From an optimization exercise on the open Yosys and OpenROAD flow, aimed at small area, a short achievable clock period and few clock cycles per item; shortcuts taken in it are not production practice. In this exercise RTL edits were held to simulation tests only and were not proved equivalent to the original. The series may have gaps, and a smaller design here may also do less where the tests do not look.

Fig. 1: run 1, critical path on the layout
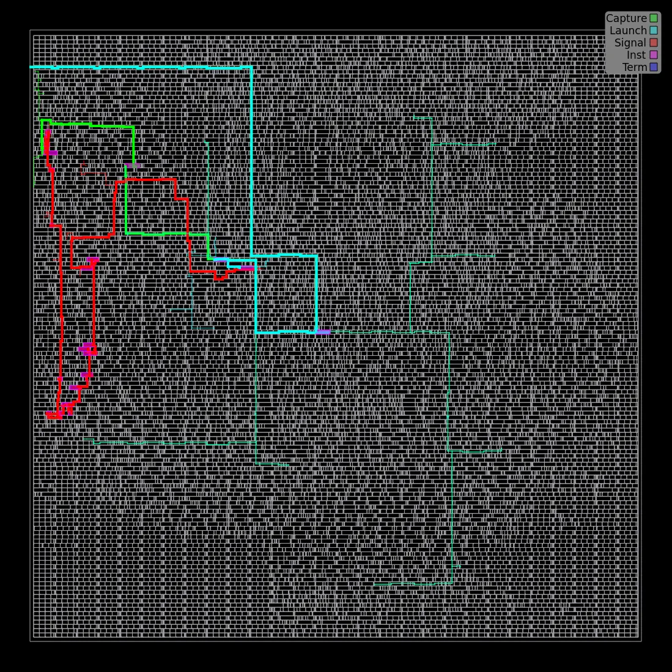
Fig. 2: run 1, wire density map
Drawn at 1 px/um. The die is cut into 39 by 39 equal tiles; white is low, dark blue is high, scaled to the fullest tile. Values are wire area over tile area, all layers added.
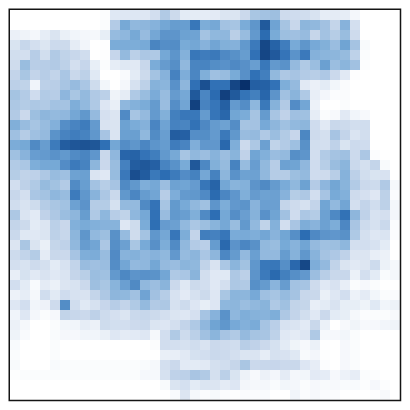
Fig. 3: run 1, pin map
Drawn at 1 px/um. Pins as bars across the die edge, other pins in gray.
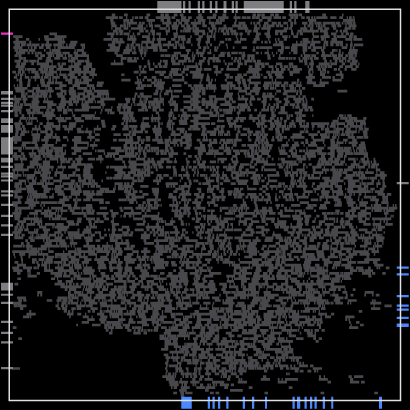
Fig. 4: run 1, wires at chosen ports, followed through buffers
Drawn at 1 px/um.
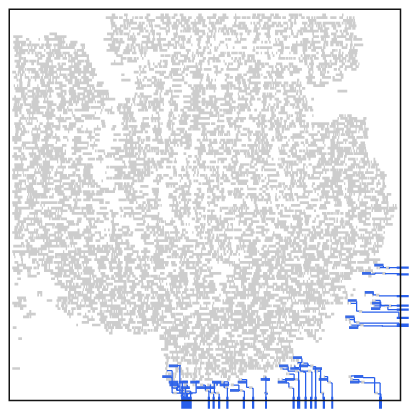
==> flow/design.v <==
module LUT (
    input [3:0]       sel,
    input             en,
    input             clk,
    input             rst,
    output reg [31:0] value
);
    reg [31:0] mem1 [14:0];
    reg ON;
    always@(posedge clk or posedge rst)begin
        if(rst)begin
            mem1[0]<=32'b00101101000000000000000000000000;
            mem1[1]<=32'b00011010100100001111000011110101;
            mem1[2]<=32'b00001110000010010010011010100101;
            mem1[3]<=32'b00000111001000000010001111010000;
            mem1[4]<=32'b00000011100100110111101010111111;
            mem1[5]<=32'b00000001110010010101110010101101;
            mem1[6]<=32'b00000000111001001001001011100101;
            mem1[7]<=32'b00000000011100100010110100010110;
            mem1[8]<=32'b00000000001110010001110100111111;
            mem1[9]<=32'b00000000000111001100001111011101;
            mem1[10]<=32'b00000000000011100010010010000111;
            mem1[11]<=32'b00000000000001110010001010010000;
            mem1[12]<=32'b00000000000000111001000101111100;
            mem1[13]<=32'b00000000000000011110011001101110;
            mem1[14]<=32'b00000000000000001110010101010111;     
        end
    end
    always@(posedge clk or posedge rst)begin
        if(rst)begin
            ON <= 0;
        end
        else begin
            if(en)begin
                ON <= 1;
            end
        end
    end
    always@(*)begin
        if(ON)begin
            value = mem1[sel];
        end
        else 
            value = 0;
    end
endmodule
module R_CORDIC (
    input signed [31:0]      i_data_1, 
    input signed [31:0]      i_data_2,
    input signed [31:0]      angle,
    input                    en,
    input                    rst,
    input                    clk,
    input signed [31:0]      LUT,
    output reg signed [31:0] o_data_1,
    output reg signed [31:0] o_data_2,
    output reg               done_flag,
    output [3:0]             sel
);
    localparam signed [31:0] COS_ANG = 32'b00000000100110110111010011101111;  
    reg [3:0] counter;
    reg signed [31:0] buff_data_1;
    reg signed [31:0] buff_data_2;
    reg signed [31:0] buff_angle;
    wire signed [63:0] product1,product2;
    reg ON;
    always@(posedge clk or posedge rst)begin
        if(rst)begin
            buff_data_1 <=32'h0;
            buff_data_2 <=32'h0;
            done_flag   <= 0;
            buff_angle  <= 32'h0;
            o_data_1    <= 32'h0;
            o_data_2    <= 32'h0;
            counter     <= 0;
            ON          <=0;
        end
        else begin
            if(ON)begin
                if(counter == 15)begin
                    o_data_1 <= product1[31:0];
                    o_data_2 <= product2[31:0];
                    counter  <= 0;
                    done_flag <= 1;
                    buff_angle <=0;
                    ON <= 0;
                end
                else begin
                    if(counter == 0)begin
                        if(angle[31])begin
                            buff_data_1 <= i_data_1 - (i_data_2>>>(counter));
                            buff_data_2 <= i_data_2 + (i_data_1>>>(counter));
                            buff_angle  <= angle + LUT; 
                        end
                        else begin
                            buff_data_1 <= i_data_1 + (i_data_2>>>(counter));
                            buff_data_2 <= i_data_2 - (i_data_1>>>(counter));
                            buff_angle  <= angle - LUT;    
                        end
                    end
                    else begin
                        if(buff_angle[31])begin
                            buff_data_1 <= buff_data_1 - (buff_data_2>>>(counter));
                            buff_data_2 <= buff_data_2 + (buff_data_1>>>(counter));
                            buff_angle  <= buff_angle + LUT;
                        end
                        else begin
                            buff_data_1 <= buff_data_1 + (buff_data_2>>>(counter));
                            buff_data_2 <= buff_data_2 - (buff_data_1>>>(counter));
                            buff_angle  <= buff_angle - LUT;
                        end
                    end
                    counter <= counter + 1;
                end
            end
            if(en)begin
                ON <= 1;
                buff_angle <= angle;
            end
            if(done_flag)begin
                done_flag<=0;
                buff_angle<=0;
                buff_data_1<=0;
                buff_data_2<=0;
            end
        end
    end
    assign sel = counter;
    assign product1 = (COS_ANG*buff_data_1)>>>24;
    assign product2 = (COS_ANG*buff_data_2)>>>24;
endmodule
module R_CORDIC_Unit (
    input signed [31:0]      i_data_1, 
    input signed [31:0]      i_data_2,
    input signed [31:0]      angle,
    input                    en,
    input                    rst,
    input                    clk,
    output signed [31:0]     o_data_1,
    output signed [31:0]     o_data_2,
    output                   done_flag
);
    wire [31:0] LUT1;
    wire [3:0]  sel;    
    R_CORDIC rotcor (
        .i_data_1(i_data_1),
        .i_data_2(i_data_2),
        .angle(angle),
        .en(en),
        .rst(rst),
        .clk(clk),
        .LUT(LUT1),
        .o_data_1(o_data_1),
        .o_data_2(o_data_2),
        .done_flag(done_flag),
        .sel(sel)
    );
    LUT lut (
        .sel(sel),
        .en(en),
        .clk(clk),
        .rst(rst),
        .value(LUT1)
    );
endmodule
==> flow/run.sh <==
#!/bin/bash
# synth_recipe.tcl (not shown) runs the flow's synth.tcl, then flattens the netlist and writes it again
# the make line also repeats each setting of config.mk as NAME=value (left out here)
make -C /OpenROAD-flow-scripts/flow DESIGN_CONFIG=/design/flow/config.mk WORK_HOME=/design/flow/orfs CLKGATE_MAP_FILE= SYNTH_SCRIPT=/design/flow/synth_recipe.tcl finish
==> flow/config.mk <==
export PLATFORM = sky130hd
export DESIGN_NAME = R_CORDIC_Unit
export DESIGN_NICKNAME = R_CORDIC_Unit
export VERILOG_FILES = /design/flow/design.v
export SDC_FILE = /design/flow/constraint.sdc
export NUM_CORES = 4
export LEC_CHECK = 0
export CAP_MARGIN = 20
export CORE_MARGIN = 2
export CORE_UTILIZATION = 40
export SLEW_MARGIN = 20
==> flow/constraint.sdc <==
create_clock -name core_clock -period 10.0 [get_ports {clk}]
set_input_delay 2.0000 -clock core_clock [delete_from_list [all_inputs] [get_ports {clk}]]
set_output_delay 2.0000 -clock core_clock [all_outputs]
set_load 0.01 [all_outputs]
==> key figures, run 1 <==
Run status
  • Outcome: finished clean

Global route
  • Met3 usage: 0.04346
  • Met2 Usage GRT: 0.4164
  • GR Layer Usage met1: 0.3585

Routing
  • Met2 WL: ~90 mm
  • Met1 Wirelength: between 80 and 90 mm
  • ANT nets after route: 0
  • Total iterations of the first detailed-routing run: 7
  • Starting DRT DRC Count: roughly 3700
  • Vias per cell: ~5.6
  • Highest routed layer: met5

Synth
  • Mux contribution to synthesized area: 0.07846
  • Top post-synthesis cells by area: fa_1 27%, ha_1 18%, inv_1 7.7%, dfrtp_1 7.0%, mux4_2 5.1%
  • Synth Area in XOR/XNOR: 0.07415
  • Post-synth top cells: 1223 x inv_1, 872 x ha_1, 792 x fa_1
  • Gate Count Post-Synth: ~6600
  • Yosys cell types: 90
  • Flops & latches, synth: 167
  • Sequential fraction of the synthesis area: 0.07020
  • Yosys top cell by area: fa_1
  • Compound-gate portion of the synthesized area: 0.1421

Hold path
  • HP Class: flip-flop to flip-flop

Setup path
  • Worst path slowest cell: dfrtp_1
  • Worst path most repeated cell: fa_1
  • CP endpoint kind: flip-flop
  • Startpoint Class: flip-flop
  • CP bufs+invs: 5
  • R2R setup slack: ~1.5 ns

STA
  • Slew Limit Fails: 0
  • Final min period: 8.506 ns
  • Worst hold slack: 0.4823 ns
  • Final-report setup violation count: 0
  • Final Cycle Share: 0.8506

Placement
  • Dpl ws: 1.432 ns

Die
  • Core footprint: roughly 150000 um^2

Clock tree
  • Clock latency (worst-skew pair): approximately 0.57 ns
  • Sink Count: about 170

Finish
  • Multi-input gate area: roughly 50000 um^2
  • Area growth syn-to-layout: 7.419%
  • Fin area: 63950 um^2
  • Fin nets: approximately 8400
  • Share of layout cells above drive strength 1: 0.05468
Testbench counts for the RTL of run 1, summed over its fixed seeds: cycles 8,712, items 512.
Back to the opening pictures, Fig. 1:
final core occ: 0.4326
Fin Setup TNS: 0 ns

Back to the opening pictures, Fig. 2:
fullest tile	0.67
tiles over half the peak	23%
mean over tiles	0.21
nearly empty tiles	13%
Routed WL per cell: 22.65 um
Routed WL: 194.2 mm
Total GRT Usage: 0.2584
DR vias: 48140

Back to the opening pictures, Fig. 3:
color	port	pins	direction	edge
magenta	`clk`	1	input	left
blue	`o_data_1`	32	output	24 bottom, 8 right
all pins by edge	80 top, 51 left, 24 bottom, 9 right
Port Buffers: 163
Die Y: 389.8 um
die width: 389.8 um

Back to the opening pictures, Fig. 4:
color	port	bits	direction	end cells	buffers	wire
blue	`o_data_1`	32	output	32	32	1050 um
IO Pins: 164

## run 1: metrics by stage
stage	std cells
3_3_place_gp	8537
2_1_floorplan	6568
5_1_grt	8578
4_1_cts	8569
6_report	8578
3_5_place_dp	8537
## run 1: final timing paths
kind                                  endpoint              startpoint  cells after the start
max in group asynchronous     rotcor.done_flag                     rst                      3
setup / recovery           rotcor.o_data_2[31]  rotcor.buff_data_2[29]                     24
min in group asynchronous   rotcor.o_data_2[0]                     rst                      2
hold / removal             rotcor.o_data_1[10]     rotcor.o_data_1[10]                      2
setup reg to reg           rotcor.o_data_2[31]  rotcor.buff_data_2[29]                     24
hold reg to reg            rotcor.o_data_1[10]     rotcor.o_data_1[10]                      2
## run 1: final cells by class
cell class,instances,area share
Clock inverter,14,0.002915
Tap cell,1930,0.03776
Sequential cell,167,0.06570
Multi-Input combinational cell,4968,0.7792
Timing Repair Buffer,244,0.03514
Antenna cell,9,0.0003522
Clock buffer,18,0.006711
Inverter,1228,0.07220
Fig. 5: run 1, placement view
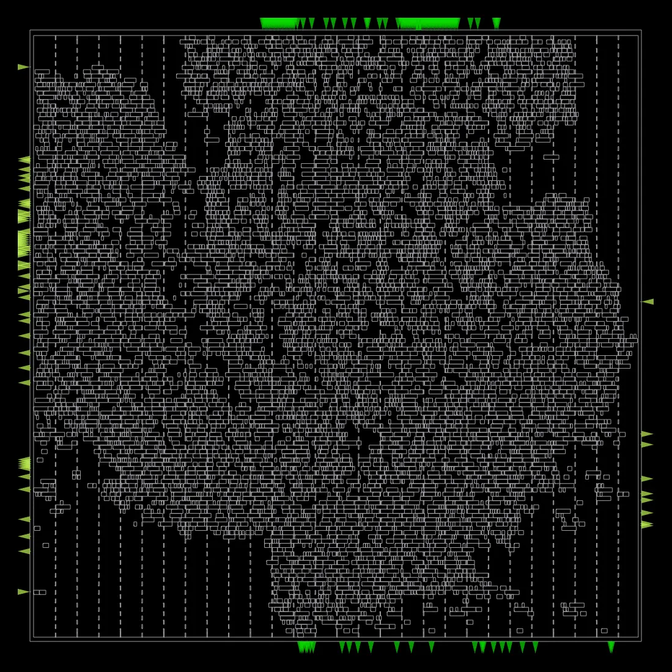

==> run 2: changes to the inputs <==
==> flow/design.v (replaced) <==
module LUT (
    input      [3:0]  sel,
    input             neg,
    output     [31:0] value
);
    reg [31:0] t;
    always @(*) begin
        case (sel)
            4'd0:  t = 32'h2D000000;
            4'd1:  t = 32'h1A90F0F5;
            4'd2:  t = 32'h0E0926A5;
            4'd3:  t = 32'h072023D0;
            4'd4:  t = 32'h03937ABF;
            4'd5:  t = 32'h01C95CAD;
            4'd6:  t = 32'h00E492E5;
            4'd7:  t = 32'h00722D16;
            4'd8:  t = 32'h00391D3F;
            4'd9:  t = 32'h001CC3DD;
            4'd10: t = 32'h000E2487;
            4'd11: t = 32'h00072290;
            4'd12: t = 32'h0003917C;
            4'd13: t = 32'h0001E66E;
            4'd14: t = 32'h0000E557;
            default: t = 32'h0;
        endcase
    end
    assign value = neg ? t : -t;
endmodule
module R_CORDIC (
    input  signed [31:0] x,
    output signed [31:0] y
);
    wire signed [55:0] e = {{24{x[31]}}, x};
    wire signed [55:0] p = (e <<< 23) + (e <<< 21) - (e <<< 18) - (e <<< 15)
                         - (e <<< 12) + (e <<< 10) + (e <<< 8) - (e <<< 4) - e;
    assign y = p[55:24];
endmodule
module R_CORDIC_Unit (
    input signed [31:0]      i_data_1,
    input signed [31:0]      i_data_2,
    input signed [31:0]      angle,
    input                    en,
    input                    rst,
    input                    clk,
    output signed [31:0]     o_data_1,
    output signed [31:0]     o_data_2,
    output                   done_flag
);
    reg        busy, done;
    reg  [4:0] cnt;
    reg signed [31:0] bx, by, ba;
    wire neg = ba[31];
    wire [31:0] t;
    LUT lut (.sel(cnt[3:0]), .neg(neg), .value(t));
    wire signed [31:0] sx = bx >>> cnt[3:0];
    wire signed [31:0] sy = by >>> cnt[3:0];
    wire [32:0] ax = {bx, 1'b1} + {sy ^ {32{ neg}},  neg};
    wire [32:0] ay = {by, 1'b1} + {sx ^ {32{~neg}}, ~neg};
    wire [31:0] nx = ax[32:1];
    wire [31:0] ny = ay[32:1];
    wire [31:0] na = ba + t;
    wire signed [31:0] kx;
    R_CORDIC gain (.x(bx), .y(kx));
    wire mul = cnt[4] | (&cnt[3:0]);
    always @(posedge clk or posedge rst) begin
        if (rst) begin
            busy <= 1'b0;
            done <= 1'b0;
            cnt  <= 5'd0;
        end else begin
            done <= busy && cnt == 5'd16;
            if (en) begin
                busy <= 1'b1;
                cnt  <= 5'd0;
            end else if (busy) begin
                cnt <= cnt + 5'd1;
                if (cnt == 5'd16) busy <= 1'b0;
            end
        end
    end
    always @(posedge clk) begin
        if (en) begin
            bx <= i_data_1;
            by <= i_data_2;
            ba <= angle;
        end else if (mul) begin
            bx <= by;
            by <= kx;
        end else begin
            bx <= nx;
            by <= ny;
            ba <= na;
        end
    end
    assign o_data_1  = bx;
    assign o_data_2  = by;
    assign done_flag = done;
endmodule
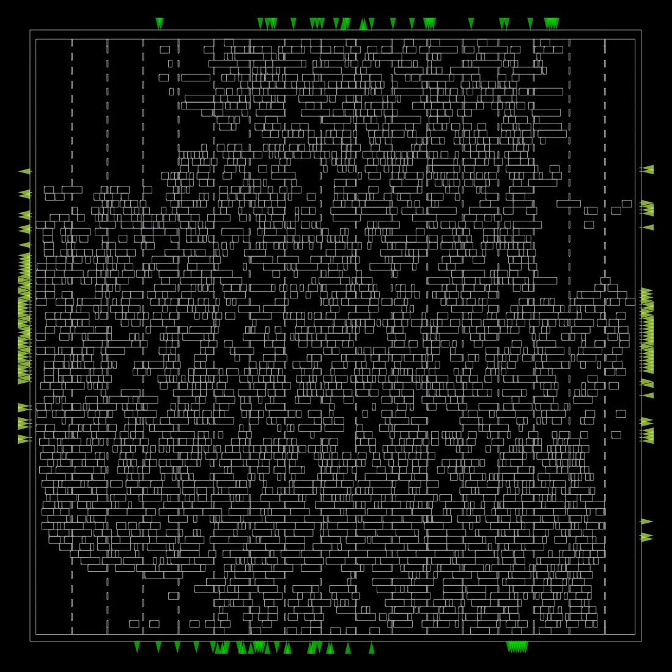
Fig. 6. Placement view (run 2).
sequential cells: 103
Rows: 85

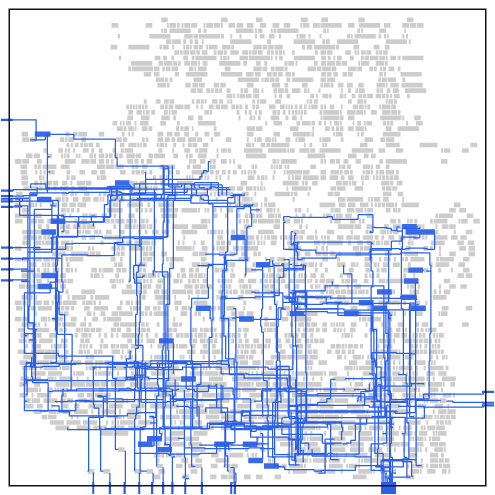
Fig. 7. Wires at chosen ports, followed through buffers (run 2).
Drawn at 2 px/um.

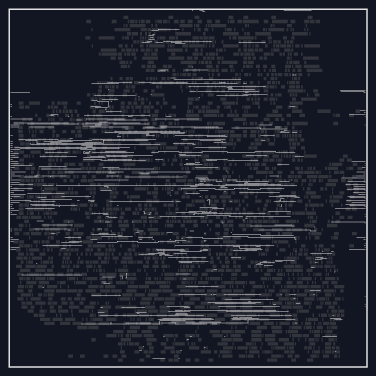
Fig. 8. Met3 routing (run 2).
Drawn at 1.5 px/um.
wire length on this layer	5820 um
share of all routed wire	7.6%
nets with wire on the layer	338
DR vias: 19680
met3 usage: 0.05121

==> run 2 against run 1 <==
Effect of this change:
- still clean on timing, DRC and antenna
- sequential share of layout area is 3.3 points higher
- global-route usage rose by 2.0 points
- setup slack better by 1.6 ns
- clock-buffer cell count fell by 8
- clock skew is 0.0053 ns lower
- sequential cell count shrank 64
- first-iteration DRC count shrank 50%
- fmax rose by 23%
- register-to-register slack improved by 1.6 ns
- hold slack improved by 0.079 ns
- via count is 59% lower
- wire length is 60% lower
- critical path type unchanged
- critical endpoint is now by[30]
==> key figures, run 2 <==
Synth
  • Sequential fraction of the synthesis area: 0.1108 (+0.04064)
  • Flops & latches, synth: 103 (-38%)
  • Compound-gate portion of the synthesized area: 0.1949 (+0.05279)
  • Gate Count Post-Synth: 2590 (-61%)
  • Yosys cell types: 85 (-5.6%)
  • Top post-synthesis cells by area: fa_1 19%, ha_1 13%, xnor2_1 6.7%, dfxtp_1 5.9%, inv_1 5.8%
  • Synth Area in XOR/XNOR: 0.08835 (+0.01420)

Hold path
  • HP Class: flip-flop to flip-flop

Die
  • Die Y: 237.5 um (-39%)
  • Tapcells: 696 (-64%)
  • Core footprint: 53810 um^2 (-64%)

Setup path
  • Crit path to: by[30]
  • Worst path slowest cell: a211oi_1
  • Startpoint Class: flip-flop
  • CP bufs+invs: 5 (unchanged)
  • Worst path most repeated cell: inv_1

Placement
  • Dpl ws: 3.259 ns (+1.827 ns)
  • Port Buffers: 163 (unchanged)
  • Placed cells: 3383 (-60%)

Finish
  • Largest cell class by area: multi-input combinational cells
  • Fin nets: 3222 (-62%)
  • Multi-input gate area: 17690 um^2 (-64%)
  • Non-clock inverters: 339 (-72%)
  • Multi-input combinational area share: 0.7232 (-0.05598)
  • Area growth syn-to-layout: 12.17%
  • Clock network share of area: 0.01084 (+0.001217)
  • Signal buffers: 203 (-17%)
  • Fin area: 24460 um^2 (-62%)
  • #MultiIn Comb: 2042 (-59%)

STA
  • Final min period: 6.908 ns (-1.598 ns)
  • Final-report setup violation count: 0 (unchanged)
  • Slew Limit Fails: 0 (unchanged)

Routing
  • Total iterations of the first detailed-routing run: 5 (-2)
  • Routed WL per cell: 22.66 um (about the same)
  • Routed WL: 77.05 mm (-60%)
  • Vias per cell: 5.788 (+3.1%)

Global route
  • GR Layer Usage met1: 0.3820 (+0.02346)
  • Met2 Usage GRT: 0.4327 (+0.01631)

Clock tree
  • Sink Count: 103 (-38%)

Run status
  • Outcome: finished clean
Testbench counts for the RTL of run 2, summed over its fixed seeds: cycles 9,224, items 512.
## run 2: changes by cell type after synthesis, sizes merged, moves of 154 or more
cell	change
a21oi	-186
dfrtp	-160
nor2	-218
fa	-585
inv	-888
ha	-654
nand2	-154
## run 2: tightest hold or removal path, stage by stage (launching register included)
cell and delay, ns:
dfrtp_1 0.38, mux2i_1 0.07, nor2_1 0.07
## run 2: cell families after synthesis
kind of cell	count (synthesis)
buffers and inverters	445
adder cells (fa/ha/maj)	425
XOR/XNOR	220
AO/OA/AOI/OAI	675
AND/OR/NAND/NOR	571
flip-flops	103
multiplexers	151
## run 2: worst min path at each step
stage / endpoint / slack (ns) / startpoint / cells after the start
2_1_floorplan: cnt[4] / 0.51 / cnt[4] / 2
3_3_place_gp: cnt[4] / 0.53 / cnt[4] / 2
3_5_place_dp: cnt[4] / 0.54 / cnt[4] / 2
4_1_cts: cnt[4] / 0.56 / cnt[4] / 2
5_1_grt: cnt[4] / 0.63 / cnt[4] / 2
6_report: cnt[4] / 0.56 / cnt[4] / 2
## run 2: routing by layer
metal,up-vias,part of all wire
met5,-,0
met4,0,0.042
met3,141,0.076
met2,848,0.44
met1,9552,0.44
li1,9137,-
Fig. 9: run 2, critical path on the layout
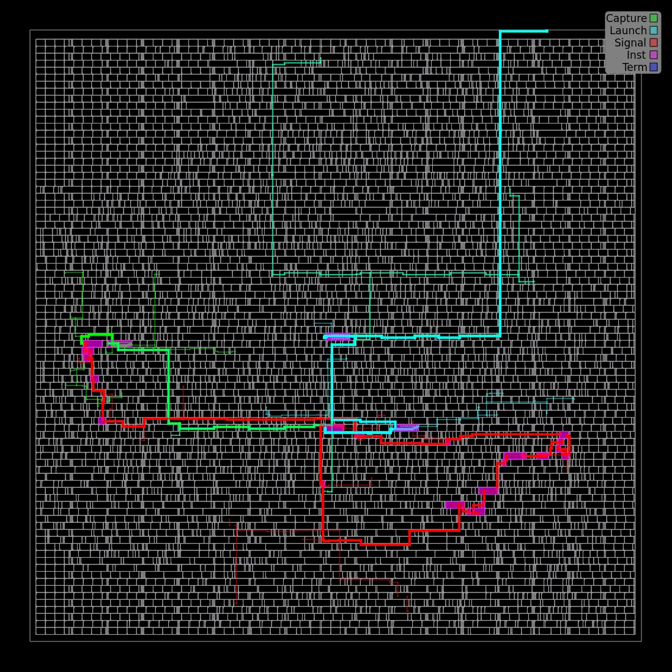

--- run 3 (changed files replaced; the others as in run 2) ---
==> flow/design.v <==
module LUT (
    input      [3:0]  sel,
    input             neg,
    output     [31:0] value
);
    reg [31:0] t;
    always @(*) begin
        case (sel)
            4'd0:  t = 32'h2D000000;
            4'd1:  t = 32'h1A90F0F5;
            4'd2:  t = 32'h0E0926A5;
            4'd3:  t = 32'h072023D0;
            4'd4:  t = 32'h03937ABF;
            4'd5:  t = 32'h01C95CAD;
            4'd6:  t = 32'h00E492E5;
            4'd7:  t = 32'h00722D16;
            4'd8:  t = 32'h00391D3F;
            4'd9:  t = 32'h001CC3DD;
            4'd10: t = 32'h000E2487;
            4'd11: t = 32'h00072290;
            4'd12: t = 32'h0003917C;
            4'd13: t = 32'h0001E66E;
            4'd14: t = 32'h0000E557;
            default: t = 32'h0;
        endcase
    end
    assign value = neg ? t : -t;
endmodule
module R_CORDIC (
    input  [31:0] x,
    output [31:0] s,
    output [31:0] c,
    output        cin
);
    wire w1 = x[31] ^ ~x[27];
    wire w2 = x[31] & ~x[27];
    wire w3 = ~x[28] ^ x[24];
    wire w4 = ~x[28] & x[24];
    wire w5 = ~x[29] ^ x[25];
    wire w6 = ~x[29] & x[25];
    wire w7 = ~x[30] ^ x[26];
    wire w8 = ~x[30] & x[26];
    wire w9 = ~x[15] ^ ~x[11];
    wire w10 = ~x[15] & ~x[11];
    wire w11 = ~x[16] ^ ~x[12];
    wire w12 = ~x[16] & ~x[12];
    wire w13 = ~x[17] ^ ~x[13];
    wire w14 = ~x[17] & ~x[13];
    wire w15 = ~x[18] ^ ~x[14] ^ x[10];
    wire w16 = (~x[18] & ~x[14]) | (~x[18] & x[10]) | (~x[14] & x[10]);
    wire w17 = x[8] ^ ~x[6];
    wire w18 = x[8] & ~x[6];
    wire w19 = ~x[19] ^ ~x[15] ^ x[11];
    wire w20 = (~x[19] & ~x[15]) | (~x[19] & x[11]) | (~x[15] & x[11]);
    wire w21 = x[9] ^ ~x[7];
    wire w22 = x[9] & ~x[7];
    wire w23 = ~x[20] ^ ~x[16] ^ x[12];
    wire w24 = (~x[20] & ~x[16]) | (~x[20] & x[12]) | (~x[16] & x[12]);
    wire w25 = x[10] ^ ~x[8];
    wire w26 = x[10] & ~x[8];
    wire w27 = ~x[21] ^ ~x[17] ^ x[13];
    wire w28 = (~x[21] & ~x[17]) | (~x[21] & x[13]) | (~x[17] & x[13]);
    wire w29 = x[11] ^ ~x[9] ^ ~x[6];
    wire w30 = (x[11] & ~x[9]) | (x[11] & ~x[6]) | (~x[9] & ~x[6]);
    wire w31 = ~x[22] ^ ~x[18] ^ x[14];
    wire w32 = (~x[22] & ~x[18]) | (~x[22] & x[14]) | (~x[18] & x[14]);
    wire w33 = x[12] ^ ~x[10] ^ ~x[7];
    wire w34 = (x[12] & ~x[10]) | (x[12] & ~x[7]) | (~x[10] & ~x[7]);
    wire w35 = ~x[23] ^ ~x[19] ^ x[15];
    wire w36 = (~x[23] & ~x[19]) | (~x[23] & x[15]) | (~x[19] & x[15]);
    wire w37 = x[13] ^ ~x[11] ^ ~x[8];
    wire w38 = (x[13] & ~x[11]) | (x[13] & ~x[8]) | (~x[11] & ~x[8]);
    wire w39 = ~x[5] ^ x[2];
    wire w40 = ~x[5] & x[2];
    wire w41 = ~x[24] ^ ~x[20] ^ x[16];
    wire w42 = (~x[24] & ~x[20]) | (~x[24] & x[16]) | (~x[20] & x[16]);
    wire w43 = x[14] ^ ~x[12] ^ ~x[9];
    wire w44 = (x[14] & ~x[12]) | (x[14] & ~x[9]) | (~x[12] & ~x[9]);
    wire w45 = ~x[6] ^ x[3] ^ x[1];
    wire w46 = (~x[6] & x[3]) | (~x[6] & x[1]) | (x[3] & x[1]);
    wire w47 = ~x[25] ^ ~x[21] ^ x[17];
    wire w48 = (~x[25] & ~x[21]) | (~x[25] & x[17]) | (~x[21] & x[17]);
    wire w49 = x[15] ^ ~x[13] ^ ~x[10];
    wire w50 = (x[15] & ~x[13]) | (x[15] & ~x[10]) | (~x[13] & ~x[10]);
    wire w51 = ~x[7] ^ x[4] ^ x[2];
    wire w52 = (~x[7] & x[4]) | (~x[7] & x[2]) | (x[4] & x[2]);
    wire w53 = ~x[26] ^ ~x[22] ^ x[18];
    wire w54 = (~x[26] & ~x[22]) | (~x[26] & x[18]) | (~x[22] & x[18]);
    wire w55 = x[16] ^ ~x[14] ^ ~x[11];
    wire w56 = (x[16] & ~x[14]) | (x[16] & ~x[11]) | (~x[14] & ~x[11]);
    wire w57 = ~x[8] ^ x[5] ^ x[3];
    wire w58 = (~x[8] & x[5]) | (~x[8] & x[3]) | (x[5] & x[3]);
    wire w59 = ~x[27] ^ ~x[23] ^ x[19];
    wire w60 = (~x[27] & ~x[23]) | (~x[27] & x[19]) | (~x[23] & x[19]);
    wire w61 = x[17] ^ ~x[15] ^ ~x[12];
    wire w62 = (x[17] & ~x[15]) | (x[17] & ~x[12]) | (~x[15] & ~x[12]);
    wire w63 = ~x[9] ^ x[6] ^ x[4];
    wire w64 = (~x[9] & x[6]) | (~x[9] & x[4]) | (x[6] & x[4]);
    wire w65 = ~x[28] ^ ~x[24] ^ x[20];
    wire w66 = (~x[28] & ~x[24]) | (~x[28] & x[20]) | (~x[24] & x[20]);
    wire w67 = x[18] ^ ~x[16] ^ ~x[13];
    wire w68 = (x[18] & ~x[16]) | (x[18] & ~x[13]) | (~x[16] & ~x[13]);
    wire w69 = ~x[10] ^ x[7] ^ x[5];
    wire w70 = (~x[10] & x[7]) | (~x[10] & x[5]) | (x[7] & x[5]);
    wire w71 = ~x[29] ^ ~x[25] ^ x[21];
    wire w72 = (~x[29] & ~x[25]) | (~x[29] & x[21]) | (~x[25] & x[21]);
    wire w73 = x[19] ^ ~x[17] ^ ~x[14];
    wire w74 = (x[19] & ~x[17]) | (x[19] & ~x[14]) | (~x[17] & ~x[14]);
    wire w75 = ~x[11] ^ x[8] ^ x[6];
    wire w76 = (~x[11] & x[8]) | (~x[11] & x[6]) | (x[8] & x[6]);
    wire w77 = ~x[30] ^ ~x[26] ^ x[22];
    wire w78 = (~x[30] & ~x[26]) | (~x[30] & x[22]) | (~x[26] & x[22]);
    wire w79 = x[20] ^ ~x[18] ^ ~x[15];
    wire w80 = (x[20] & ~x[18]) | (x[20] & ~x[15]) | (~x[18] & ~x[15]);
    wire w81 = ~x[12] ^ x[9] ^ x[7];
    wire w82 = (~x[12] & x[9]) | (~x[12] & x[7]) | (x[9] & x[7]);
    wire w83 = w1 ^ x[23] ^ x[21];
    wire w84 = (w1 & x[23]) | (w1 & x[21]) | (x[23] & x[21]);
    wire w85 = ~x[19] ^ ~x[16] ^ ~x[13];
    wire w86 = (~x[19] & ~x[16]) | (~x[19] & ~x[13]) | (~x[16] & ~x[13]);
    wire w87 = x[10] ^ x[8] ^ 1'b1;
    wire w88 = (x[10] & x[8]) | (x[10] & 1'b1) | (x[8] & 1'b1);
    wire w89 = w3 ^ x[22] ^ ~x[20];
    wire w90 = (w3 & x[22]) | (w3 & ~x[20]) | (x[22] & ~x[20]);
    wire w91 = ~x[17] ^ ~x[14] ^ x[11];
    wire w92 = (~x[17] & ~x[14]) | (~x[17] & x[11]) | (~x[14] & x[11]);
    wire w93 = x[9] ^ 1'b1 ^ w2;
    wire w94 = (x[9] & 1'b1) | (x[9] & w2) | (1'b1 & w2);
    wire w95 = w5 ^ x[23] ^ ~x[21];
    wire w96 = (w5 & x[23]) | (w5 & ~x[21]) | (x[23] & ~x[21]);
    wire w97 = ~x[18] ^ ~x[15] ^ x[12];
    wire w98 = (~x[18] & ~x[15]) | (~x[18] & x[12]) | (~x[15] & x[12]);
    wire w99 = x[10] ^ 1'b1 ^ w4;
    wire w100 = (x[10] & 1'b1) | (x[10] & w4) | (1'b1 & w4);
    wire w101 = w7 ^ x[24] ^ ~x[22];
    wire w102 = (w7 & x[24]) | (w7 & ~x[22]) | (x[24] & ~x[22]);
    wire w103 = ~x[19] ^ ~x[16] ^ x[13];
    wire w104 = (~x[19] & ~x[16]) | (~x[19] & x[13]) | (~x[16] & x[13]);
    wire w105 = x[11] ^ 1'b1 ^ w6;
    wire w106 = (x[11] & 1'b1) | (x[11] & w6) | (1'b1 & w6);
    wire w107 = x[31] ^ x[27] ^ x[25];
    wire w108 = (x[31] & x[27]) | (x[31] & x[25]) | (x[27] & x[25]);
    wire w109 = ~x[23] ^ ~x[20] ^ ~x[17];
    wire w110 = (~x[23] & ~x[20]) | (~x[23] & ~x[17]) | (~x[20] & ~x[17]);
    wire w111 = x[14] ^ x[12] ^ w8;
    wire w112 = (x[14] & x[12]) | (x[14] & w8) | (x[12] & w8);
    wire w113 = x[28] ^ x[26] ^ ~x[24];
    wire w114 = (x[28] & x[26]) | (x[28] & ~x[24]) | (x[26] & ~x[24]);
    wire w115 = ~x[21] ^ ~x[18] ^ x[15];
    wire w116 = (~x[21] & ~x[18]) | (~x[21] & x[15]) | (~x[18] & x[15]);
    wire w117 = x[13] ^ 1'b1;
    wire w118 = x[13] & 1'b1;
    wire w119 = x[29] ^ x[27] ^ ~x[25];
    wire w120 = (x[29] & x[27]) | (x[29] & ~x[25]) | (x[27] & ~x[25]);
    wire w121 = ~x[22] ^ ~x[19] ^ x[16];
    wire w122 = (~x[22] & ~x[19]) | (~x[22] & x[16]) | (~x[19] & x[16]);
    wire w123 = x[14] ^ 1'b1;
    wire w124 = x[14] & 1'b1;
    wire w125 = x[30] ^ x[28] ^ ~x[26];
    wire w126 = (x[30] & x[28]) | (x[30] & ~x[26]) | (x[28] & ~x[26]);
    wire w127 = ~x[23] ^ ~x[20] ^ x[17];
    wire w128 = (~x[23] & ~x[20]) | (~x[23] & x[17]) | (~x[20] & x[17]);
    wire w129 = x[15] ^ 1'b1;
    wire w130 = x[15] & 1'b1;
    wire w131 = ~x[31] ^ x[29] ^ ~x[27];
    wire w132 = (~x[31] & x[29]) | (~x[31] & ~x[27]) | (x[29] & ~x[27]);
    wire w133 = ~x[24] ^ ~x[21] ^ x[18];
    wire w134 = (~x[24] & ~x[21]) | (~x[24] & x[18]) | (~x[21] & x[18]);
    wire w135 = x[30] ^ ~x[28] ^ ~x[25];
    wire w136 = (x[30] & ~x[28]) | (x[30] & ~x[25]) | (~x[28] & ~x[25]);
    wire w137 = ~x[22] ^ x[19];
    wire w138 = ~x[22] & x[19];
    wire w139 = ~x[31] ^ ~x[29] ^ ~x[26];
    wire w140 = (~x[31] & ~x[29]) | (~x[31] & ~x[26]) | (~x[29] & ~x[26]);
    wire w141 = ~x[30] ^ ~x[27];
    wire w142 = ~x[30] & ~x[27];
    wire w143 = ~x[12] ^ ~x[8] ^ x[4];
    wire w144 = (~x[12] & ~x[8]) | (~x[12] & x[4]) | (~x[8] & x[4]);
    wire w145 = ~x[13] ^ ~x[9] ^ x[5];
    wire w146 = (~x[13] & ~x[9]) | (~x[13] & x[5]) | (~x[9] & x[5]);
    wire w147 = ~x[14] ^ ~x[10] ^ x[6];
    wire w148 = (~x[14] & ~x[10]) | (~x[14] & x[6]) | (~x[10] & x[6]);
    wire w149 = w9 ^ x[7] ^ x[5];
    wire w150 = (w9 & x[7]) | (w9 & x[5]) | (x[7] & x[5]);
    wire w151 = ~x[3] ^ ~x[0];
    wire w152 = ~x[3] & ~x[0];
    wire w153 = w11 ^ x[8] ^ x[6];
    wire w154 = (w11 & x[8]) | (w11 & x[6]) | (x[8] & x[6]);
    wire w155 = ~x[4] ^ ~x[1] ^ w10;
    wire w156 = (~x[4] & ~x[1]) | (~x[4] & w10) | (~x[1] & w10);
    wire w157 = w13 ^ x[9] ^ x[7];
    wire w158 = (w13 & x[9]) | (w13 & x[7]) | (x[9] & x[7]);
    wire w159 = ~x[5] ^ ~x[2] ^ w12;
    wire w160 = (~x[5] & ~x[2]) | (~x[5] & w12) | (~x[2] & w12);
    wire w161 = w15 ^ w17 ^ ~x[3];
    wire w162 = (w15 & w17) | (w15 & ~x[3]) | (w17 & ~x[3]);
    wire w163 = ~x[0] ^ 1'b1 ^ w14;
    wire w164 = (~x[0] & 1'b1) | (~x[0] & w14) | (1'b1 & w14);
    wire w165 = w19 ^ w21 ^ ~x[4];
    wire w166 = (w19 & w21) | (w19 & ~x[4]) | (w21 & ~x[4]);
    wire w167 = ~x[1] ^ w16 ^ w18;
    wire w168 = (~x[1] & w16) | (~x[1] & w18) | (w16 & w18);
    wire w169 = w23 ^ w25 ^ ~x[5];
    wire w170 = (w23 & w25) | (w23 & ~x[5]) | (w25 & ~x[5]);
    wire w171 = ~x[2] ^ w20 ^ w22;
    wire w172 = (~x[2] & w20) | (~x[2] & w22) | (w20 & w22);
    wire w173 = w27 ^ w29 ^ ~x[3];
    wire w174 = (w27 & w29) | (w27 & ~x[3]) | (w29 & ~x[3]);
    wire w175 = x[0] ^ w24 ^ w26;
    wire w176 = (x[0] & w24) | (x[0] & w26) | (w24 & w26);
    wire w177 = w31 ^ w33 ^ ~x[4];
    wire w178 = (w31 & w33) | (w31 & ~x[4]) | (w33 & ~x[4]);
    wire w179 = x[1] ^ w28 ^ w30;
    wire w180 = (x[1] & w28) | (x[1] & w30) | (w28 & w30);
    wire w181 = w35 ^ w37 ^ w39;
    wire w182 = (w35 & w37) | (w35 & w39) | (w37 & w39);
    wire w183 = x[0] ^ w32 ^ w34;
    wire w184 = (x[0] & w32) | (x[0] & w34) | (w32 & w34);
    wire w185 = w41 ^ w43 ^ w45;
    wire w186 = (w41 & w43) | (w41 & w45) | (w43 & w45);
    wire w187 = w36 ^ w38 ^ w40;
    wire w188 = (w36 & w38) | (w36 & w40) | (w38 & w40);
    wire w189 = w47 ^ w49 ^ w51;
    wire w190 = (w47 & w49) | (w47 & w51) | (w49 & w51);
    wire w191 = w42 ^ w44 ^ w46;
    wire w192 = (w42 & w44) | (w42 & w46) | (w44 & w46);
    wire w193 = w53 ^ w55 ^ w57;
    wire w194 = (w53 & w55) | (w53 & w57) | (w55 & w57);
    wire w195 = w48 ^ w50 ^ w52;
    wire w196 = (w48 & w50) | (w48 & w52) | (w50 & w52);
    wire w197 = w59 ^ w61 ^ w63;
    wire w198 = (w59 & w61) | (w59 & w63) | (w61 & w63);
    wire w199 = w54 ^ w56 ^ w58;
    wire w200 = (w54 & w56) | (w54 & w58) | (w56 & w58);
    wire w201 = w65 ^ w67 ^ w69;
    wire w202 = (w65 & w67) | (w65 & w69) | (w67 & w69);
    wire w203 = w60 ^ w62 ^ w64;
    wire w204 = (w60 & w62) | (w60 & w64) | (w62 & w64);
    wire w205 = w71 ^ w73 ^ w75;
    wire w206 = (w71 & w73) | (w71 & w75) | (w73 & w75);
    wire w207 = w66 ^ w68 ^ w70;
    wire w208 = (w66 & w68) | (w66 & w70) | (w68 & w70);
    wire w209 = w77 ^ w79 ^ w81;
    wire w210 = (w77 & w79) | (w77 & w81) | (w79 & w81);
    wire w211 = w72 ^ w74 ^ w76;
    wire w212 = (w72 & w74) | (w72 & w76) | (w74 & w76);
    wire w213 = w83 ^ w85 ^ w87;
    wire w214 = (w83 & w85) | (w83 & w87) | (w85 & w87);
    wire w215 = w78 ^ w80 ^ w82;
    wire w216 = (w78 & w80) | (w78 & w82) | (w80 & w82);
    wire w217 = w89 ^ w91 ^ w93;
    wire w218 = (w89 & w91) | (w89 & w93) | (w91 & w93);
    wire w219 = w84 ^ w86 ^ w88;
    wire w220 = (w84 & w86) | (w84 & w88) | (w86 & w88);
    wire w221 = w95 ^ w97 ^ w99;
    wire w222 = (w95 & w97) | (w95 & w99) | (w97 & w99);
    wire w223 = w90 ^ w92 ^ w94;
    wire w224 = (w90 & w92) | (w90 & w94) | (w92 & w94);
    wire w225 = w101 ^ w103 ^ w105;
    wire w226 = (w101 & w103) | (w101 & w105) | (w103 & w105);
    wire w227 = w96 ^ w98 ^ w100;
    wire w228 = (w96 & w98) | (w96 & w100) | (w98 & w100);
    wire w229 = w107 ^ w109 ^ w111;
    wire w230 = (w107 & w109) | (w107 & w111) | (w109 & w111);
    wire w231 = w102 ^ w104 ^ w106;
    wire w232 = (w102 & w104) | (w102 & w106) | (w104 & w106);
    wire w233 = w113 ^ w115 ^ w117;
    wire w234 = (w113 & w115) | (w113 & w117) | (w115 & w117);
    wire w235 = w108 ^ w110 ^ w112;
    wire w236 = (w108 & w110) | (w108 & w112) | (w110 & w112);
    wire w237 = w119 ^ w121 ^ w123;
    wire w238 = (w119 & w121) | (w119 & w123) | (w121 & w123);
    wire w239 = w114 ^ w116 ^ w118;
    wire w240 = (w114 & w116) | (w114 & w118) | (w116 & w118);
    wire w241 = w125 ^ w127 ^ w129;
    wire w242 = (w125 & w127) | (w125 & w129) | (w127 & w129);
    wire w243 = w120 ^ w122 ^ w124;
    wire w244 = (w120 & w122) | (w120 & w124) | (w122 & w124);
    wire w245 = w131 ^ w133 ^ x[16];
    wire w246 = (w131 & w133) | (w131 & x[16]) | (w133 & x[16]);
    wire w247 = w126 ^ w128 ^ w130;
    wire w248 = (w126 & w128) | (w126 & w130) | (w128 & w130);
    wire w249 = w135 ^ w137 ^ x[17];
    wire w250 = (w135 & w137) | (w135 & x[17]) | (w137 & x[17]);
    wire w251 = 1'b1 ^ w132 ^ w134;
    wire w252 = (1'b1 & w132) | (1'b1 & w134) | (w132 & w134);
    wire w253 = w139 ^ ~x[23] ^ x[20];
    wire w254 = (w139 & ~x[23]) | (w139 & x[20]) | (~x[23] & x[20]);
    wire w255 = x[18] ^ w136 ^ w138;
    wire w256 = (x[18] & w136) | (x[18] & w138) | (w136 & w138);
    wire w257 = w141 ^ ~x[24] ^ x[21];
    wire w258 = (w141 & ~x[24]) | (w141 & x[21]) | (~x[24] & x[21]);
    wire w259 = x[19] ^ 1'b1 ^ w140;
    wire w260 = (x[19] & 1'b1) | (x[19] & w140) | (1'b1 & w140);
    wire w261 = x[31] ^ ~x[28] ^ ~x[25];
    wire w262 = (x[31] & ~x[28]) | (x[31] & ~x[25]) | (~x[28] & ~x[25]);
    wire w263 = x[22] ^ x[20] ^ w142;
    wire w264 = (x[22] & x[20]) | (x[22] & w142) | (x[20] & w142);
    wire w265 = ~x[29] ^ ~x[26] ^ x[23];
    wire w266 = (~x[29] & ~x[26]) | (~x[29] & x[23]) | (~x[26] & x[23]);
    wire w267 = x[21] ^ 1'b1;
    wire w268 = x[21] & 1'b1;
    wire w269 = ~x[30] ^ ~x[27] ^ x[24];
    wire w270 = (~x[30] & ~x[27]) | (~x[30] & x[24]) | (~x[27] & x[24]);
    wire w271 = x[22] ^ 1'b1;
    wire w272 = x[22] & 1'b1;
    wire w273 = x[31] ^ ~x[28] ^ x[25];
    wire w274 = (x[31] & ~x[28]) | (x[31] & x[25]) | (~x[28] & x[25]);
    wire w275 = ~x[29] ^ x[26];
    wire w276 = ~x[29] & x[26];
    wire w277 = ~x[30] ^ x[27];
    wire w278 = ~x[30] & x[27];
    wire w279 = ~x[10] ^ ~x[6];
    wire w280 = ~x[10] & ~x[6];
    wire w281 = ~x[11] ^ ~x[7] ^ x[3];
    wire w282 = (~x[11] & ~x[7]) | (~x[11] & x[3]) | (~x[7] & x[3]);
    wire w283 = w143 ^ x[2] ^ ~x[0];
    wire w284 = (w143 & x[2]) | (w143 & ~x[0]) | (x[2] & ~x[0]);
    wire w285 = w145 ^ x[3] ^ ~x[1];
    wire w286 = (w145 & x[3]) | (w145 & ~x[1]) | (x[3] & ~x[1]);
    wire w287 = w147 ^ x[4] ^ ~x[2];
    wire w288 = (w147 & x[4]) | (w147 & ~x[2]) | (x[4] & ~x[2]);
    wire w289 = w149 ^ w151 ^ 1'b1;
    wire w290 = (w149 & w151) | (w149 & 1'b1) | (w151 & 1'b1);
    wire w291 = w153 ^ w155 ^ w150;
    wire w292 = (w153 & w155) | (w153 & w150) | (w155 & w150);
    wire w293 = w157 ^ w159 ^ w154;
    wire w294 = (w157 & w159) | (w157 & w154) | (w159 & w154);
    wire w295 = w161 ^ w163 ^ w158;
    wire w296 = (w161 & w163) | (w161 & w158) | (w163 & w158);
    wire w297 = w165 ^ w167 ^ w162;
    wire w298 = (w165 & w167) | (w165 & w162) | (w167 & w162);
    wire w299 = w169 ^ w171 ^ w166;
    wire w300 = (w169 & w171) | (w169 & w166) | (w171 & w166);
    wire w301 = w173 ^ w175 ^ w170;
    wire w302 = (w173 & w175) | (w173 & w170) | (w175 & w170);
    wire w303 = w177 ^ w179 ^ w174;
    wire w304 = (w177 & w179) | (w177 & w174) | (w179 & w174);
    wire w305 = w181 ^ w183 ^ w178;
    wire w306 = (w181 & w183) | (w181 & w178) | (w183 & w178);
    wire w307 = w185 ^ w187 ^ w182;
    wire w308 = (w185 & w187) | (w185 & w182) | (w187 & w182);
    wire w309 = w189 ^ w191 ^ w186;
    wire w310 = (w189 & w191) | (w189 & w186) | (w191 & w186);
    wire w311 = w193 ^ w195 ^ w190;
    wire w312 = (w193 & w195) | (w193 & w190) | (w195 & w190);
    wire w313 = w197 ^ w199 ^ w194;
    wire w314 = (w197 & w199) | (w197 & w194) | (w199 & w194);
    wire w315 = w201 ^ w203 ^ w198;
    wire w316 = (w201 & w203) | (w201 & w198) | (w203 & w198);
    wire w317 = w205 ^ w207 ^ w202;
    wire w318 = (w205 & w207) | (w205 & w202) | (w207 & w202);
    wire w319 = w209 ^ w211 ^ w206;
    wire w320 = (w209 & w211) | (w209 & w206) | (w211 & w206);
    wire w321 = w213 ^ w215 ^ w210;
    wire w322 = (w213 & w215) | (w213 & w210) | (w215 & w210);
    wire w323 = w217 ^ w219 ^ w214;
    wire w324 = (w217 & w219) | (w217 & w214) | (w219 & w214);
    wire w325 = w221 ^ w223 ^ w218;
    wire w326 = (w221 & w223) | (w221 & w218) | (w223 & w218);
    wire w327 = w225 ^ w227 ^ w222;
    wire w328 = (w225 & w227) | (w225 & w222) | (w227 & w222);
    wire w329 = w229 ^ w231 ^ w226;
    wire w330 = (w229 & w231) | (w229 & w226) | (w231 & w226);
    wire w331 = w233 ^ w235 ^ w230;
    wire w332 = (w233 & w235) | (w233 & w230) | (w235 & w230);
    wire w333 = w237 ^ w239 ^ w234;
    wire w334 = (w237 & w239) | (w237 & w234) | (w239 & w234);
    wire w335 = w241 ^ w243 ^ w238;
    wire w336 = (w241 & w243) | (w241 & w238) | (w243 & w238);
    wire w337 = w245 ^ w247 ^ w242;
    wire w338 = (w245 & w247) | (w245 & w242) | (w247 & w242);
    wire w339 = w249 ^ w251 ^ w246;
    wire w340 = (w249 & w251) | (w249 & w246) | (w251 & w246);
    wire w341 = w253 ^ w255 ^ w250;
    wire w342 = (w253 & w255) | (w253 & w250) | (w255 & w250);
    wire w343 = w257 ^ w259 ^ w254;
    wire w344 = (w257 & w259) | (w257 & w254) | (w259 & w254);
    wire w345 = w261 ^ w263 ^ w258;
    wire w346 = (w261 & w263) | (w261 & w258) | (w263 & w258);
    wire w347 = w265 ^ w267 ^ w262;
    wire w348 = (w265 & w267) | (w265 & w262) | (w267 & w262);
    wire w349 = w269 ^ w271 ^ w266;
    wire w350 = (w269 & w271) | (w269 & w266) | (w271 & w266);
    wire w351 = w273 ^ x[23] ^ w270;
    wire w352 = (w273 & x[23]) | (w273 & w270) | (x[23] & w270);
    wire w353 = w275 ^ x[24] ^ 1'b1;
    wire w354 = (w275 & x[24]) | (w275 & 1'b1) | (x[24] & 1'b1);
    wire w355 = w277 ^ x[25] ^ 1'b1;
    wire w356 = (w277 & x[25]) | (w277 & 1'b1) | (x[25] & 1'b1);
    wire w357 = x[31] ^ x[28] ^ x[26];
    wire w358 = (x[31] & x[28]) | (x[31] & x[26]) | (x[28] & x[26]);
    wire w359 = x[29] ^ x[27];
    wire w360 = x[29] & x[27];
    wire w361 = x[30] ^ x[28];
    wire w362 = x[30] & x[28];
    wire w363 = ~x[4] ^ ~x[0];
    wire w364 = ~x[4] & ~x[0];
    wire w365 = ~x[5] ^ ~x[1];
    wire w366 = ~x[5] & ~x[1];
    wire w367 = ~x[6] ^ ~x[2];
    wire w368 = ~x[6] & ~x[2];
    wire w369 = ~x[7] ^ ~x[3];
    wire w370 = ~x[7] & ~x[3];
    wire w371 = ~x[8] ^ ~x[4] ^ x[0];
    wire w372 = (~x[8] & ~x[4]) | (~x[8] & x[0]) | (~x[4] & x[0]);
    wire w373 = ~x[9] ^ ~x[5] ^ x[1];
    wire w374 = (~x[9] & ~x[5]) | (~x[9] & x[1]) | (~x[5] & x[1]);
    wire w375 = w279 ^ x[2] ^ x[0];
    wire w376 = (w279 & x[2]) | (w279 & x[0]) | (x[2] & x[0]);
    wire w377 = w281 ^ x[1] ^ w280;
    wire w378 = (w281 & x[1]) | (w281 & w280) | (x[1] & w280);
    wire w379 = w283 ^ 1'b1 ^ w282;
    wire w380 = (w283 & 1'b1) | (w283 & w282) | (1'b1 & w282);
    wire w381 = w285 ^ w144 ^ w284;
    wire w382 = (w285 & w144) | (w285 & w284) | (w144 & w284);
    wire w383 = w287 ^ w146 ^ w286;
    wire w384 = (w287 & w146) | (w287 & w286) | (w146 & w286);
    wire w385 = w289 ^ w148 ^ w288;
    wire w386 = (w289 & w148) | (w289 & w288) | (w148 & w288);
    wire w387 = w291 ^ w152 ^ w290;
    wire w388 = (w291 & w152) | (w291 & w290) | (w152 & w290);
    wire w389 = w293 ^ w156 ^ w292;
    wire w390 = (w293 & w156) | (w293 & w292) | (w156 & w292);
    wire w391 = w295 ^ w160 ^ w294;
    wire w392 = (w295 & w160) | (w295 & w294) | (w160 & w294);
    wire w393 = w297 ^ w164 ^ w296;
    wire w394 = (w297 & w164) | (w297 & w296) | (w164 & w296);
    wire w395 = w299 ^ w168 ^ w298;
    wire w396 = (w299 & w168) | (w299 & w298) | (w168 & w298);
    wire w397 = w301 ^ w172 ^ w300;
    wire w398 = (w301 & w172) | (w301 & w300) | (w172 & w300);
    wire w399 = w303 ^ w176 ^ w302;
    wire w400 = (w303 & w176) | (w303 & w302) | (w176 & w302);
    wire w401 = w305 ^ w180 ^ w304;
    wire w402 = (w305 & w180) | (w305 & w304) | (w180 & w304);
    wire w403 = w307 ^ w184 ^ w306;
    wire w404 = (w307 & w184) | (w307 & w306) | (w184 & w306);
    wire w405 = w309 ^ w188 ^ w308;
    wire w406 = (w309 & w188) | (w309 & w308) | (w188 & w308);
    wire w407 = w311 ^ w192 ^ w310;
    wire w408 = (w311 & w192) | (w311 & w310) | (w192 & w310);
    wire w409 = w313 ^ w196 ^ w312;
    wire w410 = (w313 & w196) | (w313 & w312) | (w196 & w312);
    wire w411 = w315 ^ w200 ^ w314;
    wire w412 = (w315 & w200) | (w315 & w314) | (w200 & w314);
    wire w413 = w317 ^ w204 ^ w316;
    wire w414 = (w317 & w204) | (w317 & w316) | (w204 & w316);
    wire w415 = w319 ^ w208 ^ w318;
    wire w416 = (w319 & w208) | (w319 & w318) | (w208 & w318);
    wire w417 = w321 ^ w212 ^ w320;
    wire w418 = (w321 & w212) | (w321 & w320) | (w212 & w320);
    wire w419 = w323 ^ w216 ^ w322;
    wire w420 = (w323 & w216) | (w323 & w322) | (w216 & w322);
    wire w421 = w325 ^ w220 ^ w324;
    wire w422 = (w325 & w220) | (w325 & w324) | (w220 & w324);
    wire w423 = w327 ^ w224 ^ w326;
    wire w424 = (w327 & w224) | (w327 & w326) | (w224 & w326);
    wire w425 = w329 ^ w228 ^ w328;
    wire w426 = (w329 & w228) | (w329 & w328) | (w228 & w328);
    wire w427 = w331 ^ w232 ^ w330;
    wire w428 = (w331 & w232) | (w331 & w330) | (w232 & w330);
    wire w429 = w333 ^ w236 ^ w332;
    wire w430 = (w333 & w236) | (w333 & w332) | (w236 & w332);
    wire w431 = w335 ^ w240 ^ w334;
    wire w432 = (w335 & w240) | (w335 & w334) | (w240 & w334);
    wire w433 = w337 ^ w244 ^ w336;
    wire w434 = (w337 & w244) | (w337 & w336) | (w244 & w336);
    wire w435 = w339 ^ w248 ^ w338;
    wire w436 = (w339 & w248) | (w339 & w338) | (w248 & w338);
    wire w437 = w341 ^ w252 ^ w340;
    wire w438 = (w341 & w252) | (w341 & w340) | (w252 & w340);
    wire w439 = w343 ^ w256 ^ w342;
    wire w440 = (w343 & w256) | (w343 & w342) | (w256 & w342);
    wire w441 = w345 ^ w260 ^ w344;
    wire w442 = (w345 & w260) | (w345 & w344) | (w260 & w344);
    wire w443 = w347 ^ w264 ^ w346;
    wire w444 = (w347 & w264) | (w347 & w346) | (w264 & w346);
    wire w445 = w349 ^ w268 ^ w348;
    wire w446 = (w349 & w268) | (w349 & w348) | (w268 & w348);
    wire w447 = w351 ^ w272 ^ w350;
    wire w448 = (w351 & w272) | (w351 & w350) | (w272 & w350);
    wire w449 = w353 ^ w274 ^ w352;
    wire w450 = (w353 & w274) | (w353 & w352) | (w274 & w352);
    wire w451 = w355 ^ w276 ^ w354;
    wire w452 = (w355 & w276) | (w355 & w354) | (w276 & w354);
    wire w453 = w357 ^ w278 ^ w356;
    wire w454 = (w357 & w278) | (w357 & w356) | (w278 & w356);
    wire w455 = w359 ^ 1'b1 ^ w358;
    wire w456 = (w359 & 1'b1) | (w359 & w358) | (1'b1 & w358);
    wire w457 = w361 ^ 1'b1 ^ w360;
    wire w458 = (w361 & 1'b1) | (w361 & w360) | (1'b1 & w360);
    wire w459 = ~x[31] ^ x[29] ^ w362;
    wire w460 = (~x[31] & x[29]) | (~x[31] & w362) | (x[29] & w362);
    wire w461 = x[30] ^ 1'b1;
    wire w462 = x[30] & 1'b1;
    wire [23:0] la = {w401, w399, w397, w395, w393, w391, w389, w387, w385, w383, w381, w379, w377, w375, w373, w371, w369, w367, w365, w363, ~x[3], ~x[2], ~x[1], ~x[0]};
    wire [23:0] lb = {w400, w398, w396, w394, w392, w390, w388, w386, w384, w382, w380, w378, w376, w374, w372, w370, w368, w366, w364, 1'b1, 1'b0, 1'b0, 1'b0, 1'b1};
    wire [24:0] lsum = {1'b0, la} + {1'b0, lb};
    assign cin = lsum[24];
    assign s = {1'b1, ~x[31], w461, w459, w457, w455, w453, w451, w449, w447, w445, w443, w441, w439, w437, w435, w433, w431, w429, w427, w425, w423, w421, w419, w417, w415, w413, w411, w409, w407, w405, w403};
    assign c = {1'b0, w462, w460, w458, w456, w454, w452, w450, w448, w446, w444, w442, w440, w438, w436, w434, w432, w430, w428, w426, w424, w422, w420, w418, w416, w414, w412, w410, w408, w406, w404, w402};
endmodule
module R_CORDIC_Unit (
    input signed [31:0]      i_data_1,
    input signed [31:0]      i_data_2,
    input signed [31:0]      angle,
    input                    en,
    input                    rst,
    input                    clk,
    output signed [31:0]     o_data_1,
    output signed [31:0]     o_data_2,
    output                   done_flag
);
    reg        busy, done;
    reg  [4:0] cnt;
    reg signed [31:0] bx, by, ba;
    reg        [31:0] pc;
    reg               pci;
    wire neg = ba[31];
    wire [31:0] t;
    LUT lut (.sel(cnt[3:0]), .neg(neg), .value(t));
    wire signed [31:0] sx = bx >>> cnt[3:0];
    wire signed [31:0] sy = by >>> cnt[3:0];
    wire [32:0] ax = {bx, 1'b1} + {sy ^ {32{ neg}},  neg};
    wire [32:0] ay = {by, 1'b1} + {sx ^ {32{~neg}}, ~neg};
    wire [31:0] nx = ax[32:1];
    wire [31:0] ny = ay[32:1];
    wire [31:0] na = ba + t;
    wire [31:0] ks, kc;
    wire        kci;
    R_CORDIC gain (.x(bx), .s(ks), .c(kc), .cin(kci));
    wire [32:0] kp = {ba, 1'b1} + {pc, pci};
    wire [31:0] kx = kp[32:1];
    wire m1  = cnt == 5'd15;
    wire mul = cnt[4] | m1;           
    wire fin = cnt[4];                
    always @(posedge clk or posedge rst) begin
        if (rst) begin
            busy <= 1'b0;
            done <= 1'b0;
            cnt  <= 5'd0;
        end else begin
            done <= busy && cnt == 5'd17;
            if (en) begin
                busy <= 1'b1;
                cnt  <= 5'd0;
            end else if (busy) begin
                cnt <= cnt + 5'd1;
                if (cnt == 5'd17) busy <= 1'b0;
            end
        end
    end
    always @(posedge clk) begin
        pc  <= kc;
        pci <= kci;
        if (en) begin
            bx <= i_data_1;
            by <= i_data_2;
            ba <= angle;
        end else if (mul) begin
            bx <= by;
            by <= fin ? kx : ny;
            ba <= ks;
        end else begin
            bx <= nx;
            by <= ny;
            ba <= na;
        end
    end
    assign o_data_1  = bx;
    assign o_data_2  = by;
    assign done_flag = done;
endmodule
==> flow/config.mk <==
export PLATFORM = sky130hd
export DESIGN_NAME = R_CORDIC_Unit
export DESIGN_NICKNAME = R_CORDIC_Unit
export VERILOG_FILES = /design/flow/design.v
export SDC_FILE = /design/flow/constraint.sdc
export NUM_CORES = 4
export LEC_CHECK = 0
export CAP_MARGIN = 20
export CORE_MARGIN = 2
export CORE_UTILIZATION = 40
export SETUP_SLACK_MARGIN = 5
export SLEW_MARGIN = 20
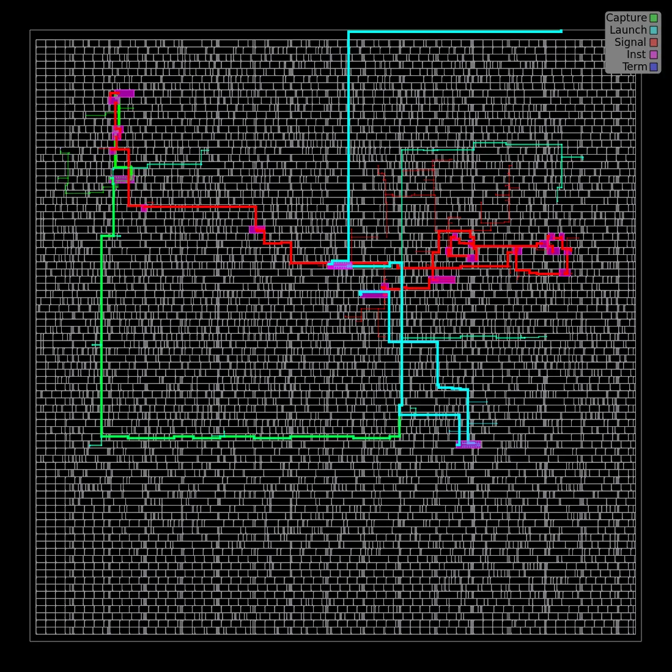
Fig. 10. Critical path on the layout (run 3).
Non-Filler Instances: 3275
Final min period: 4.860 ns
Final Worst Setup Slack: 5.140 ns
final core occ: 0.4833

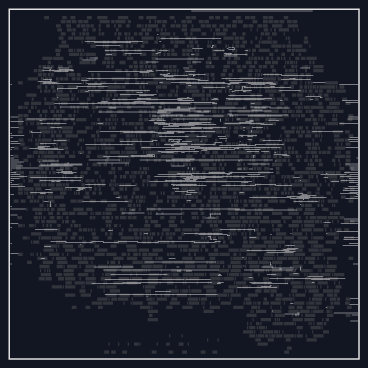
Fig. 11. Met3 routing (run 3).
Drawn at 1.5 px/um.
main direction	horizontal
wire length on this layer	5810 um
longest straight run	92.5 um
nets with wire on the layer	323
share of all routed wire	7.6%
Routed WL: 76.89 mm
met3 usage: 0.05157
DR vias: 19060

==> run 3 against run 2 <==
Effect of this change:
- still clean on timing, DRC and antenna
- global-route usage rose by 0.70 points
- first-iteration DRC count down 0.22%
- core utilization increased by 2.9 points
- die area is 4.4% lower
- synthesized cell count down 6.3%
- clock-buffer cell count increased by 10
- critical path type unchanged
==> key figures, run 3 <==
Finish
  • Signal buffers share of area: 0.1012
  • Largest cell class by area: multi-input combinational cells
  • Sequential cells: 135 (+31%)
  • Largest regs: ba: 32 flops, bx: 32 flops, by: 32 flops
  • # diodes: 0
  • Most frequent cells in the layout: 244 x inv_1, 206 x nand2_1, 198 x ha_1, 191 x fa_1, 166 x a21oi_1
  • Fillers: 4960
  • Signal buffers: 247 (+22%)
  • Most common cell after layout, fill and taps aside: inv_1
  • Non-clock inverters: 253 (-25%)
  • Clock network share of area: 0.02478 (+0.01394)
  • Register area: around 2800 um^2
  • Fin nets: 3081 (-4.4%)
  • Seq/total area: 0.1109
  • Area growth syn-to-layout: 19.26%
  • Multi-input gate area: 17120 um^2 (-3.2%)
  • Share of layout cells above drive strength 1: 0.1025
  • # clk buffers: 20
  • Fin area: 24840 um^2 (+1.5%)
  • #MultiIn Comb: 1929 (-5.5%)
  • Multi-input combinational area share: 0.6893 (-0.03395)

Setup path
  • Crit Path Max Fanout: 32
  • R2R cell count: 19
  • Delay-heaviest family, CP: compound AO/OA/AOI/OAI gates
  • Slowest stage delay, CP: between 0.4 and 0.5 ns
  • Worst path slowest cell: dfrtp_4
  • Startpoint Class: flip-flop
  • CP bufs+invs: 2 (-3)
  • Worst path most repeated cell: mux2_2
  • Type of the worst setup path: flip-flop to flip-flop
  • CP endpoint kind: flip-flop
  • Crit-path cells: buf_4, buf_16, mux2_2, o22ai_1, nor3_1, nor2_2, xnor2_1, ha_1, nor2b_1, o21ai_0, a21boi_1, o41a_1, a31o_2, o311ai_2, nand3_1, a31oi_1, xor2_1, mux2i_1, mux2_2
  • Cell depth of the worst setup path: 19
  • Critical Path AT: roughly 5.2 ns
  • CP required: between 10 and 15 ns

STA
  • RSZ-0062 raised after global routing: true
  • Slew Limit Fails: 0 (unchanged)
  • Final hold violations: 0
  • Slew at the pin closest to its max-slew limit: about 1.0 ns
  • Worst hold slack: just under 0.6 ns
  • Final-report setup violation count: 0 (unchanged)
  • Fin Setup TNS: 0 ns
  • Final clock skew: 0.02184 ns
  • Final Cycle Share: 0.4860
  • Max frequency: between 0.2 and 0.25 GHz
  • Worst slew margin: 0.3158

Routing
  • Met2 WL: 34.35 mm (+1.6%)
  • ANT nets after route: 0
  • Met3 routed WL: 5.808 mm (-0.19%)
  • Starting DRT DRC Count: about 1800
  • Routed WL per cell: 23.48 um (+3.6%)
  • Met1 Wirelength: 34.40 mm (+0.54%)
  • Drc violations: 0
  • Highest routed layer: met4
  • Vias per cell: 5.820 (+0.56%)
  • Total iterations of the first detailed-routing run: 6 (+1)

Synth
  • Top post-synthesis cells by area: fa_1 18%, ha_1 12%, dfxtp_1 12%, xnor2_1 6.4%, mux2i_1 4.7%
  • Yosys top cell area share: 0.1836
  • Most frequent cell after synthesis: inv_1
  • Flops & latches, synth: 135 (+31%)
  • Avg Inst Size Synth: about 8.6 um^2
  • Gate Count Post-Synth: 2426 (-6.3%)
  • YS warnings: 2
  • Mapped Nets: a little under 3000
  • Sequential fraction of the synthesis area: 0.1314 (+0.02058)
  • Cell area after synthesis: 20830 um^2
  • Post-synth EDFFs: 0
  • Yosys top cell by area: fa_1
  • Synth async-reset ratio: 0.05185
  • Ys flop type: dfxtp_1
  • Post-synth top cells: 252 x inv_1, 208 x ha_1, 208 x nand2_1
  • Yosys cell types: 81 (-4.7%)

Die
  • IO Pins: between 150 and 200
  • Starting density of the core: 0.4052
  • Core footprint: 51410 um^2 (-4.5%)
  • Die Area: 53920 um^2
  • Tapcells: 680 (-2.3%)
  • Rows: 83 (-2.4%)

Global route
  • Total GRT Usage: 0.2850
  • Gr busiest metal: met2
  • Met2 Usage GRT: 0.4443 (+0.01160)
  • First-pass GRT wire length: approximately 110 mm
  • GR Layer Usage met1: 0.3992 (+0.01715)
  • Vias in the first global route: 18700
  • Initial antenna violation count: 0
  • Congestion Overflow GR: 0
  • Largest net degree at the start of global routing: 75

Clock tree
  • Sink Count: 135 (+31%)
  • CTS tree: done
  • Clock latency (worst-skew pair): between 0.4 and 0.5 ns
  • Root Driver: clkbuf_16
  • Clk buf depth: 2
  • Clock-pin slew on the worst setup and hold paths: about 0.070 ns
  • Hold-fix buffers, CTS: 0
  • Htree depth: 4
  • Cts bufs inserted: 17

Placement
  • Port Buffers: 163 (unchanged)
  • Placed cells: 3193 (-5.6%)
  • Post-DP HPWL: 58.27 mm
  • Final GP Congestion: about 0.96
  • Dpl ws: 4.009 ns (+0.7504 ns)
  • DP Area: roughly 23000 um^2

Flow run
  • Max-cap viol count: 0

Hold path
  • Hold path depth: 2 (unchanged)
  • HP Class: flip-flop to flip-flop

Run status
  • Outcome: finished clean
Testbench counts for the RTL of run 3, summed over its fixed seeds: cycles 9,736, items 512.
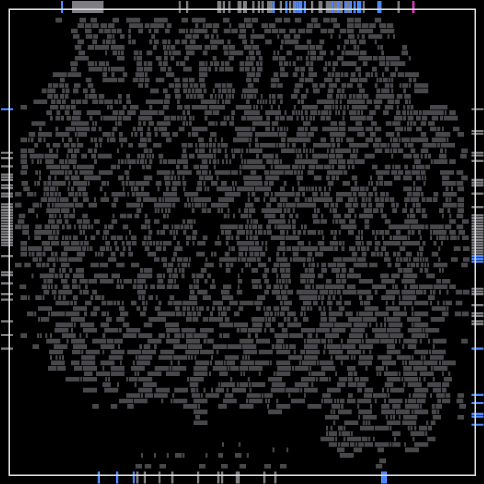
Fig. 12. Pin map (run 3).
Drawn at 2 px/um. Pins as bars across the die edge, other pins in gray.
color	port	pins	direction	edge
blue	`o_data_1`	32	output	16 top, 9 right, 6 bottom, 1 left
magenta	`clk`	1	input	top
Die Y: 232.2 um
die width: 232.2 um

## run 3: worst paths after layout
kind / startpoint / to / slack (ns)
setup / recovery: cnt[0] / by[24] / 5.14
hold / removal: cnt[4] / cnt[4] / 0.58
setup reg to reg: cnt[0] / by[24] / 5.14
hold reg to reg: cnt[4] / cnt[4] / 0.58
max in group asynchronous: rst / cnt[0] / 7.81
min in group asynchronous: rst / cnt[2] / 1.84
## run 3: what timing repair did
action,in CTS,in global routing
gates resized for setup,61,59
cloned,4,2
pin swaps,7,30
setup endpoints to repair,57,30
setup buffers,18,27
## run 3: logic make-up after synthesis
kind of cell | share of synthesized area
AO/OA/AOI/OAI | 0.1941
AND/OR/NAND/NOR | 0.1164
adder cells (fa/ha/maj) | 0.3085
buffers and inverters | 0.06799
XOR/XNOR | 0.08367
multiplexers | 0.09790
flip-flops | 0.1314
Fig. 13: run 3, wire density map
Drawn at 1.5 px/um. The die is cut into 23 by 23 equal tiles; white is low, dark blue is high, scaled to the fullest tile. Values are wire area over tile area, all layers added.
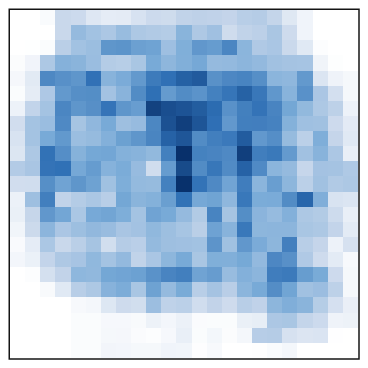

==> run 4: changes to the inputs <==
--- a/flow/config.mk
+++ b/flow/config.mk
@@ -7,6 +7,7 @@
 export LEC_CHECK = 0
 export CAP_MARGIN = 20
 export CORE_MARGIN = 2
-export CORE_UTILIZATION = 40
+export CORE_UTILIZATION = 60
+export PLACE_DENSITY = 0.7
 export SETUP_SLACK_MARGIN = 5
 export SLEW_MARGIN = 20
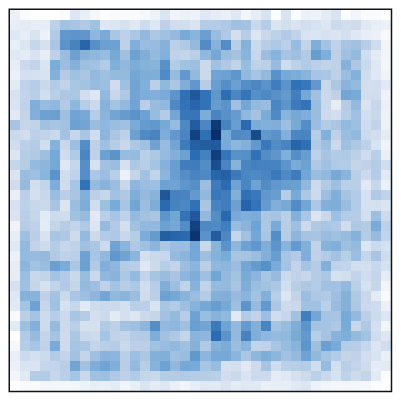
Fig. 14. Wire density map (run 4).
Drawn at 2 px/um. The die is cut into 38 by 38 equal tiles; white is low, dark blue is high, scaled to the fullest tile. Values are wire area over tile area, all layers added.
densest ninth of the die	center
tiles over half the peak	20%
mean over tiles	0.35
nearly empty tiles	0.70%
Routed WL: 74.10 mm
Routed WL per cell: 24.33 um
Total GRT Usage: 0.4110

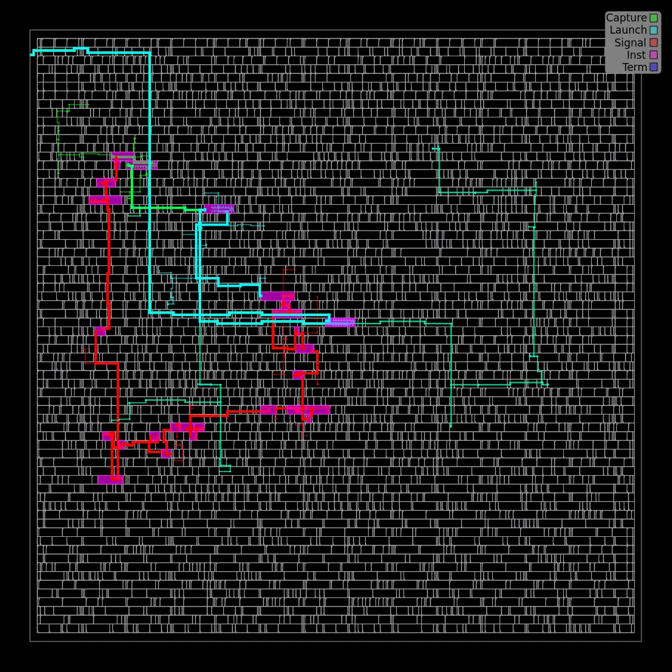
Fig. 15. Critical path on the layout (run 4).
Final min period: 4.807 ns
Non-Filler Instances: 3046
Final Worst Setup Slack: 5.193 ns

==> run 4 against run 3 <==
Effect of this change:
- final cell count fell by 7.0%
- still clean on timing, DRC and antenna
- sequential cell count unchanged
- critical endpoint is now ba[29]
- critical path depth increased by 4
- design area is 1.6% lower
- register-to-register slack improved by 0.05 ns
- hold slack got worse by 0.0037 ns
- global-route usage grew 13 points
- synthesized area is the same
- non-clock buffer count down 6
==> key figures, run 4 <==
STA
  • Fin Setup TNS: 0 ns (unchanged)
  • Worst hold slack: 0.5811 ns (-0.003729 ns)
  • Max frequency: 0.2080 GHz (+1.1%)
  • Final Cycle Share: 0.4807 (-0.005235)
  • Slew at the pin closest to its max-slew limit: 1.139 ns (+0.1151 ns)
  • Worst slew margin: 0.2376 (-0.07814)
  • Slew Limit Fails: 0 (unchanged)
  • Final-report setup violation count: 0 (unchanged)
  • RSZ-0062 raised after global routing: true
  • Final hold violations: 0 (unchanged)

Synth
  • Yosys cell types: 81 (unchanged)
  • Compound-gate portion of the synthesized area: 0.1941 (unchanged)
  • Sequential fraction of the synthesis area: 0.1314 (unchanged)
  • Synth Area in Simple Gates: 0.1164 (unchanged)
  • Adder-cell area share of the yosys netlist: 0.3085 (unchanged)
  • Mux contribution to synthesized area: 0.09790 (unchanged)
  • YS warnings: 2 (unchanged)
  • Post-synth EDFFs: 0 (unchanged)
  • Yosys top cell area share: 0.1836 (unchanged)
  • Avg Inst Size Synth: 8.587 um^2 (unchanged)
  • Cell area after synthesis: 20830 um^2 (unchanged)
  • Synth Area in XOR/XNOR: 0.08367 (unchanged)
  • Most frequent cell after synthesis: inv_1

Global route
  • Vias in the first global route: 19050 (+1.9%)
  • Largest net degree at the start of global routing: 71 (-5.3%)
  • Initial antenna violation count: 0 (unchanged)

Finish
  • Fillers: 2756 (-44%)
  • Most frequent cells in the layout: 244 x inv_1, 207 x nand2_1, 198 x ha_1, 191 x fa_1, 168 x a21oi_1
  • Share of layout cells above drive strength 1: 0.09923 (-0.003277)
  • Register area: 2755 um^2 (unchanged)
  • Final core occ: 0.7113 (+0.2280)

Setup path
  • Worst R2R End: ba[29]
  • Worst path slowest cell: dfrtp_4
  • Cell depth of the worst setup path: 23 (+4)
  • Slowest stage delay, CP: 0.46 ns (-0.02 ns)
  • CP required: 10.31 ns (-0.06 ns)
  • Crit path to: ba[29]
  • CP startpoint: cnt[0]
  • Critical Path AT: 5.12 ns (-0.10 ns)
  • CP bufs+invs: 2 (unchanged)
  • Crit Path Max Fanout: 6 (-81%)
  • CP endpoint kind: flip-flop

Die
  • IO Pins: 164 (unchanged)
  • Die Area: 36230 um^2 (-33%)
  • Core footprint: 34370 um^2 (-33%)

Placement
  • Port Buffers: 163 (unchanged)
  • Post-DP HPWL: 54.77 mm (-6.0%)

Clock tree
  • Clock latency (worst-skew pair): 0.46 ns (-0.02 ns)
  • CTS tree: done
  • Root Driver: clkbuf_16
  • Sink Count: 135 (unchanged)
  • Clock-pin slew on the worst setup and hold paths: 0.07 ns (about the same)

Hold path
  • Worst Hold End: done
  • HP Class: flip-flop to flip-flop
  • Hold path start: cnt[4]

Flow run
  • Max-cap viol count: 0 (unchanged)

Run status
  • Outcome: finished clean

Routing
  • Drc violations: 0 (unchanged)
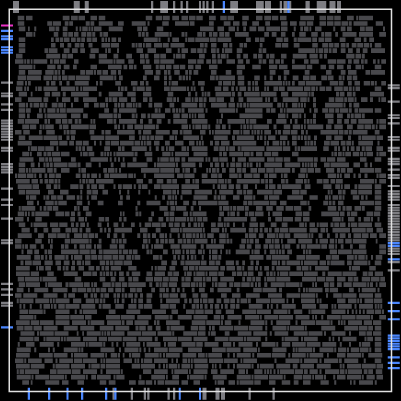
Fig. 16. Pin map (run 4).
Drawn at 2 px/um. Pins as bars across the die edge, other pins in gray.
color	port	pins	direction	edge
blue	`o_data_1`	32	output	15 right, 8 bottom, 7 left, 2 top
magenta	`clk`	1	input	left
all pins by edge	55 right, 49 top, 38 left, 22 bottom
Die Y: 190.3 um
die width: 190.3 um

## run 4: cell counts after synthesis
No cell type changed its count.
## run 4: cell type report
| class | count | share of cell area |
|---|---|---|
| inverters | 253 | 0.03982 |
| well taps | 455 | 0.02329 |
| multi-input cells | 1929 | 0.6972 |
| flip-flops and latches | 135 | 0.1127 |
| clock buffers | 20 | 0.01914 |
| diodes | 1 | 0.0001024 |
| repair buffers | 241 | 0.1034 |
| clock inverters | 12 | 0.004350 |
## run 4: metal layers
| metal | vias up | global-route usage | wire [um] |
|---|---|---|---|
| met5 | - | 0 | 0 |
| met4 | 0 | 0.2135 | 4212 |
| met3 | 239 | 0.08502 | 7599 |
| met2 | 1091 | 0.6448 | 32850 |
| met1 | 9329 | 0.5366 | 29430 |
| li1 | 8694 | - | - |
## run 4: stage by stage
stage	area, um^2	setup slack, ns
after floorplan	20880	5.003
after global placement	22910	4.095
after detailed placement	22910	3.966
after CTS	23960	4.973
after global routing	24450	4.978
final	24450	5.193
Fig. 17: run 4, wires at chosen ports, followed through buffers
Drawn at 2 px/um.
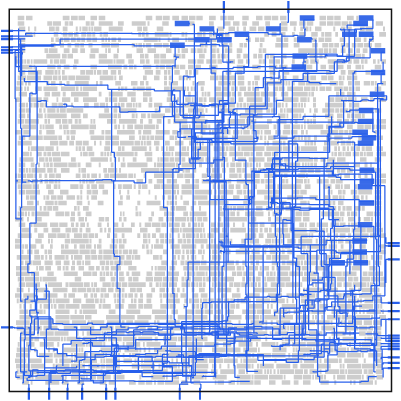

==> run 5: changes to the inputs <==
==> flow/flow/run.sh (new file) <==
#!/bin/bash
set -euo pipefail
export SETUP_SLACK_MARGIN=7
bash standard.sh > standard.log 2>&1
==> flow/standard.sh (new file) <==
#!/bin/bash
# synth_recipe.tcl (not shown) runs the flow's synth.tcl, then flattens the netlist and writes it again
# the make line also repeats each setting of config.mk as NAME=value (left out here)
make -C /OpenROAD-flow-scripts/flow DESIGN_CONFIG=/design/flow/config.mk WORK_HOME=/design/flow/orfs CLKGATE_MAP_FILE= SYNTH_SCRIPT=/design/flow/synth_recipe.tcl "${@:-finish}"
--- a/flow/config.mk
+++ b/flow/config.mk
@@ -9,5 +9,4 @@
 export CORE_MARGIN = 2
 export CORE_UTILIZATION = 60
 export PLACE_DENSITY = 0.7
-export SETUP_SLACK_MARGIN = 5
 export SLEW_MARGIN = 20
removed: flow/run.sh
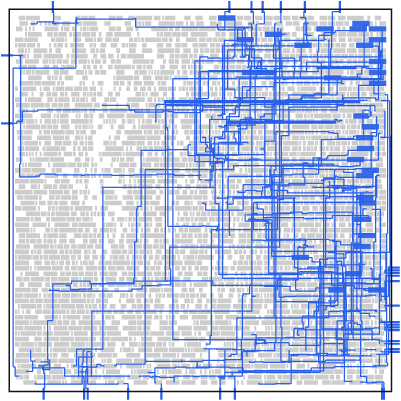
Fig. 18. Wires at chosen ports, followed through buffers (run 5).
Drawn at 2 px/um.
color	port	bits	direction	end cells	buffers	wire
blue	`o_data_1`	32	output	32	88	10800 um

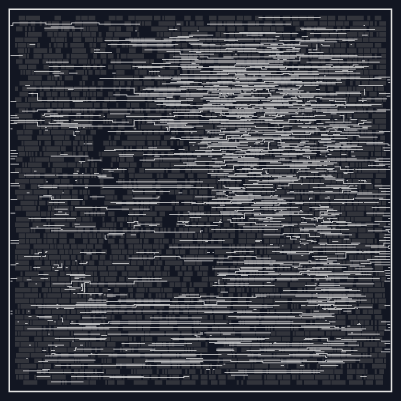
Fig. 19. Met3 routing (run 5).
Drawn at 2 px/um.
longest straight run	150 um
wire length on this layer	13300 um
main direction	horizontal
Routed WL: 93.43 mm
DR vias: 22330
met3 usage: 0.1713

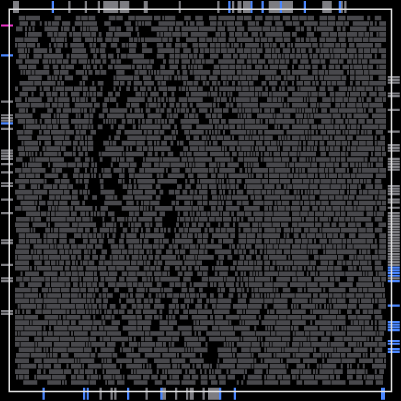
Fig. 20. Pin map (run 5).
Drawn at 2 px/um. Pins as bars across the die edge, other pins in gray.
color	port	pins	direction	edge
blue	`o_data_1`	32	output	14 right, 9 bottom, 7 top, 2 left
magenta	`clk`	1	input	left

==> run 5 against run 4 <==
Effect of this change:
- via count is 15% higher
- sequential share of layout area shrank 0.97 points
- sequential cell count unchanged
- critical path type unchanged
- hold slack improved by 0.020 ns
- critical path depth fell by 4
- first-iteration DRC count is 17% higher
- final cell count grew 10%
- non-clock buffer count is 306 higher
- synthesized cell count did not move
- synthesized area unchanged
- wire length rose by 26%
==> key figures, run 5 <==
Synth
  • Most frequent cell after synthesis: inv_1
  • Post-synth EDFFs: 0 (unchanged)
  • Yosys cell types: 81 (unchanged)
  • YS warnings: 2 (unchanged)
  • Cell area after synthesis: 20830 um^2 (unchanged)
  • Avg Inst Size Synth: 8.587 um^2 (unchanged)
  • Yosys top cell area share: 0.1836 (unchanged)
  • Sequential fraction of the synthesis area: 0.1314 (unchanged)

Setup path
  • CP bufs+invs: 5 (+3)
  • Worst R2R End: bx[18]
  • Worst path slowest cell: o21ai_0
  • Slowest stage delay, CP: 1.12 ns (+0.66 ns)
  • Cell depth of the worst setup path: 19 (-17%)
  • Crit Path Max Fanout: 10 (+4)
  • Critical Path AT: 5.62 ns (+0.50 ns)
  • CP required: 10.35 ns (+0.04 ns)

Global route
  • Gr busiest metal: met2
  • Vias in the first global route: 21660 (+14%)
  • First-pass GRT wire length: roughly 130 mm
  • Total GRT Usage: 0.4822 (+0.07113)
  • Initial antenna violation count: 4 (+4)
  • Largest net degree at the start of global routing: 85 (+20%)

STA
  • Final Worst Setup Slack: 4.722 ns (-0.4708 ns)
  • Max frequency: 0.1895 GHz (-8.9%)
  • Final-report setup violation count: 0 (unchanged)
  • Final Cycle Share: 0.5278 (+0.04708)
  • Final min period: 5.278 ns (+0.4708 ns)
  • Worst hold slack: 0.6015 ns (+0.02036 ns)
  • Final hold violations: 0 (unchanged)
  • Slew at the pin closest to its max-slew limit: 1.438 ns (+0.2985 ns)
  • Worst slew margin: 0.03128 (-0.2063)
  • Slew Limit Fails: 0 (unchanged)

Die
  • Tapcells: 455 (unchanged)
  • Die width: 190.3 um (unchanged)
  • Die Area: 36230 um^2 (unchanged)
  • IO Pins: 164 (unchanged)
  • Die Y: 190.3 um (unchanged)
  • Core footprint: 34370 um^2 (unchanged)

Run status
  • Outcome: finished clean

Clock tree
  • Sink Count: 135 (unchanged)
  • Clock-pin slew on the worst setup and hold paths: 0.07 ns (about the same)
  • Clock latency (worst-skew pair): 0.47 ns (about the same)
  • Root Driver: clkbuf_16

Finish
  • # clk buffers: 17 (-15%)
  • Seq/total area: 0.1030 (-0.009707)
  • Non-clock inverters: 254 (+0.40%)
  • Fin area: 29000 um^2 (+19%)
  • Signal buffers share of area: 0.1952 (+0.09180)
  • Non-Filler Instances: 3357 (+10%)
  • #MultiIn Comb: 1929 (unchanged)
  • # diodes: 5 (+4)
  • Sequential cells: 135 (unchanged)
  • Most frequent cells in the layout: 233 x buf_4, 209 x inv_1, 200 x nand2_1, 182 x ha_1, 149 x fa_1
  • Multi-input combinational area share: 0.6263 (-0.07086)
  • Largest cell class by area: multi-input combinational cells
  • Register area: 2987 um^2 (+8.4%)
  • Share of layout cells above drive strength 1: 0.3145 (+0.2152)
  • Clock network share of area: 0.01941 (-0.004075)
  • Final core occ: 0.8437 (+0.1324)

Placement
  • DP Area: 23110 um^2 (+0.90%)
  • Dpl ws: 4.233 ns (+0.2666 ns)
  • Port Buffers: 163 (unchanged)
  • Post-DP HPWL: 54.21 mm (-1.0%)

Flow run
  • Max-cap viol count: 0 (unchanged)

Routing
  • Drc violations: 0 (unchanged)
  • Routed WL per cell: 27.83 um (+14%)

Hold path
  • HP Class: flip-flop to flip-flop
==> run 5: cell counts after synthesis <==
Identical to the previous run, type by type.
==> run 5: how the worst min path moves through the flow <==
stage                start      to  slack [ns]  cells past startpoint
finish              cnt[4]  cnt[4]        0.60                      2
global route        cnt[4]  cnt[4]        0.62                      2
CTS                 cnt[4]  cnt[4]        0.60                      2
detailed placement  cnt[4]  cnt[4]        0.58                      2
global placement    cnt[4]  cnt[4]        0.56                      2
floorplan           bx[30]  pc[30]        0.45                      0
==> run 5: timing repair <==
item	CTS	global route
buffers inserted	284	77
pin swaps	123	115
setup endpoints to repair	183	179
cloned	7	1
resized for setup	767	172
==> run 5: metal layers <==
metal / vias to the layer above / part of all wire
met2: 1643 / 0.43
li1: 9327 / -
met3: 586 / 0.14
met4: 8 / 0.087
met5: - / 0.0020
met1: 10770 / 0.34
==> run 5: kinds of logic after synthesis <==
group,after synthesis,synth area share
xor+xnor,199,0.08367
flops,135,0.1314
compound gates,640,0.1941
simple gates,532,0.1164
fa+ha+maj,399,0.3085
mux,159,0.09790
buf+inv,362,0.06799
Fig. 21: run 5, critical path on the layout
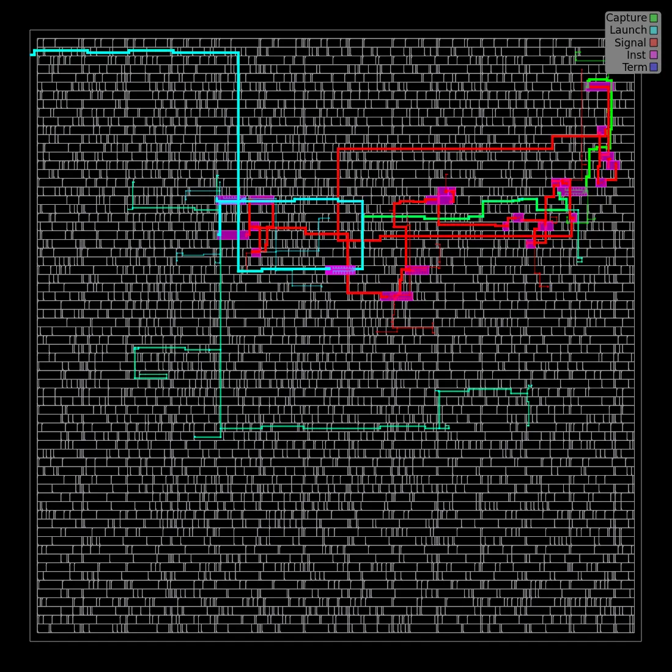

==> run 6: changes to the inputs <==
--- a/flow/design.v
+++ b/flow/design.v
@@ -517,58 +517,49 @@
     reg signed [31:0] bx, by, ba;
     reg        [31:0] pc;
     reg               pci;
-    wire neg = ba[31];
+    wire last = cnt == 5'd16;
+    wire [31:0] ux = busy ? bx : i_data_1;
+    wire [31:0] uy = busy ? by : i_data_2;
+    wire [31:0] ua = busy ? ba : angle;
+    wire [31:0] sx = busy ? bx >>> cnt[3:0] : i_data_1;
+    wire [31:0] sy = busy ? by >>> cnt[3:0] : i_data_2;
+    wire neg = ua[31];
     wire [31:0] t;
     LUT lut (.sel(cnt[3:0]), .neg(neg), .value(t));
-    wire signed [31:0] sx = bx >>> cnt[3:0];
-    wire signed [31:0] sy = by >>> cnt[3:0];
-    wire [32:0] ax = {bx, 1'b1} + {sy ^ {32{ neg}},  neg};
-    wire [32:0] ay = {by, 1'b1} + {sx ^ {32{~neg}}, ~neg};
-    wire [31:0] nx = ax[32:1];
-    wire [31:0] ny = ay[32:1];
-    wire [31:0] na = ba + t;
+    wire [32:0] ax = {ux, 1'b1} + {sy ^ {32{ neg}},  neg};
+    wire [32:0] ay = {uy, 1'b1} + {sx ^ {32{~neg}}, ~neg};
+    wire [31:0] na = ua + t;
     wire [31:0] ks, kc;
     wire        kci;
     R_CORDIC gain (.x(bx), .s(ks), .c(kc), .cin(kci));
     wire [32:0] kp = {ba, 1'b1} + {pc, pci};
     wire [31:0] kx = kp[32:1];
-    wire m1  = cnt == 5'd15;
-    wire mul = cnt[4] | m1;           
-    wire fin = cnt[4];                
+    wire m1 = cnt == 5'd15;
+    wire m2 = cnt[4];
     always @(posedge clk or posedge rst) begin
         if (rst) begin
             busy <= 1'b0;
             done <= 1'b0;
             cnt  <= 5'd0;
         end else begin
-            done <= busy && cnt == 5'd17;
-            if (en) begin
-                busy <= 1'b1;
-                cnt  <= 5'd0;
-            end else if (busy) begin
-                cnt <= cnt + 5'd1;
-                if (cnt == 5'd17) busy <= 1'b0;
-            end
+            busy <= en || (busy && !last);
+            done <= busy && last;
+            cnt  <= en ? 5'd1 : (busy && !last) ? cnt + 5'd1 : 5'd0;
         end
     end
     always @(posedge clk) begin
         pc  <= kc;
         pci <= kci;
-        if (en) begin
-            bx <= i_data_1;
-            by <= i_data_2;
-            ba <= angle;
-        end else if (mul) begin
-            bx <= by;
-            by <= fin ? kx : ny;
+        by  <= ay[32:1];
+        if (m1 | m2) begin
+            bx <= m2 ? kx : by;
             ba <= ks;
         end else begin
-            bx <= nx;
-            by <= ny;
+            bx <= ax[32:1];
             ba <= na;
         end
     end
     assign o_data_1  = bx;
-    assign o_data_2  = by;
+    assign o_data_2  = kx;
     assign done_flag = done;
 endmodule
==> flow/run.sh (new file) <==
#!/bin/bash
# synth_recipe.tcl (not shown) runs the flow's synth.tcl, then flattens the netlist and writes it again
# the make line also repeats each setting of config.mk as NAME=value (left out here)
make -C /OpenROAD-flow-scripts/flow DESIGN_CONFIG=/design/flow/config.mk WORK_HOME=/design/flow/orfs CLKGATE_MAP_FILE= SYNTH_SCRIPT=/design/flow/synth_recipe.tcl finish
--- a/flow/config.mk
+++ b/flow/config.mk
@@ -9,4 +9,5 @@
 export CORE_MARGIN = 2
 export CORE_UTILIZATION = 60
 export PLACE_DENSITY = 0.7
+export SETUP_SLACK_MARGIN = 5
 export SLEW_MARGIN = 20
removed: flow/flow/run.sh
removed: flow/standard.sh
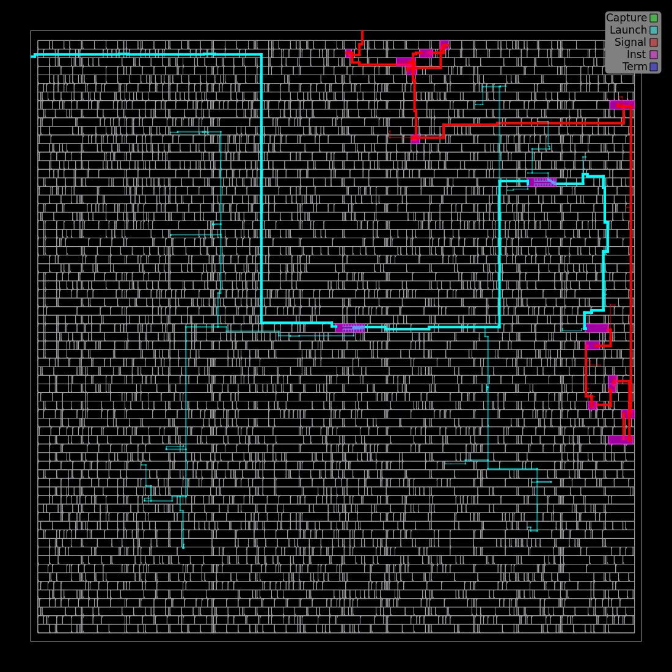
Fig. 22. Critical path on the layout (run 6).
final core occ: 0.7633
Non-Filler Instances: 3181

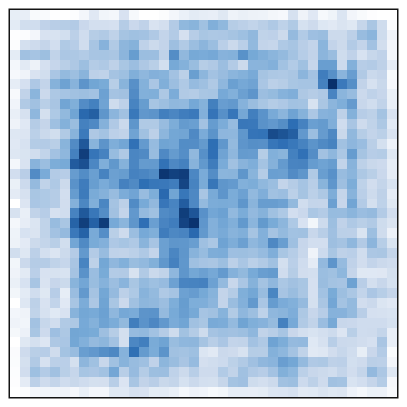
Fig. 23. Wire density map (run 6).
Drawn at 2 px/um. The die is cut into 39 by 39 equal tiles; white is low, dark blue is high, scaled to the fullest tile. Values are wire area over tile area, all layers added.
Routed WL: 81.22 mm
Routed WL per cell: 25.53 um
Total GRT Usage: 0.4161
DR vias: 20740

==> run 6 against run 5 <==
Effect of this change:
- fmax decreased by 1.1%
- synthesized cell count rose by 1.9%
- final cell count down 5.2%
- core utilization fell by 8.0 points
==> key figures, run 6 <==
Clock tree
  • Htree depth: 4
  • Sink Count: 135 (unchanged)
  • Hold-fix buffers, CTS: 0
  • Cts bufs inserted: 17
  • CTS tree: done
  • Clock latency (worst-skew pair): 0.47 ns (about the same)
  • Root Driver: clkbuf_16
  • Clock-pin slew on the worst setup and hold paths: 0.07 ns (about the same)
  • Clk buf depth: 2

Hold path
  • HP Class: flip-flop to flip-flop
  • Hold path depth: 2 (unchanged)
  • Worst Hold End: bx[8]
  • Hold path start: by[8]

Synth
  • Post-synth EDFFs: 0 (unchanged)
  • Largest family of logic cells by synthesized area: adder cells
  • Ys flop type: dfxtp_1
  • Most frequent cell after synthesis: inv_1
  • YS warnings: 2 (unchanged)
  • Sequential fraction of the synthesis area: 0.1270 (-0.004439)
  • Compound-gate portion of the synthesized area: 0.1682 (-0.02588)
  • Yosys top cell area share: 0.1774 (-0.006200)
  • Cell area after synthesis: 21560 um^2 (+3.5%)
  • Mux contribution to synthesized area: 0.1493 (+0.05136)
  • Synth async-reset ratio: 0.05185
  • Yosys cell types: 76 (-6.2%)
  • Adder-cell area share of the yosys netlist: 0.2946 (-0.01390)
  • Avg Inst Size Synth: 8.721 um^2 (+1.6%)
  • Yosys top cell by area: fa_1
  • Synth Area in Simple Gates: 0.1107 (-0.005673)
  • Synth Area in XOR/XNOR: 0.08450 (+0.0008302)
  • Flops & latches, synth: around 140
  • Mapped Nets: between 2000 and 3000
  • Post-synth top cells: 252 x inv_1, 202 x ha_1, 198 x nand2_1

Die
  • Die width: 193.6 um (+1.7%)
  • Starting density of the core: 0.6076
  • Core footprint: 35480 um^2 (+3.2%)
  • Die Area: 37470 um^2 (+3.4%)
  • Rows: 69
  • IO Pins: 164 (unchanged)
  • Die Y: 193.6 um (+1.7%)

STA
  • Worst slew margin: 0.3771 (+0.3459)
  • Slew at the pin closest to its max-slew limit: 0.9330 ns (-0.5049 ns)
  • Fin Setup TNS: 0 ns
  • Worst hold slack: 0.6199 ns (+0.01835 ns)
  • Final clock skew: roughly 0.014 ns
  • Max frequency: 0.1873 GHz (-1.1%)
  • Final min period: 5.339 ns (+0.06072 ns)
  • Slew Limit Fails: 0 (unchanged)
  • RSZ-0062 raised after global routing: true
  • Final-report setup violation count: 0 (unchanged)
  • Final hold violations: 0 (unchanged)
  • Final Cycle Share: 0.5339 (+0.006072)
  • Final Worst Setup Slack: 4.661 ns (-0.06072 ns)

Global route
  • Vias in the first global route: 20690 (-4.5%)
  • GR Layer Usage met1: 0.5487
  • Gr busiest metal: met2
  • Met2 Usage GRT: 0.6513
  • Met3 usage: 0.09536 (-0.07597)
  • Initial antenna violation count: 0 (-4)
  • Largest net degree at the start of global routing: 75 (-12%)
  • First-pass GRT wire length: 119.4 mm (-7.3%)

Placement
  • DP Area: 23620 um^2 (+2.2%)
  • Port Buffers: 163 (unchanged)
  • Dpl ws: 3.153 ns (-1.080 ns)
  • Post-DP HPWL: 56.77 mm (+4.7%)
  • Final GP Congestion: 0.9623
  • Placed cells: about 3000

Flow run
  • Max-cap viol count: 0 (unchanged)

Setup path
  • Worst R2R End: ba[31]
  • R2R cell count: 26
  • Type of the worst setup path: flip-flop to output port
  • Slowest stage delay, CP: 0.42 ns (-0.70 ns)
  • Critical Path AT: 3.34 ns (-2.28 ns)
  • Worst path slowest cell: ha_1
  • Crit Path Max Fanout: 6 (-4)
  • CP required: 8.00 ns (-2.35 ns)
  • CP startpoint: ba[12]
  • R2R setup slack: 4.91 ns
  • Startpoint Class: flip-flop
  • Crit-path cells: ha_1, a211oi_1, nor2b_1, o31ai_1, o31ai_4, buf_6, o31ai_4, buf_4, buf_6, a21o_1, a21oi_2, xnor2_2, buf_2
  • Crit path to: o_data_2[25]

Routing
  • Total iterations of the first detailed-routing run: 7
  • Met3 routed WL: 9.240 mm (-31%)
  • ANT nets after route: 0
  • Drc violations: 0 (unchanged)
  • Met2 WL: 36.52 mm (-8.2%)
  • Met1 Wirelength: 31.17 mm (-2.5%)
  • Highest routed layer: met4
  • Starting DRT DRC Count: 2298

Finish
  • Share of layout cells above drive strength 1: 0.2224 (-0.09204)
  • Most frequent cells in the layout: 240 x inv_1, 195 x nand2_1, 189 x fa_1, 171 x ha_1, 142 x xnor2_1
  • Fin area: 27080 um^2 (-6.6%)
  • Fillers: between 2000 and 3000
  • Area growth syn-to-layout: 25.62%
  • # diodes: 0 (-5)
  • Most common cell after layout, fill and taps aside: inv_1

Run status
  • Outcome: finished clean
Testbench counts for the RTL of run 6, summed over its fixed seeds: cycles 8,712, items 512.
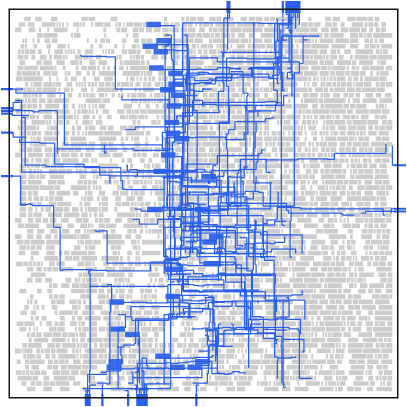
Fig. 24. Wires at chosen ports, followed through buffers (run 6).
Drawn at 2 px/um.

-- run 6: cell types whose count changed after synthesis, moves of 9 or more --
cell,delta
nand3_1,-12
o22ai_1,-10
a31oi_1,-19
a22oi_1,-10
nor3_1,+9
xnor2_1,+17
mux2i_1,+18
mux2_2,+83
a21oi_1,+11
o21ai_0,-10
nand2_1,-10
-- run 6: area by class of cell --
| type | instances | area [um^2] | share of cell area |
|---|---|---|---|
| well taps | 461 | 576.8 | 0.02130 |
| clock buffers | 20 | 446.7 | 0.01649 |
| multi-input cells | 1969 | 18880 | 0.6971 |
| inverters | 253 | 974.7 | 0.03599 |
| flip-flops and latches | 135 | 2770 | 0.1023 |
| clock inverters | 12 | 224.0 | 0.008270 |
| repair buffers | 331 | 3212 | 0.1186 |
-- run 6: what timing repair did --
action,CTS,global route
gates resized for setup,226,171
gates cloned,5,2
buffers inserted,79,58
setup endpoints to repair,98,57
pin swaps,69,114
-- run 6: critical path, delay by kind of cell (launching register included) --
family	cells	cell delay (ns)
flip-flops	1	0.32
AND/OR/NAND/NOR	1	0.15
AO/OA/AOI/OAI	6	1.21
adder cells (fa/ha/maj)	1	0.42
buffers and inverters	4	0.60
XOR/XNOR	1	0.17
Fig. 25: run 6, placement view
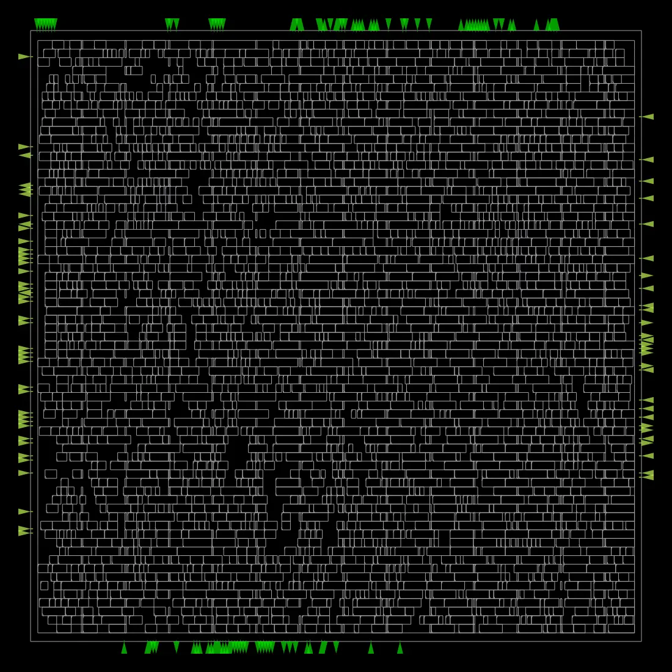

==> run 7: changes to the inputs <==
--- a/flow/config.mk
+++ b/flow/config.mk
@@ -5,6 +5,7 @@
 export SDC_FILE = /design/flow/constraint.sdc
 export NUM_CORES = 4
 export LEC_CHECK = 0
+export ABC_AREA = 1
 export CAP_MARGIN = 20
 export CORE_MARGIN = 2
 export CORE_UTILIZATION = 60
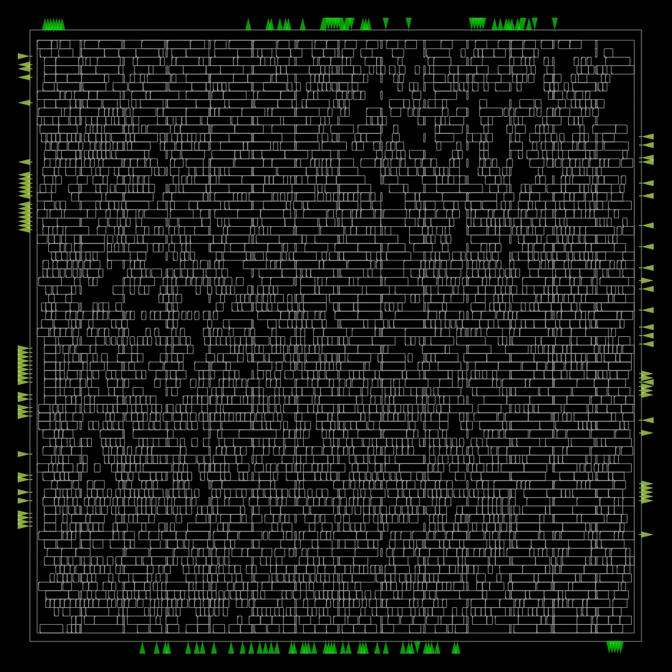
Fig. 26. Placement view (run 7).
Rows: 70
core footprint: 36520 um^2
sequential cells: 135
Fillers: 3048

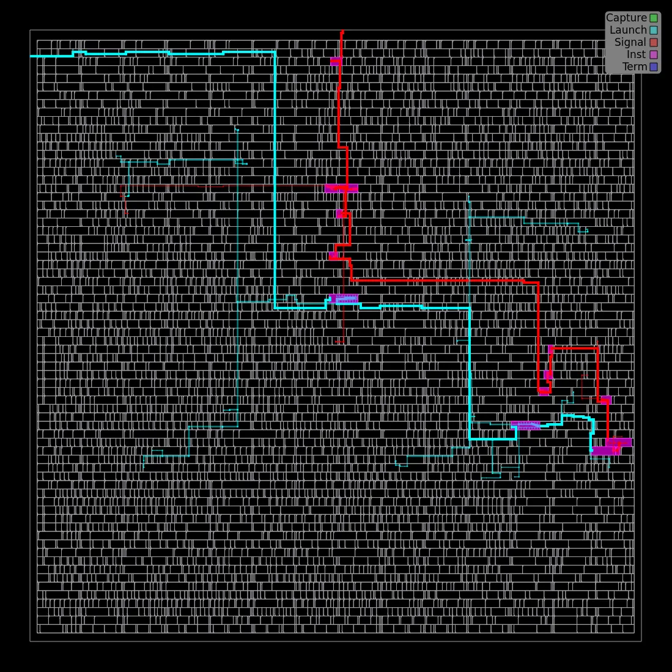
Fig. 27. Critical path on the layout (run 7).
Final min period: 5.096 ns
Non-Filler Instances: 3873
Final Worst Setup Slack: 4.904 ns

==> run 7 against run 6 <==
Effect of this change:
- largest cell class unchanged
- still clean on timing, DRC and antenna
- critical path depth shrank 2
- core utilization decreased by 5.6 points
- via count increased by 17%
==> key figures, run 7 <==
STA
  • Worst slew margin: 0.2925 (-0.08463)
  • Final hold violations: 0 (unchanged)
  • Fin Setup TNS: 0 ns (unchanged)
  • Worst hold slack: 0.6150 ns (-0.004864 ns)
  • RSZ-0062 raised after global routing: true
  • Final-report setup violation count: 0 (unchanged)
  • Final clock skew: 0.01535 ns (+0.001305 ns)
  • Slew Limit Fails: 0 (unchanged)

Setup path
  • CP bufs+invs: 4 (unchanged)
  • Delay-heaviest family, CP: buffers and inverters
  • Worst R2R End: ba[28]
  • Crit path to: o_data_2[9]
  • CP startpoint: pc[0]
  • Critical Path AT: 3.10 ns (-0.24 ns)
  • Startpoint Class: flip-flop
  • Crit Path Max Fanout: 3 (-3)
  • R2R setup slack: 5.19 ns (+0.28 ns)
  • Type of the worst setup path: flip-flop to output port

Placement
  • Post-DP HPWL: 68.67 mm (+21%)
  • Port Buffers: 163 (unchanged)
  • Final GP Congestion: 1.043 (+8.4%)
  • DP Area: 24160 um^2 (+2.3%)
  • Dpl ws: 3.476 ns (+0.3235 ns)

Global route
  • Largest net degree at the start of global routing: 123 (+64%)
  • Vias in the first global route: 23150 (+12%)
  • Total GRT Usage: 0.4565 (+0.04042)
  • First-pass GRT wire length: 132.9 mm (+11%)

Synth
  • Mapped Nets: 3749 (+26%)
  • Cell area after synthesis: 22220 um^2 (+3.1%)
  • Flops & latches, synth: 135 (unchanged)
  • Yosys top cell by area: fa_1
  • Sequential fraction of the synthesis area: 0.1232 (-0.003761)
  • Avg Inst Size Synth: 6.821 um^2 (-22%)
  • YS warnings: 2 (unchanged)
  • Yosys top cell area share: 0.1721 (-0.005254)
  • Post-synth EDFFs: 0 (unchanged)

Die
  • Starting density of the core: 0.6083 (+0.0007222)

Hold path
  • HP Class: flip-flop to flip-flop
  • Hold path depth: 4 (+2)

Run status
  • Outcome: finished clean

Clock tree
  • Clk buf depth: 2 (unchanged)
  • Setup bufs post-CTS: 14 (-82%)
  • Hold-fix buffers, CTS: 0 (unchanged)
  • Root Driver: clkbuf_16
  • Cts repair resizes: 91 (-60%)

Routing
  • Routed WL: 89.92 mm (+11%)
  • ANT nets after route: 0 (unchanged)
  • Routed WL per cell: 23.22 um (-9.1%)
  • DR vias: 24230 (+17%)
  • Drc violations: 0 (unchanged)

Finish
  • Most common cell after layout, fill and taps aside: nand2_1
  • # diodes: 0 (unchanged)
  • Area growth syn-to-layout: 16.34%
  • Share of layout cells above drive strength 1: 0.08106 (-0.1414)

Flow run
  • Max-cap viol count: 0 (unchanged)
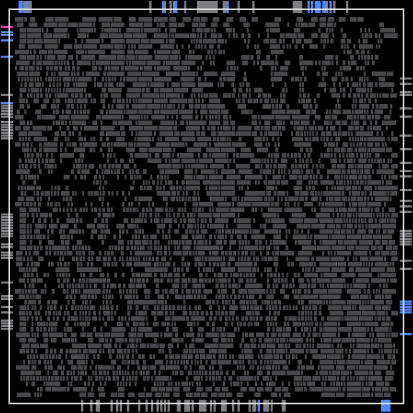
Fig. 28. Pin map (run 7).
Drawn at 2 px/um. Pins as bars across the die edge, other pins in gray.
color	port	pins	direction	edge
magenta	`clk`	1	input	left
blue	`o_data_1`	32	output	15 top, 6 bottom, 6 right, 5 left
Die Y: 196.4 um
die width: 196.4 um

run 7: area by class of cell:
cell class | count | area [um^2] | area share
clock inverter | 14 | 151.4 | 0.005857
tap | 468 | 585.6 | 0.02265
clock buffer | 18 | 429.2 | 0.01660
timing repair buffer | 233 | 2302 | 0.08907
multi-input combinational | 2521 | 17790 | 0.6883
inverter | 484 | 1834 | 0.07096
sequential | 135 | 2755 | 0.1066
run 7: kinds of logic after synthesis:
group | after synthesis | synth area share
adder cells (fa/ha/maj) | 393 | 0.2859
AO/OA/AOI/OAI | 763 | 0.1881
AND/OR/NAND/NOR | 1160 | 0.2153
XOR/XNOR | 174 | 0.06859
multiplexers | 31 | 0.01397
flip-flops | 135 | 0.1232
buffers and inverters | 601 | 0.1050
run 7: routing by layer:
layer  routed length (um)  global-route usage
met5                   43                   0
met3                12160              0.1280
met2                37810              0.6890
met4                 6419              0.2738
met1                33490              0.5832
Fig. 29: run 7, wire density map
Drawn at 2 px/um. The die is cut into 39 by 39 equal tiles; white is low, dark blue is high, scaled to the fullest tile. Values are wire area over tile area, all layers added.
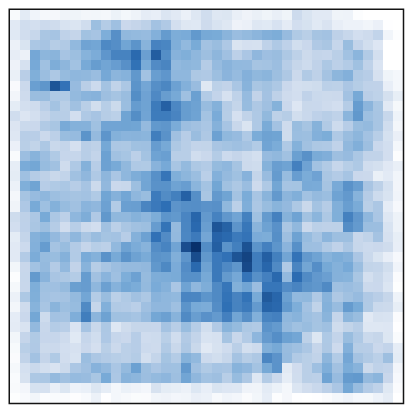

==> run 8: changes to the inputs <==
--- a/flow/design.v
+++ b/flow/design.v
@@ -1,30 +1,27 @@
 module LUT (
     input      [3:0]  sel,
-    input             neg,
-    output     [31:0] value
+    output reg [31:0] value
 );
-    reg [31:0] t;
     always @(*) begin
         case (sel)
-            4'd0:  t = 32'h2D000000;
-            4'd1:  t = 32'h1A90F0F5;
-            4'd2:  t = 32'h0E0926A5;
-            4'd3:  t = 32'h072023D0;
-            4'd4:  t = 32'h03937ABF;
-            4'd5:  t = 32'h01C95CAD;
-            4'd6:  t = 32'h00E492E5;
-            4'd7:  t = 32'h00722D16;
-            4'd8:  t = 32'h00391D3F;
-            4'd9:  t = 32'h001CC3DD;
-            4'd10: t = 32'h000E2487;
-            4'd11: t = 32'h00072290;
-            4'd12: t = 32'h0003917C;
-            4'd13: t = 32'h0001E66E;
-            4'd14: t = 32'h0000E557;
-            default: t = 32'h0;
+            4'd0:  value = 32'h2D000000;
+            4'd1:  value = 32'h1A90F0F5;
+            4'd2:  value = 32'h0E0926A5;
+            4'd3:  value = 32'h072023D0;
+            4'd4:  value = 32'h03937ABF;
+            4'd5:  value = 32'h01C95CAD;
+            4'd6:  value = 32'h00E492E5;
+            4'd7:  value = 32'h00722D16;
+            4'd8:  value = 32'h00391D3F;
+            4'd9:  value = 32'h001CC3DD;
+            4'd10: value = 32'h000E2487;
+            4'd11: value = 32'h00072290;
+            4'd12: value = 32'h0003917C;
+            4'd13: value = 32'h0001E66E;
+            4'd14: value = 32'h0000E557;
+            default: value = 32'h0;
         endcase
     end
-    assign value = neg ? t : -t;
 endmodule
 module R_CORDIC (
     input  [31:0] x,
@@ -515,51 +512,58 @@
     reg        busy, done;
     reg  [4:0] cnt;
     reg signed [31:0] bx, by, ba;
-    reg        [31:0] pc;
-    reg               pci;
-    wire last = cnt == 5'd16;
-    wire [31:0] ux = busy ? bx : i_data_1;
-    wire [31:0] uy = busy ? by : i_data_2;
-    wire [31:0] ua = busy ? ba : angle;
-    wire [31:0] sx = busy ? bx >>> cnt[3:0] : i_data_1;
-    wire [31:0] sy = busy ? by >>> cnt[3:0] : i_data_2;
-    wire neg = ua[31];
+    reg               bc;
+    wire neg = ba[31];
     wire [31:0] t;
-    LUT lut (.sel(cnt[3:0]), .neg(neg), .value(t));
-    wire [32:0] ax = {ux, 1'b1} + {sy ^ {32{ neg}},  neg};
-    wire [32:0] ay = {uy, 1'b1} + {sx ^ {32{~neg}}, ~neg};
-    wire [31:0] na = ua + t;
+    LUT lut (.sel(cnt[3:0]), .value(t));
+    wire signed [31:0] sx = bx >>> cnt[3:0];
+    wire signed [31:0] sy = by >>> cnt[3:0];
+    wire [32:0] ax = {bx, 1'b1} + {sy ^ {32{ neg}},  neg};
+    wire [32:0] ay = {by, 1'b1} + {sx ^ {32{~neg}}, ~neg};
+    wire [32:0] aa = {ba, 1'b1} + {t  ^ {32{~neg}}, ~neg};
     wire [31:0] ks, kc;
     wire        kci;
     R_CORDIC gain (.x(bx), .s(ks), .c(kc), .cin(kci));
-    wire [32:0] kp = {ba, 1'b1} + {pc, pci};
-    wire [31:0] kx = kp[32:1];
+    wire [32:0] kp = {ba, 1'b1} + {by, bc};
     wire m1 = cnt == 5'd15;
-    wire m2 = cnt[4];
+    wire m2 = cnt == 5'd16;
+    wire m3 = cnt == 5'd17;
     always @(posedge clk or posedge rst) begin
         if (rst) begin
             busy <= 1'b0;
             done <= 1'b0;
             cnt  <= 5'd0;
         end else begin
-            busy <= en || (busy && !last);
-            done <= busy && last;
-            cnt  <= en ? 5'd1 : (busy && !last) ? cnt + 5'd1 : 5'd0;
+            done <= busy && m3;
+            if (en) begin
+                busy <= 1'b1;
+                cnt  <= 5'd0;
+            end else if (busy) begin
+                cnt <= cnt + 5'd1;
+                if (m3) busy <= 1'b0;
+            end
         end
     end
     always @(posedge clk) begin
-        pc  <= kc;
-        pci <= kci;
-        by  <= ay[32:1];
-        if (m1 | m2) begin
-            bx <= m2 ? kx : by;
+        bc <= kci;
+        if (en) begin
+            bx <= i_data_1;
+            by <= i_data_2;
+            ba <= angle;
+        end else if (m1 | m2) begin
+            bx <= m1 ? by : kp[32:1];
+            by <= kc;
+            ba <= ks;
+        end else if (m3) begin
+            by <= kp[32:1];
             ba <= ks;
         end else begin
             bx <= ax[32:1];
-            ba <= na;
+            by <= ay[32:1];
+            ba <= aa[32:1];
         end
     end
     assign o_data_1  = bx;
-    assign o_data_2  = kx;
+    assign o_data_2  = by;
     assign done_flag = done;
 endmodule
--- a/flow/config.mk
+++ b/flow/config.mk
@@ -5,7 +5,6 @@
 export SDC_FILE = /design/flow/constraint.sdc
 export NUM_CORES = 4
 export LEC_CHECK = 0
-export ABC_AREA = 1
 export CAP_MARGIN = 20
 export CORE_MARGIN = 2
 export CORE_UTILIZATION = 60
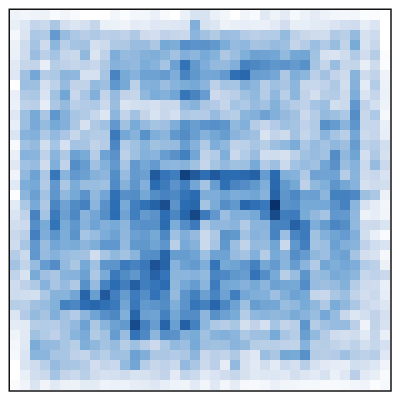
Fig. 30. Wire density map (run 8).
Drawn at 2 px/um. The die is cut into 38 by 38 equal tiles; white is low, dark blue is high, scaled to the fullest tile. Values are wire area over tile area, all layers added.
fullest tile	1.0
nearly empty tiles	1.1%
tiles over half the peak	27%
mean over tiles	0.39
densest ninth of the die	center
DR vias: 20000
Total GRT Usage: 0.4336

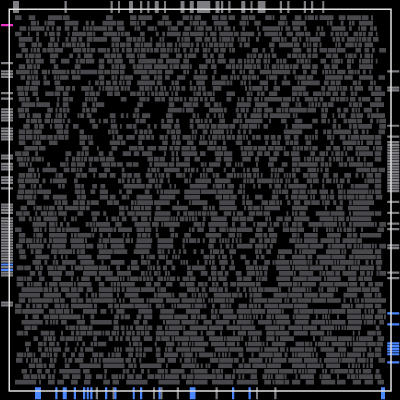
Fig. 31. Pin map (run 8).
Drawn at 2 px/um. Pins as bars across the die edge, other pins in gray.
color	port	pins	direction	edge
magenta	`clk`	1	input	left
blue	`o_data_1`	32	output	22 bottom, 8 right, 2 left
Die Y: 190.1 um
die width: 190.1 um

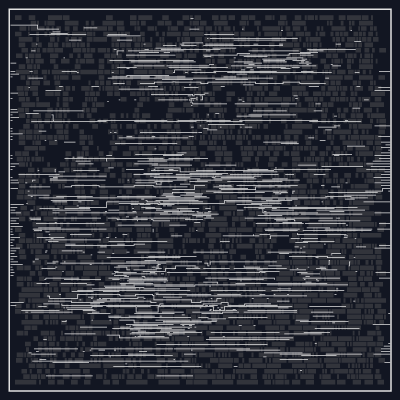
Fig. 32. Met3 routing (run 8).
Drawn at 2 px/um.
Routed WL: 78.72 mm
met3 usage: 0.08910

==> run 8 against run 7 <==
Effect of this change:
- design area fell by 9.1%
- hold slack better by 0.075 ns
- core utilization fell by 2.4 points
- sequential cell count down 31
- first-iteration DRC count is 34% lower
- non-clock buffer count decreased by 5
- clock-buffer cell count fell by 8
==> key figures, run 8 <==
Global route
  • Vias in the first global route: 19300 (-17%)
  • First-pass GRT wire length: 116.0 mm (-13%)
  • Met2 Usage GRT: 0.6491 (-0.03992)

Setup path
  • Worst R2R End: bx[30]
  • Type of the worst setup path: flip-flop to flip-flop
  • Critical Path AT: 4.92 ns (+1.82 ns)
  • CP startpoint: cnt[0]
  • R2R setup slack: 5.19 ns (about the same)
  • Crit Path Max Fanout: 20 (+17)

Synth
  • Adder-cell area share of the yosys netlist: 0.3045 (+0.01868)
  • Yosys top cell by area: fa_1
  • YS warnings: 2 (unchanged)
  • Synth Area in XOR/XNOR: 0.08974 (+0.02115)
  • Largest family of logic cells by synthesized area: adder cells
  • Sequential fraction of the synthesis area: 0.1172 (-0.005976)
  • Cell area after synthesis: 20790 um^2 (-6.4%)
  • Flops & latches, synth: 104 (-23%)
  • Mux contribution to synthesized area: 0.08438 (+0.07042)
  • Yosys top cell area share: 0.1830 (+0.01087)
  • Avg Inst Size Synth: 8.329 um^2 (+22%)
  • Post-synth EDFFs: 32 (+32)

Finish
  • Non-Filler Instances: 3070 (-21%)
  • Share of layout cells above drive strength 1: 0.06922 (-0.01184)
  • Fillers: 2930 (-3.9%)
  • Most common cell after layout, fill and taps aside: nand2_1
  • # diodes: 0 (unchanged)
  • Multi-input gate area: 17090 um^2 (-3.9%)
  • Register area: 2451 um^2 (-11%)

STA
  • Final clock skew: 0.02244 ns (+0.007086 ns)
  • Final hold violations: 0 (unchanged)
  • RSZ-0062 raised after global routing: true
  • Fin Setup TNS: 0 ns (unchanged)
  • Final-report setup violation count: 0 (unchanged)
  • Final Worst Setup Slack: 5.194 ns (+0.2893 ns)

Routing
  • Routed WL per cell: 25.64 um (+10%)
  • ANT nets after route: 0 (unchanged)
  • Met3 routed WL: 8.471 mm (-30%)
  • Met2 WL: 33.66 mm (-11%)
  • Highest routed layer: met4
  • Met1 Wirelength: 29.36 mm (-12%)

Hold path
  • HP Class: flip-flop to flip-flop
  • Hold path depth: 2 (-2)

Clock tree
  • Setup bufs post-CTS: 4 (-10)
  • Root Driver: clkbuf_16
  • Clk buf depth: 2 (unchanged)
  • Cts repair resizes: 14 (-85%)
  • Hold-fix buffers, CTS: 0 (unchanged)

Die
  • Core footprint: 34370 um^2 (-5.9%)
  • Rows: 68 (-2.9%)

Placement
  • Final GP Congestion: 1.017 (-2.5%)
  • Dpl ws: 4.174 ns (+0.6976 ns)
  • DP Area: 22720 um^2 (-6.0%)
  • Port Buffers: 163 (unchanged)

Flow run
  • Max-cap viol count: 0 (unchanged)

Run status
  • Outcome: finished clean
Testbench counts for the RTL of run 8, summed over its fixed seeds: cycles 9,736, items 512.
[run 8: cell count changes after synthesis, moves of 48 or more]
cell,previous run,this run
dfxtp_1,128,65
mux2i_1,31,79
nand3_1,113,36
inv_1,472,231
nand2_1,777,265
a21o_1,14,63
o21ai_0,389,210
xnor2_1,40,159
xor2_1,134,54
[run 8: worst max-delay path, stage by stage (launching register included)]
cell and delay [ns]:
dfrtp_4 0.50, buf_16 0.20, mux2_2 0.36, o21ai_0 0.40, mux4_2 0.34, xnor2_1 0.07
ha_1 0.39, nand2_1 0.13, o21ai_1 0.18, nand3_1 0.20, a311oi_4 0.46, o211ai_1 0.14
buf_4 0.17, o311ai_1 0.27, o211ai_1 0.18, o21ai_0 0.23, xor2_1 0.10, o22ai_1 0.13
a21oi_1 0.06
[run 8: final cells by class]
cell class                      count  area share
Sequential cell                   104      0.1043
Clock buffer                       10    0.009744
Clock inverter                      6    0.002236
Tap cell                          455     0.02423
Inverter                          234     0.03829
Timing Repair Buffer              228     0.09388
Multi-Input combinational cell   2033      0.7273

==> layout pictures side by side <==
Met3 routing.
image #1
Drawn at 2 px/um.
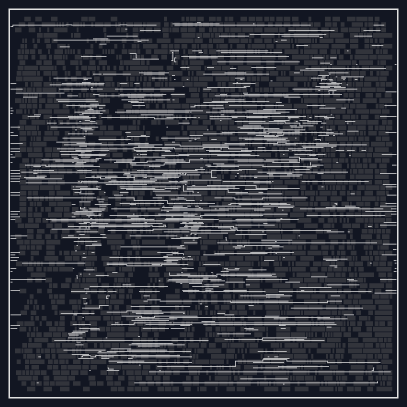
image #2
Drawn at 2 px/um.
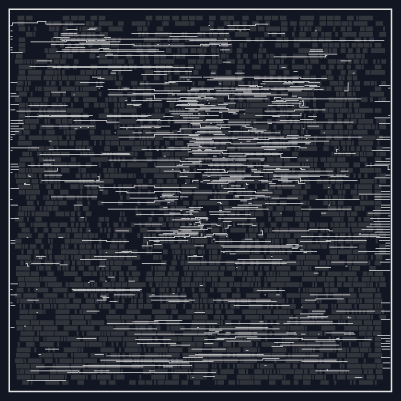
image #3
Drawn at 2 px/um.
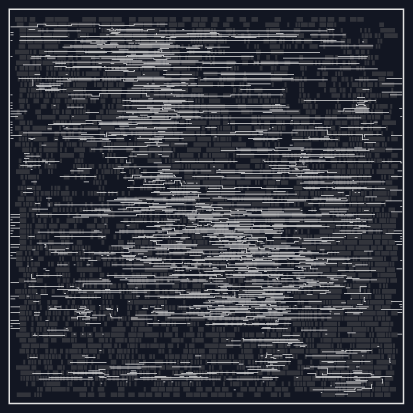
image #4
Drawn at 1 px/um.
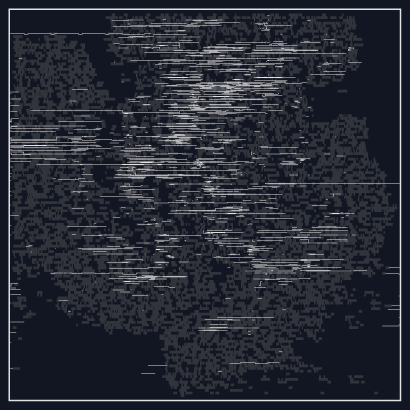
image #1 -> run 6
image #2 -> run 4
image #3 -> run 7
image #4 -> run 1

Key to image #4:
share of all routed wire	7.0%
nets with wire on the layer	584
wire length on this layer	13500 um
main direction	horizontal


## Gallery

Placement view.
picture 1
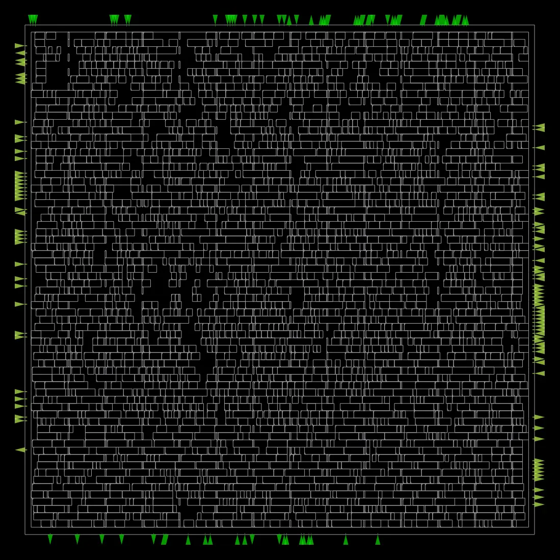
picture 2
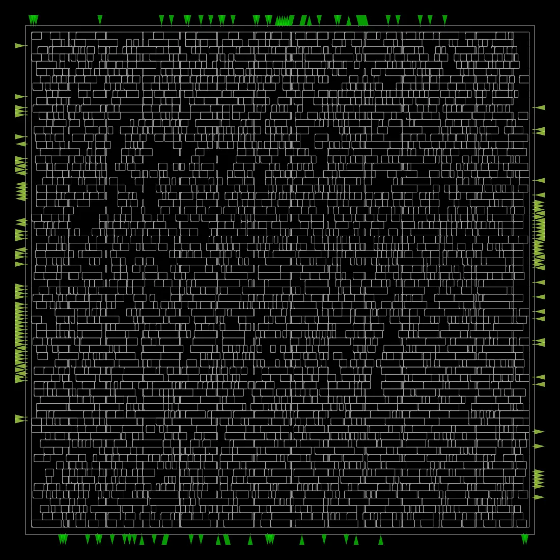
picture 1: run 4
picture 2: run 8
Of these, most sequential cells: picture 1

## afterwards: timing with drivers on the ports
The flow's constraints put no driver on any port. The routed layouts listed below were extracted and timed again, unchanged, in two steps.
Step 1 assumes that a clkbuf_16 drives the clock port and a buf_2 every other input.
Step 2 also shifts input and output timing later by t, the mid clock arrival at the registers, as if the neighbouring blocks saw the same clock.
Slacks: no drivers / after step 1 / after step 2; pairs: no drivers / after step 1.
run | t, ns | setup WS [ns] | worst hold slack (ns) | slew at the worst register clock pin (ns)
run 1 | 0.645 | 1.494 / 1.494 / 1.494 | 0.482 / 0.482 / 0.482 | 0.10 / 0.10
run 2 | 0.467 | 3.092 / 3.092 / 3.092 | 0.562 / 0.562 / 0.562 | 0.09 / 0.09
run 3 | 0.524 | 5.140 / 5.140 / 5.140 | 0.585 / 0.585 / 0.585 | 0.07 / 0.07
run 4 | 0.506 | 5.193 / 5.193 / 5.193 | 0.581 / 0.581 / 0.581 | 0.08 / 0.08
run 5 | 0.516 | 4.722 / 4.722 / 4.722 | 0.602 / 0.602 / 0.602 | 0.08 / 0.08
run 6 | 0.519 | 4.661 / 4.603 / 4.374 | 0.620 / 0.620 / 0.620 | 0.07 / 0.07
run 7 | 0.520 | 4.904 / 4.847 / 4.491 | 0.615 / 0.615 / 0.615 | 0.08 / 0.08
run 8 | 0.460 | 5.194 / 5.194 / 5.168 | 0.690 / 0.690 / 0.690 | 0.10 / 0.10
After both steps setup and hold are still met in every run listed. The setup slack of run 7, which loses most, moves by -0.057 ns with the drivers and by -0.413 ns with both steps.
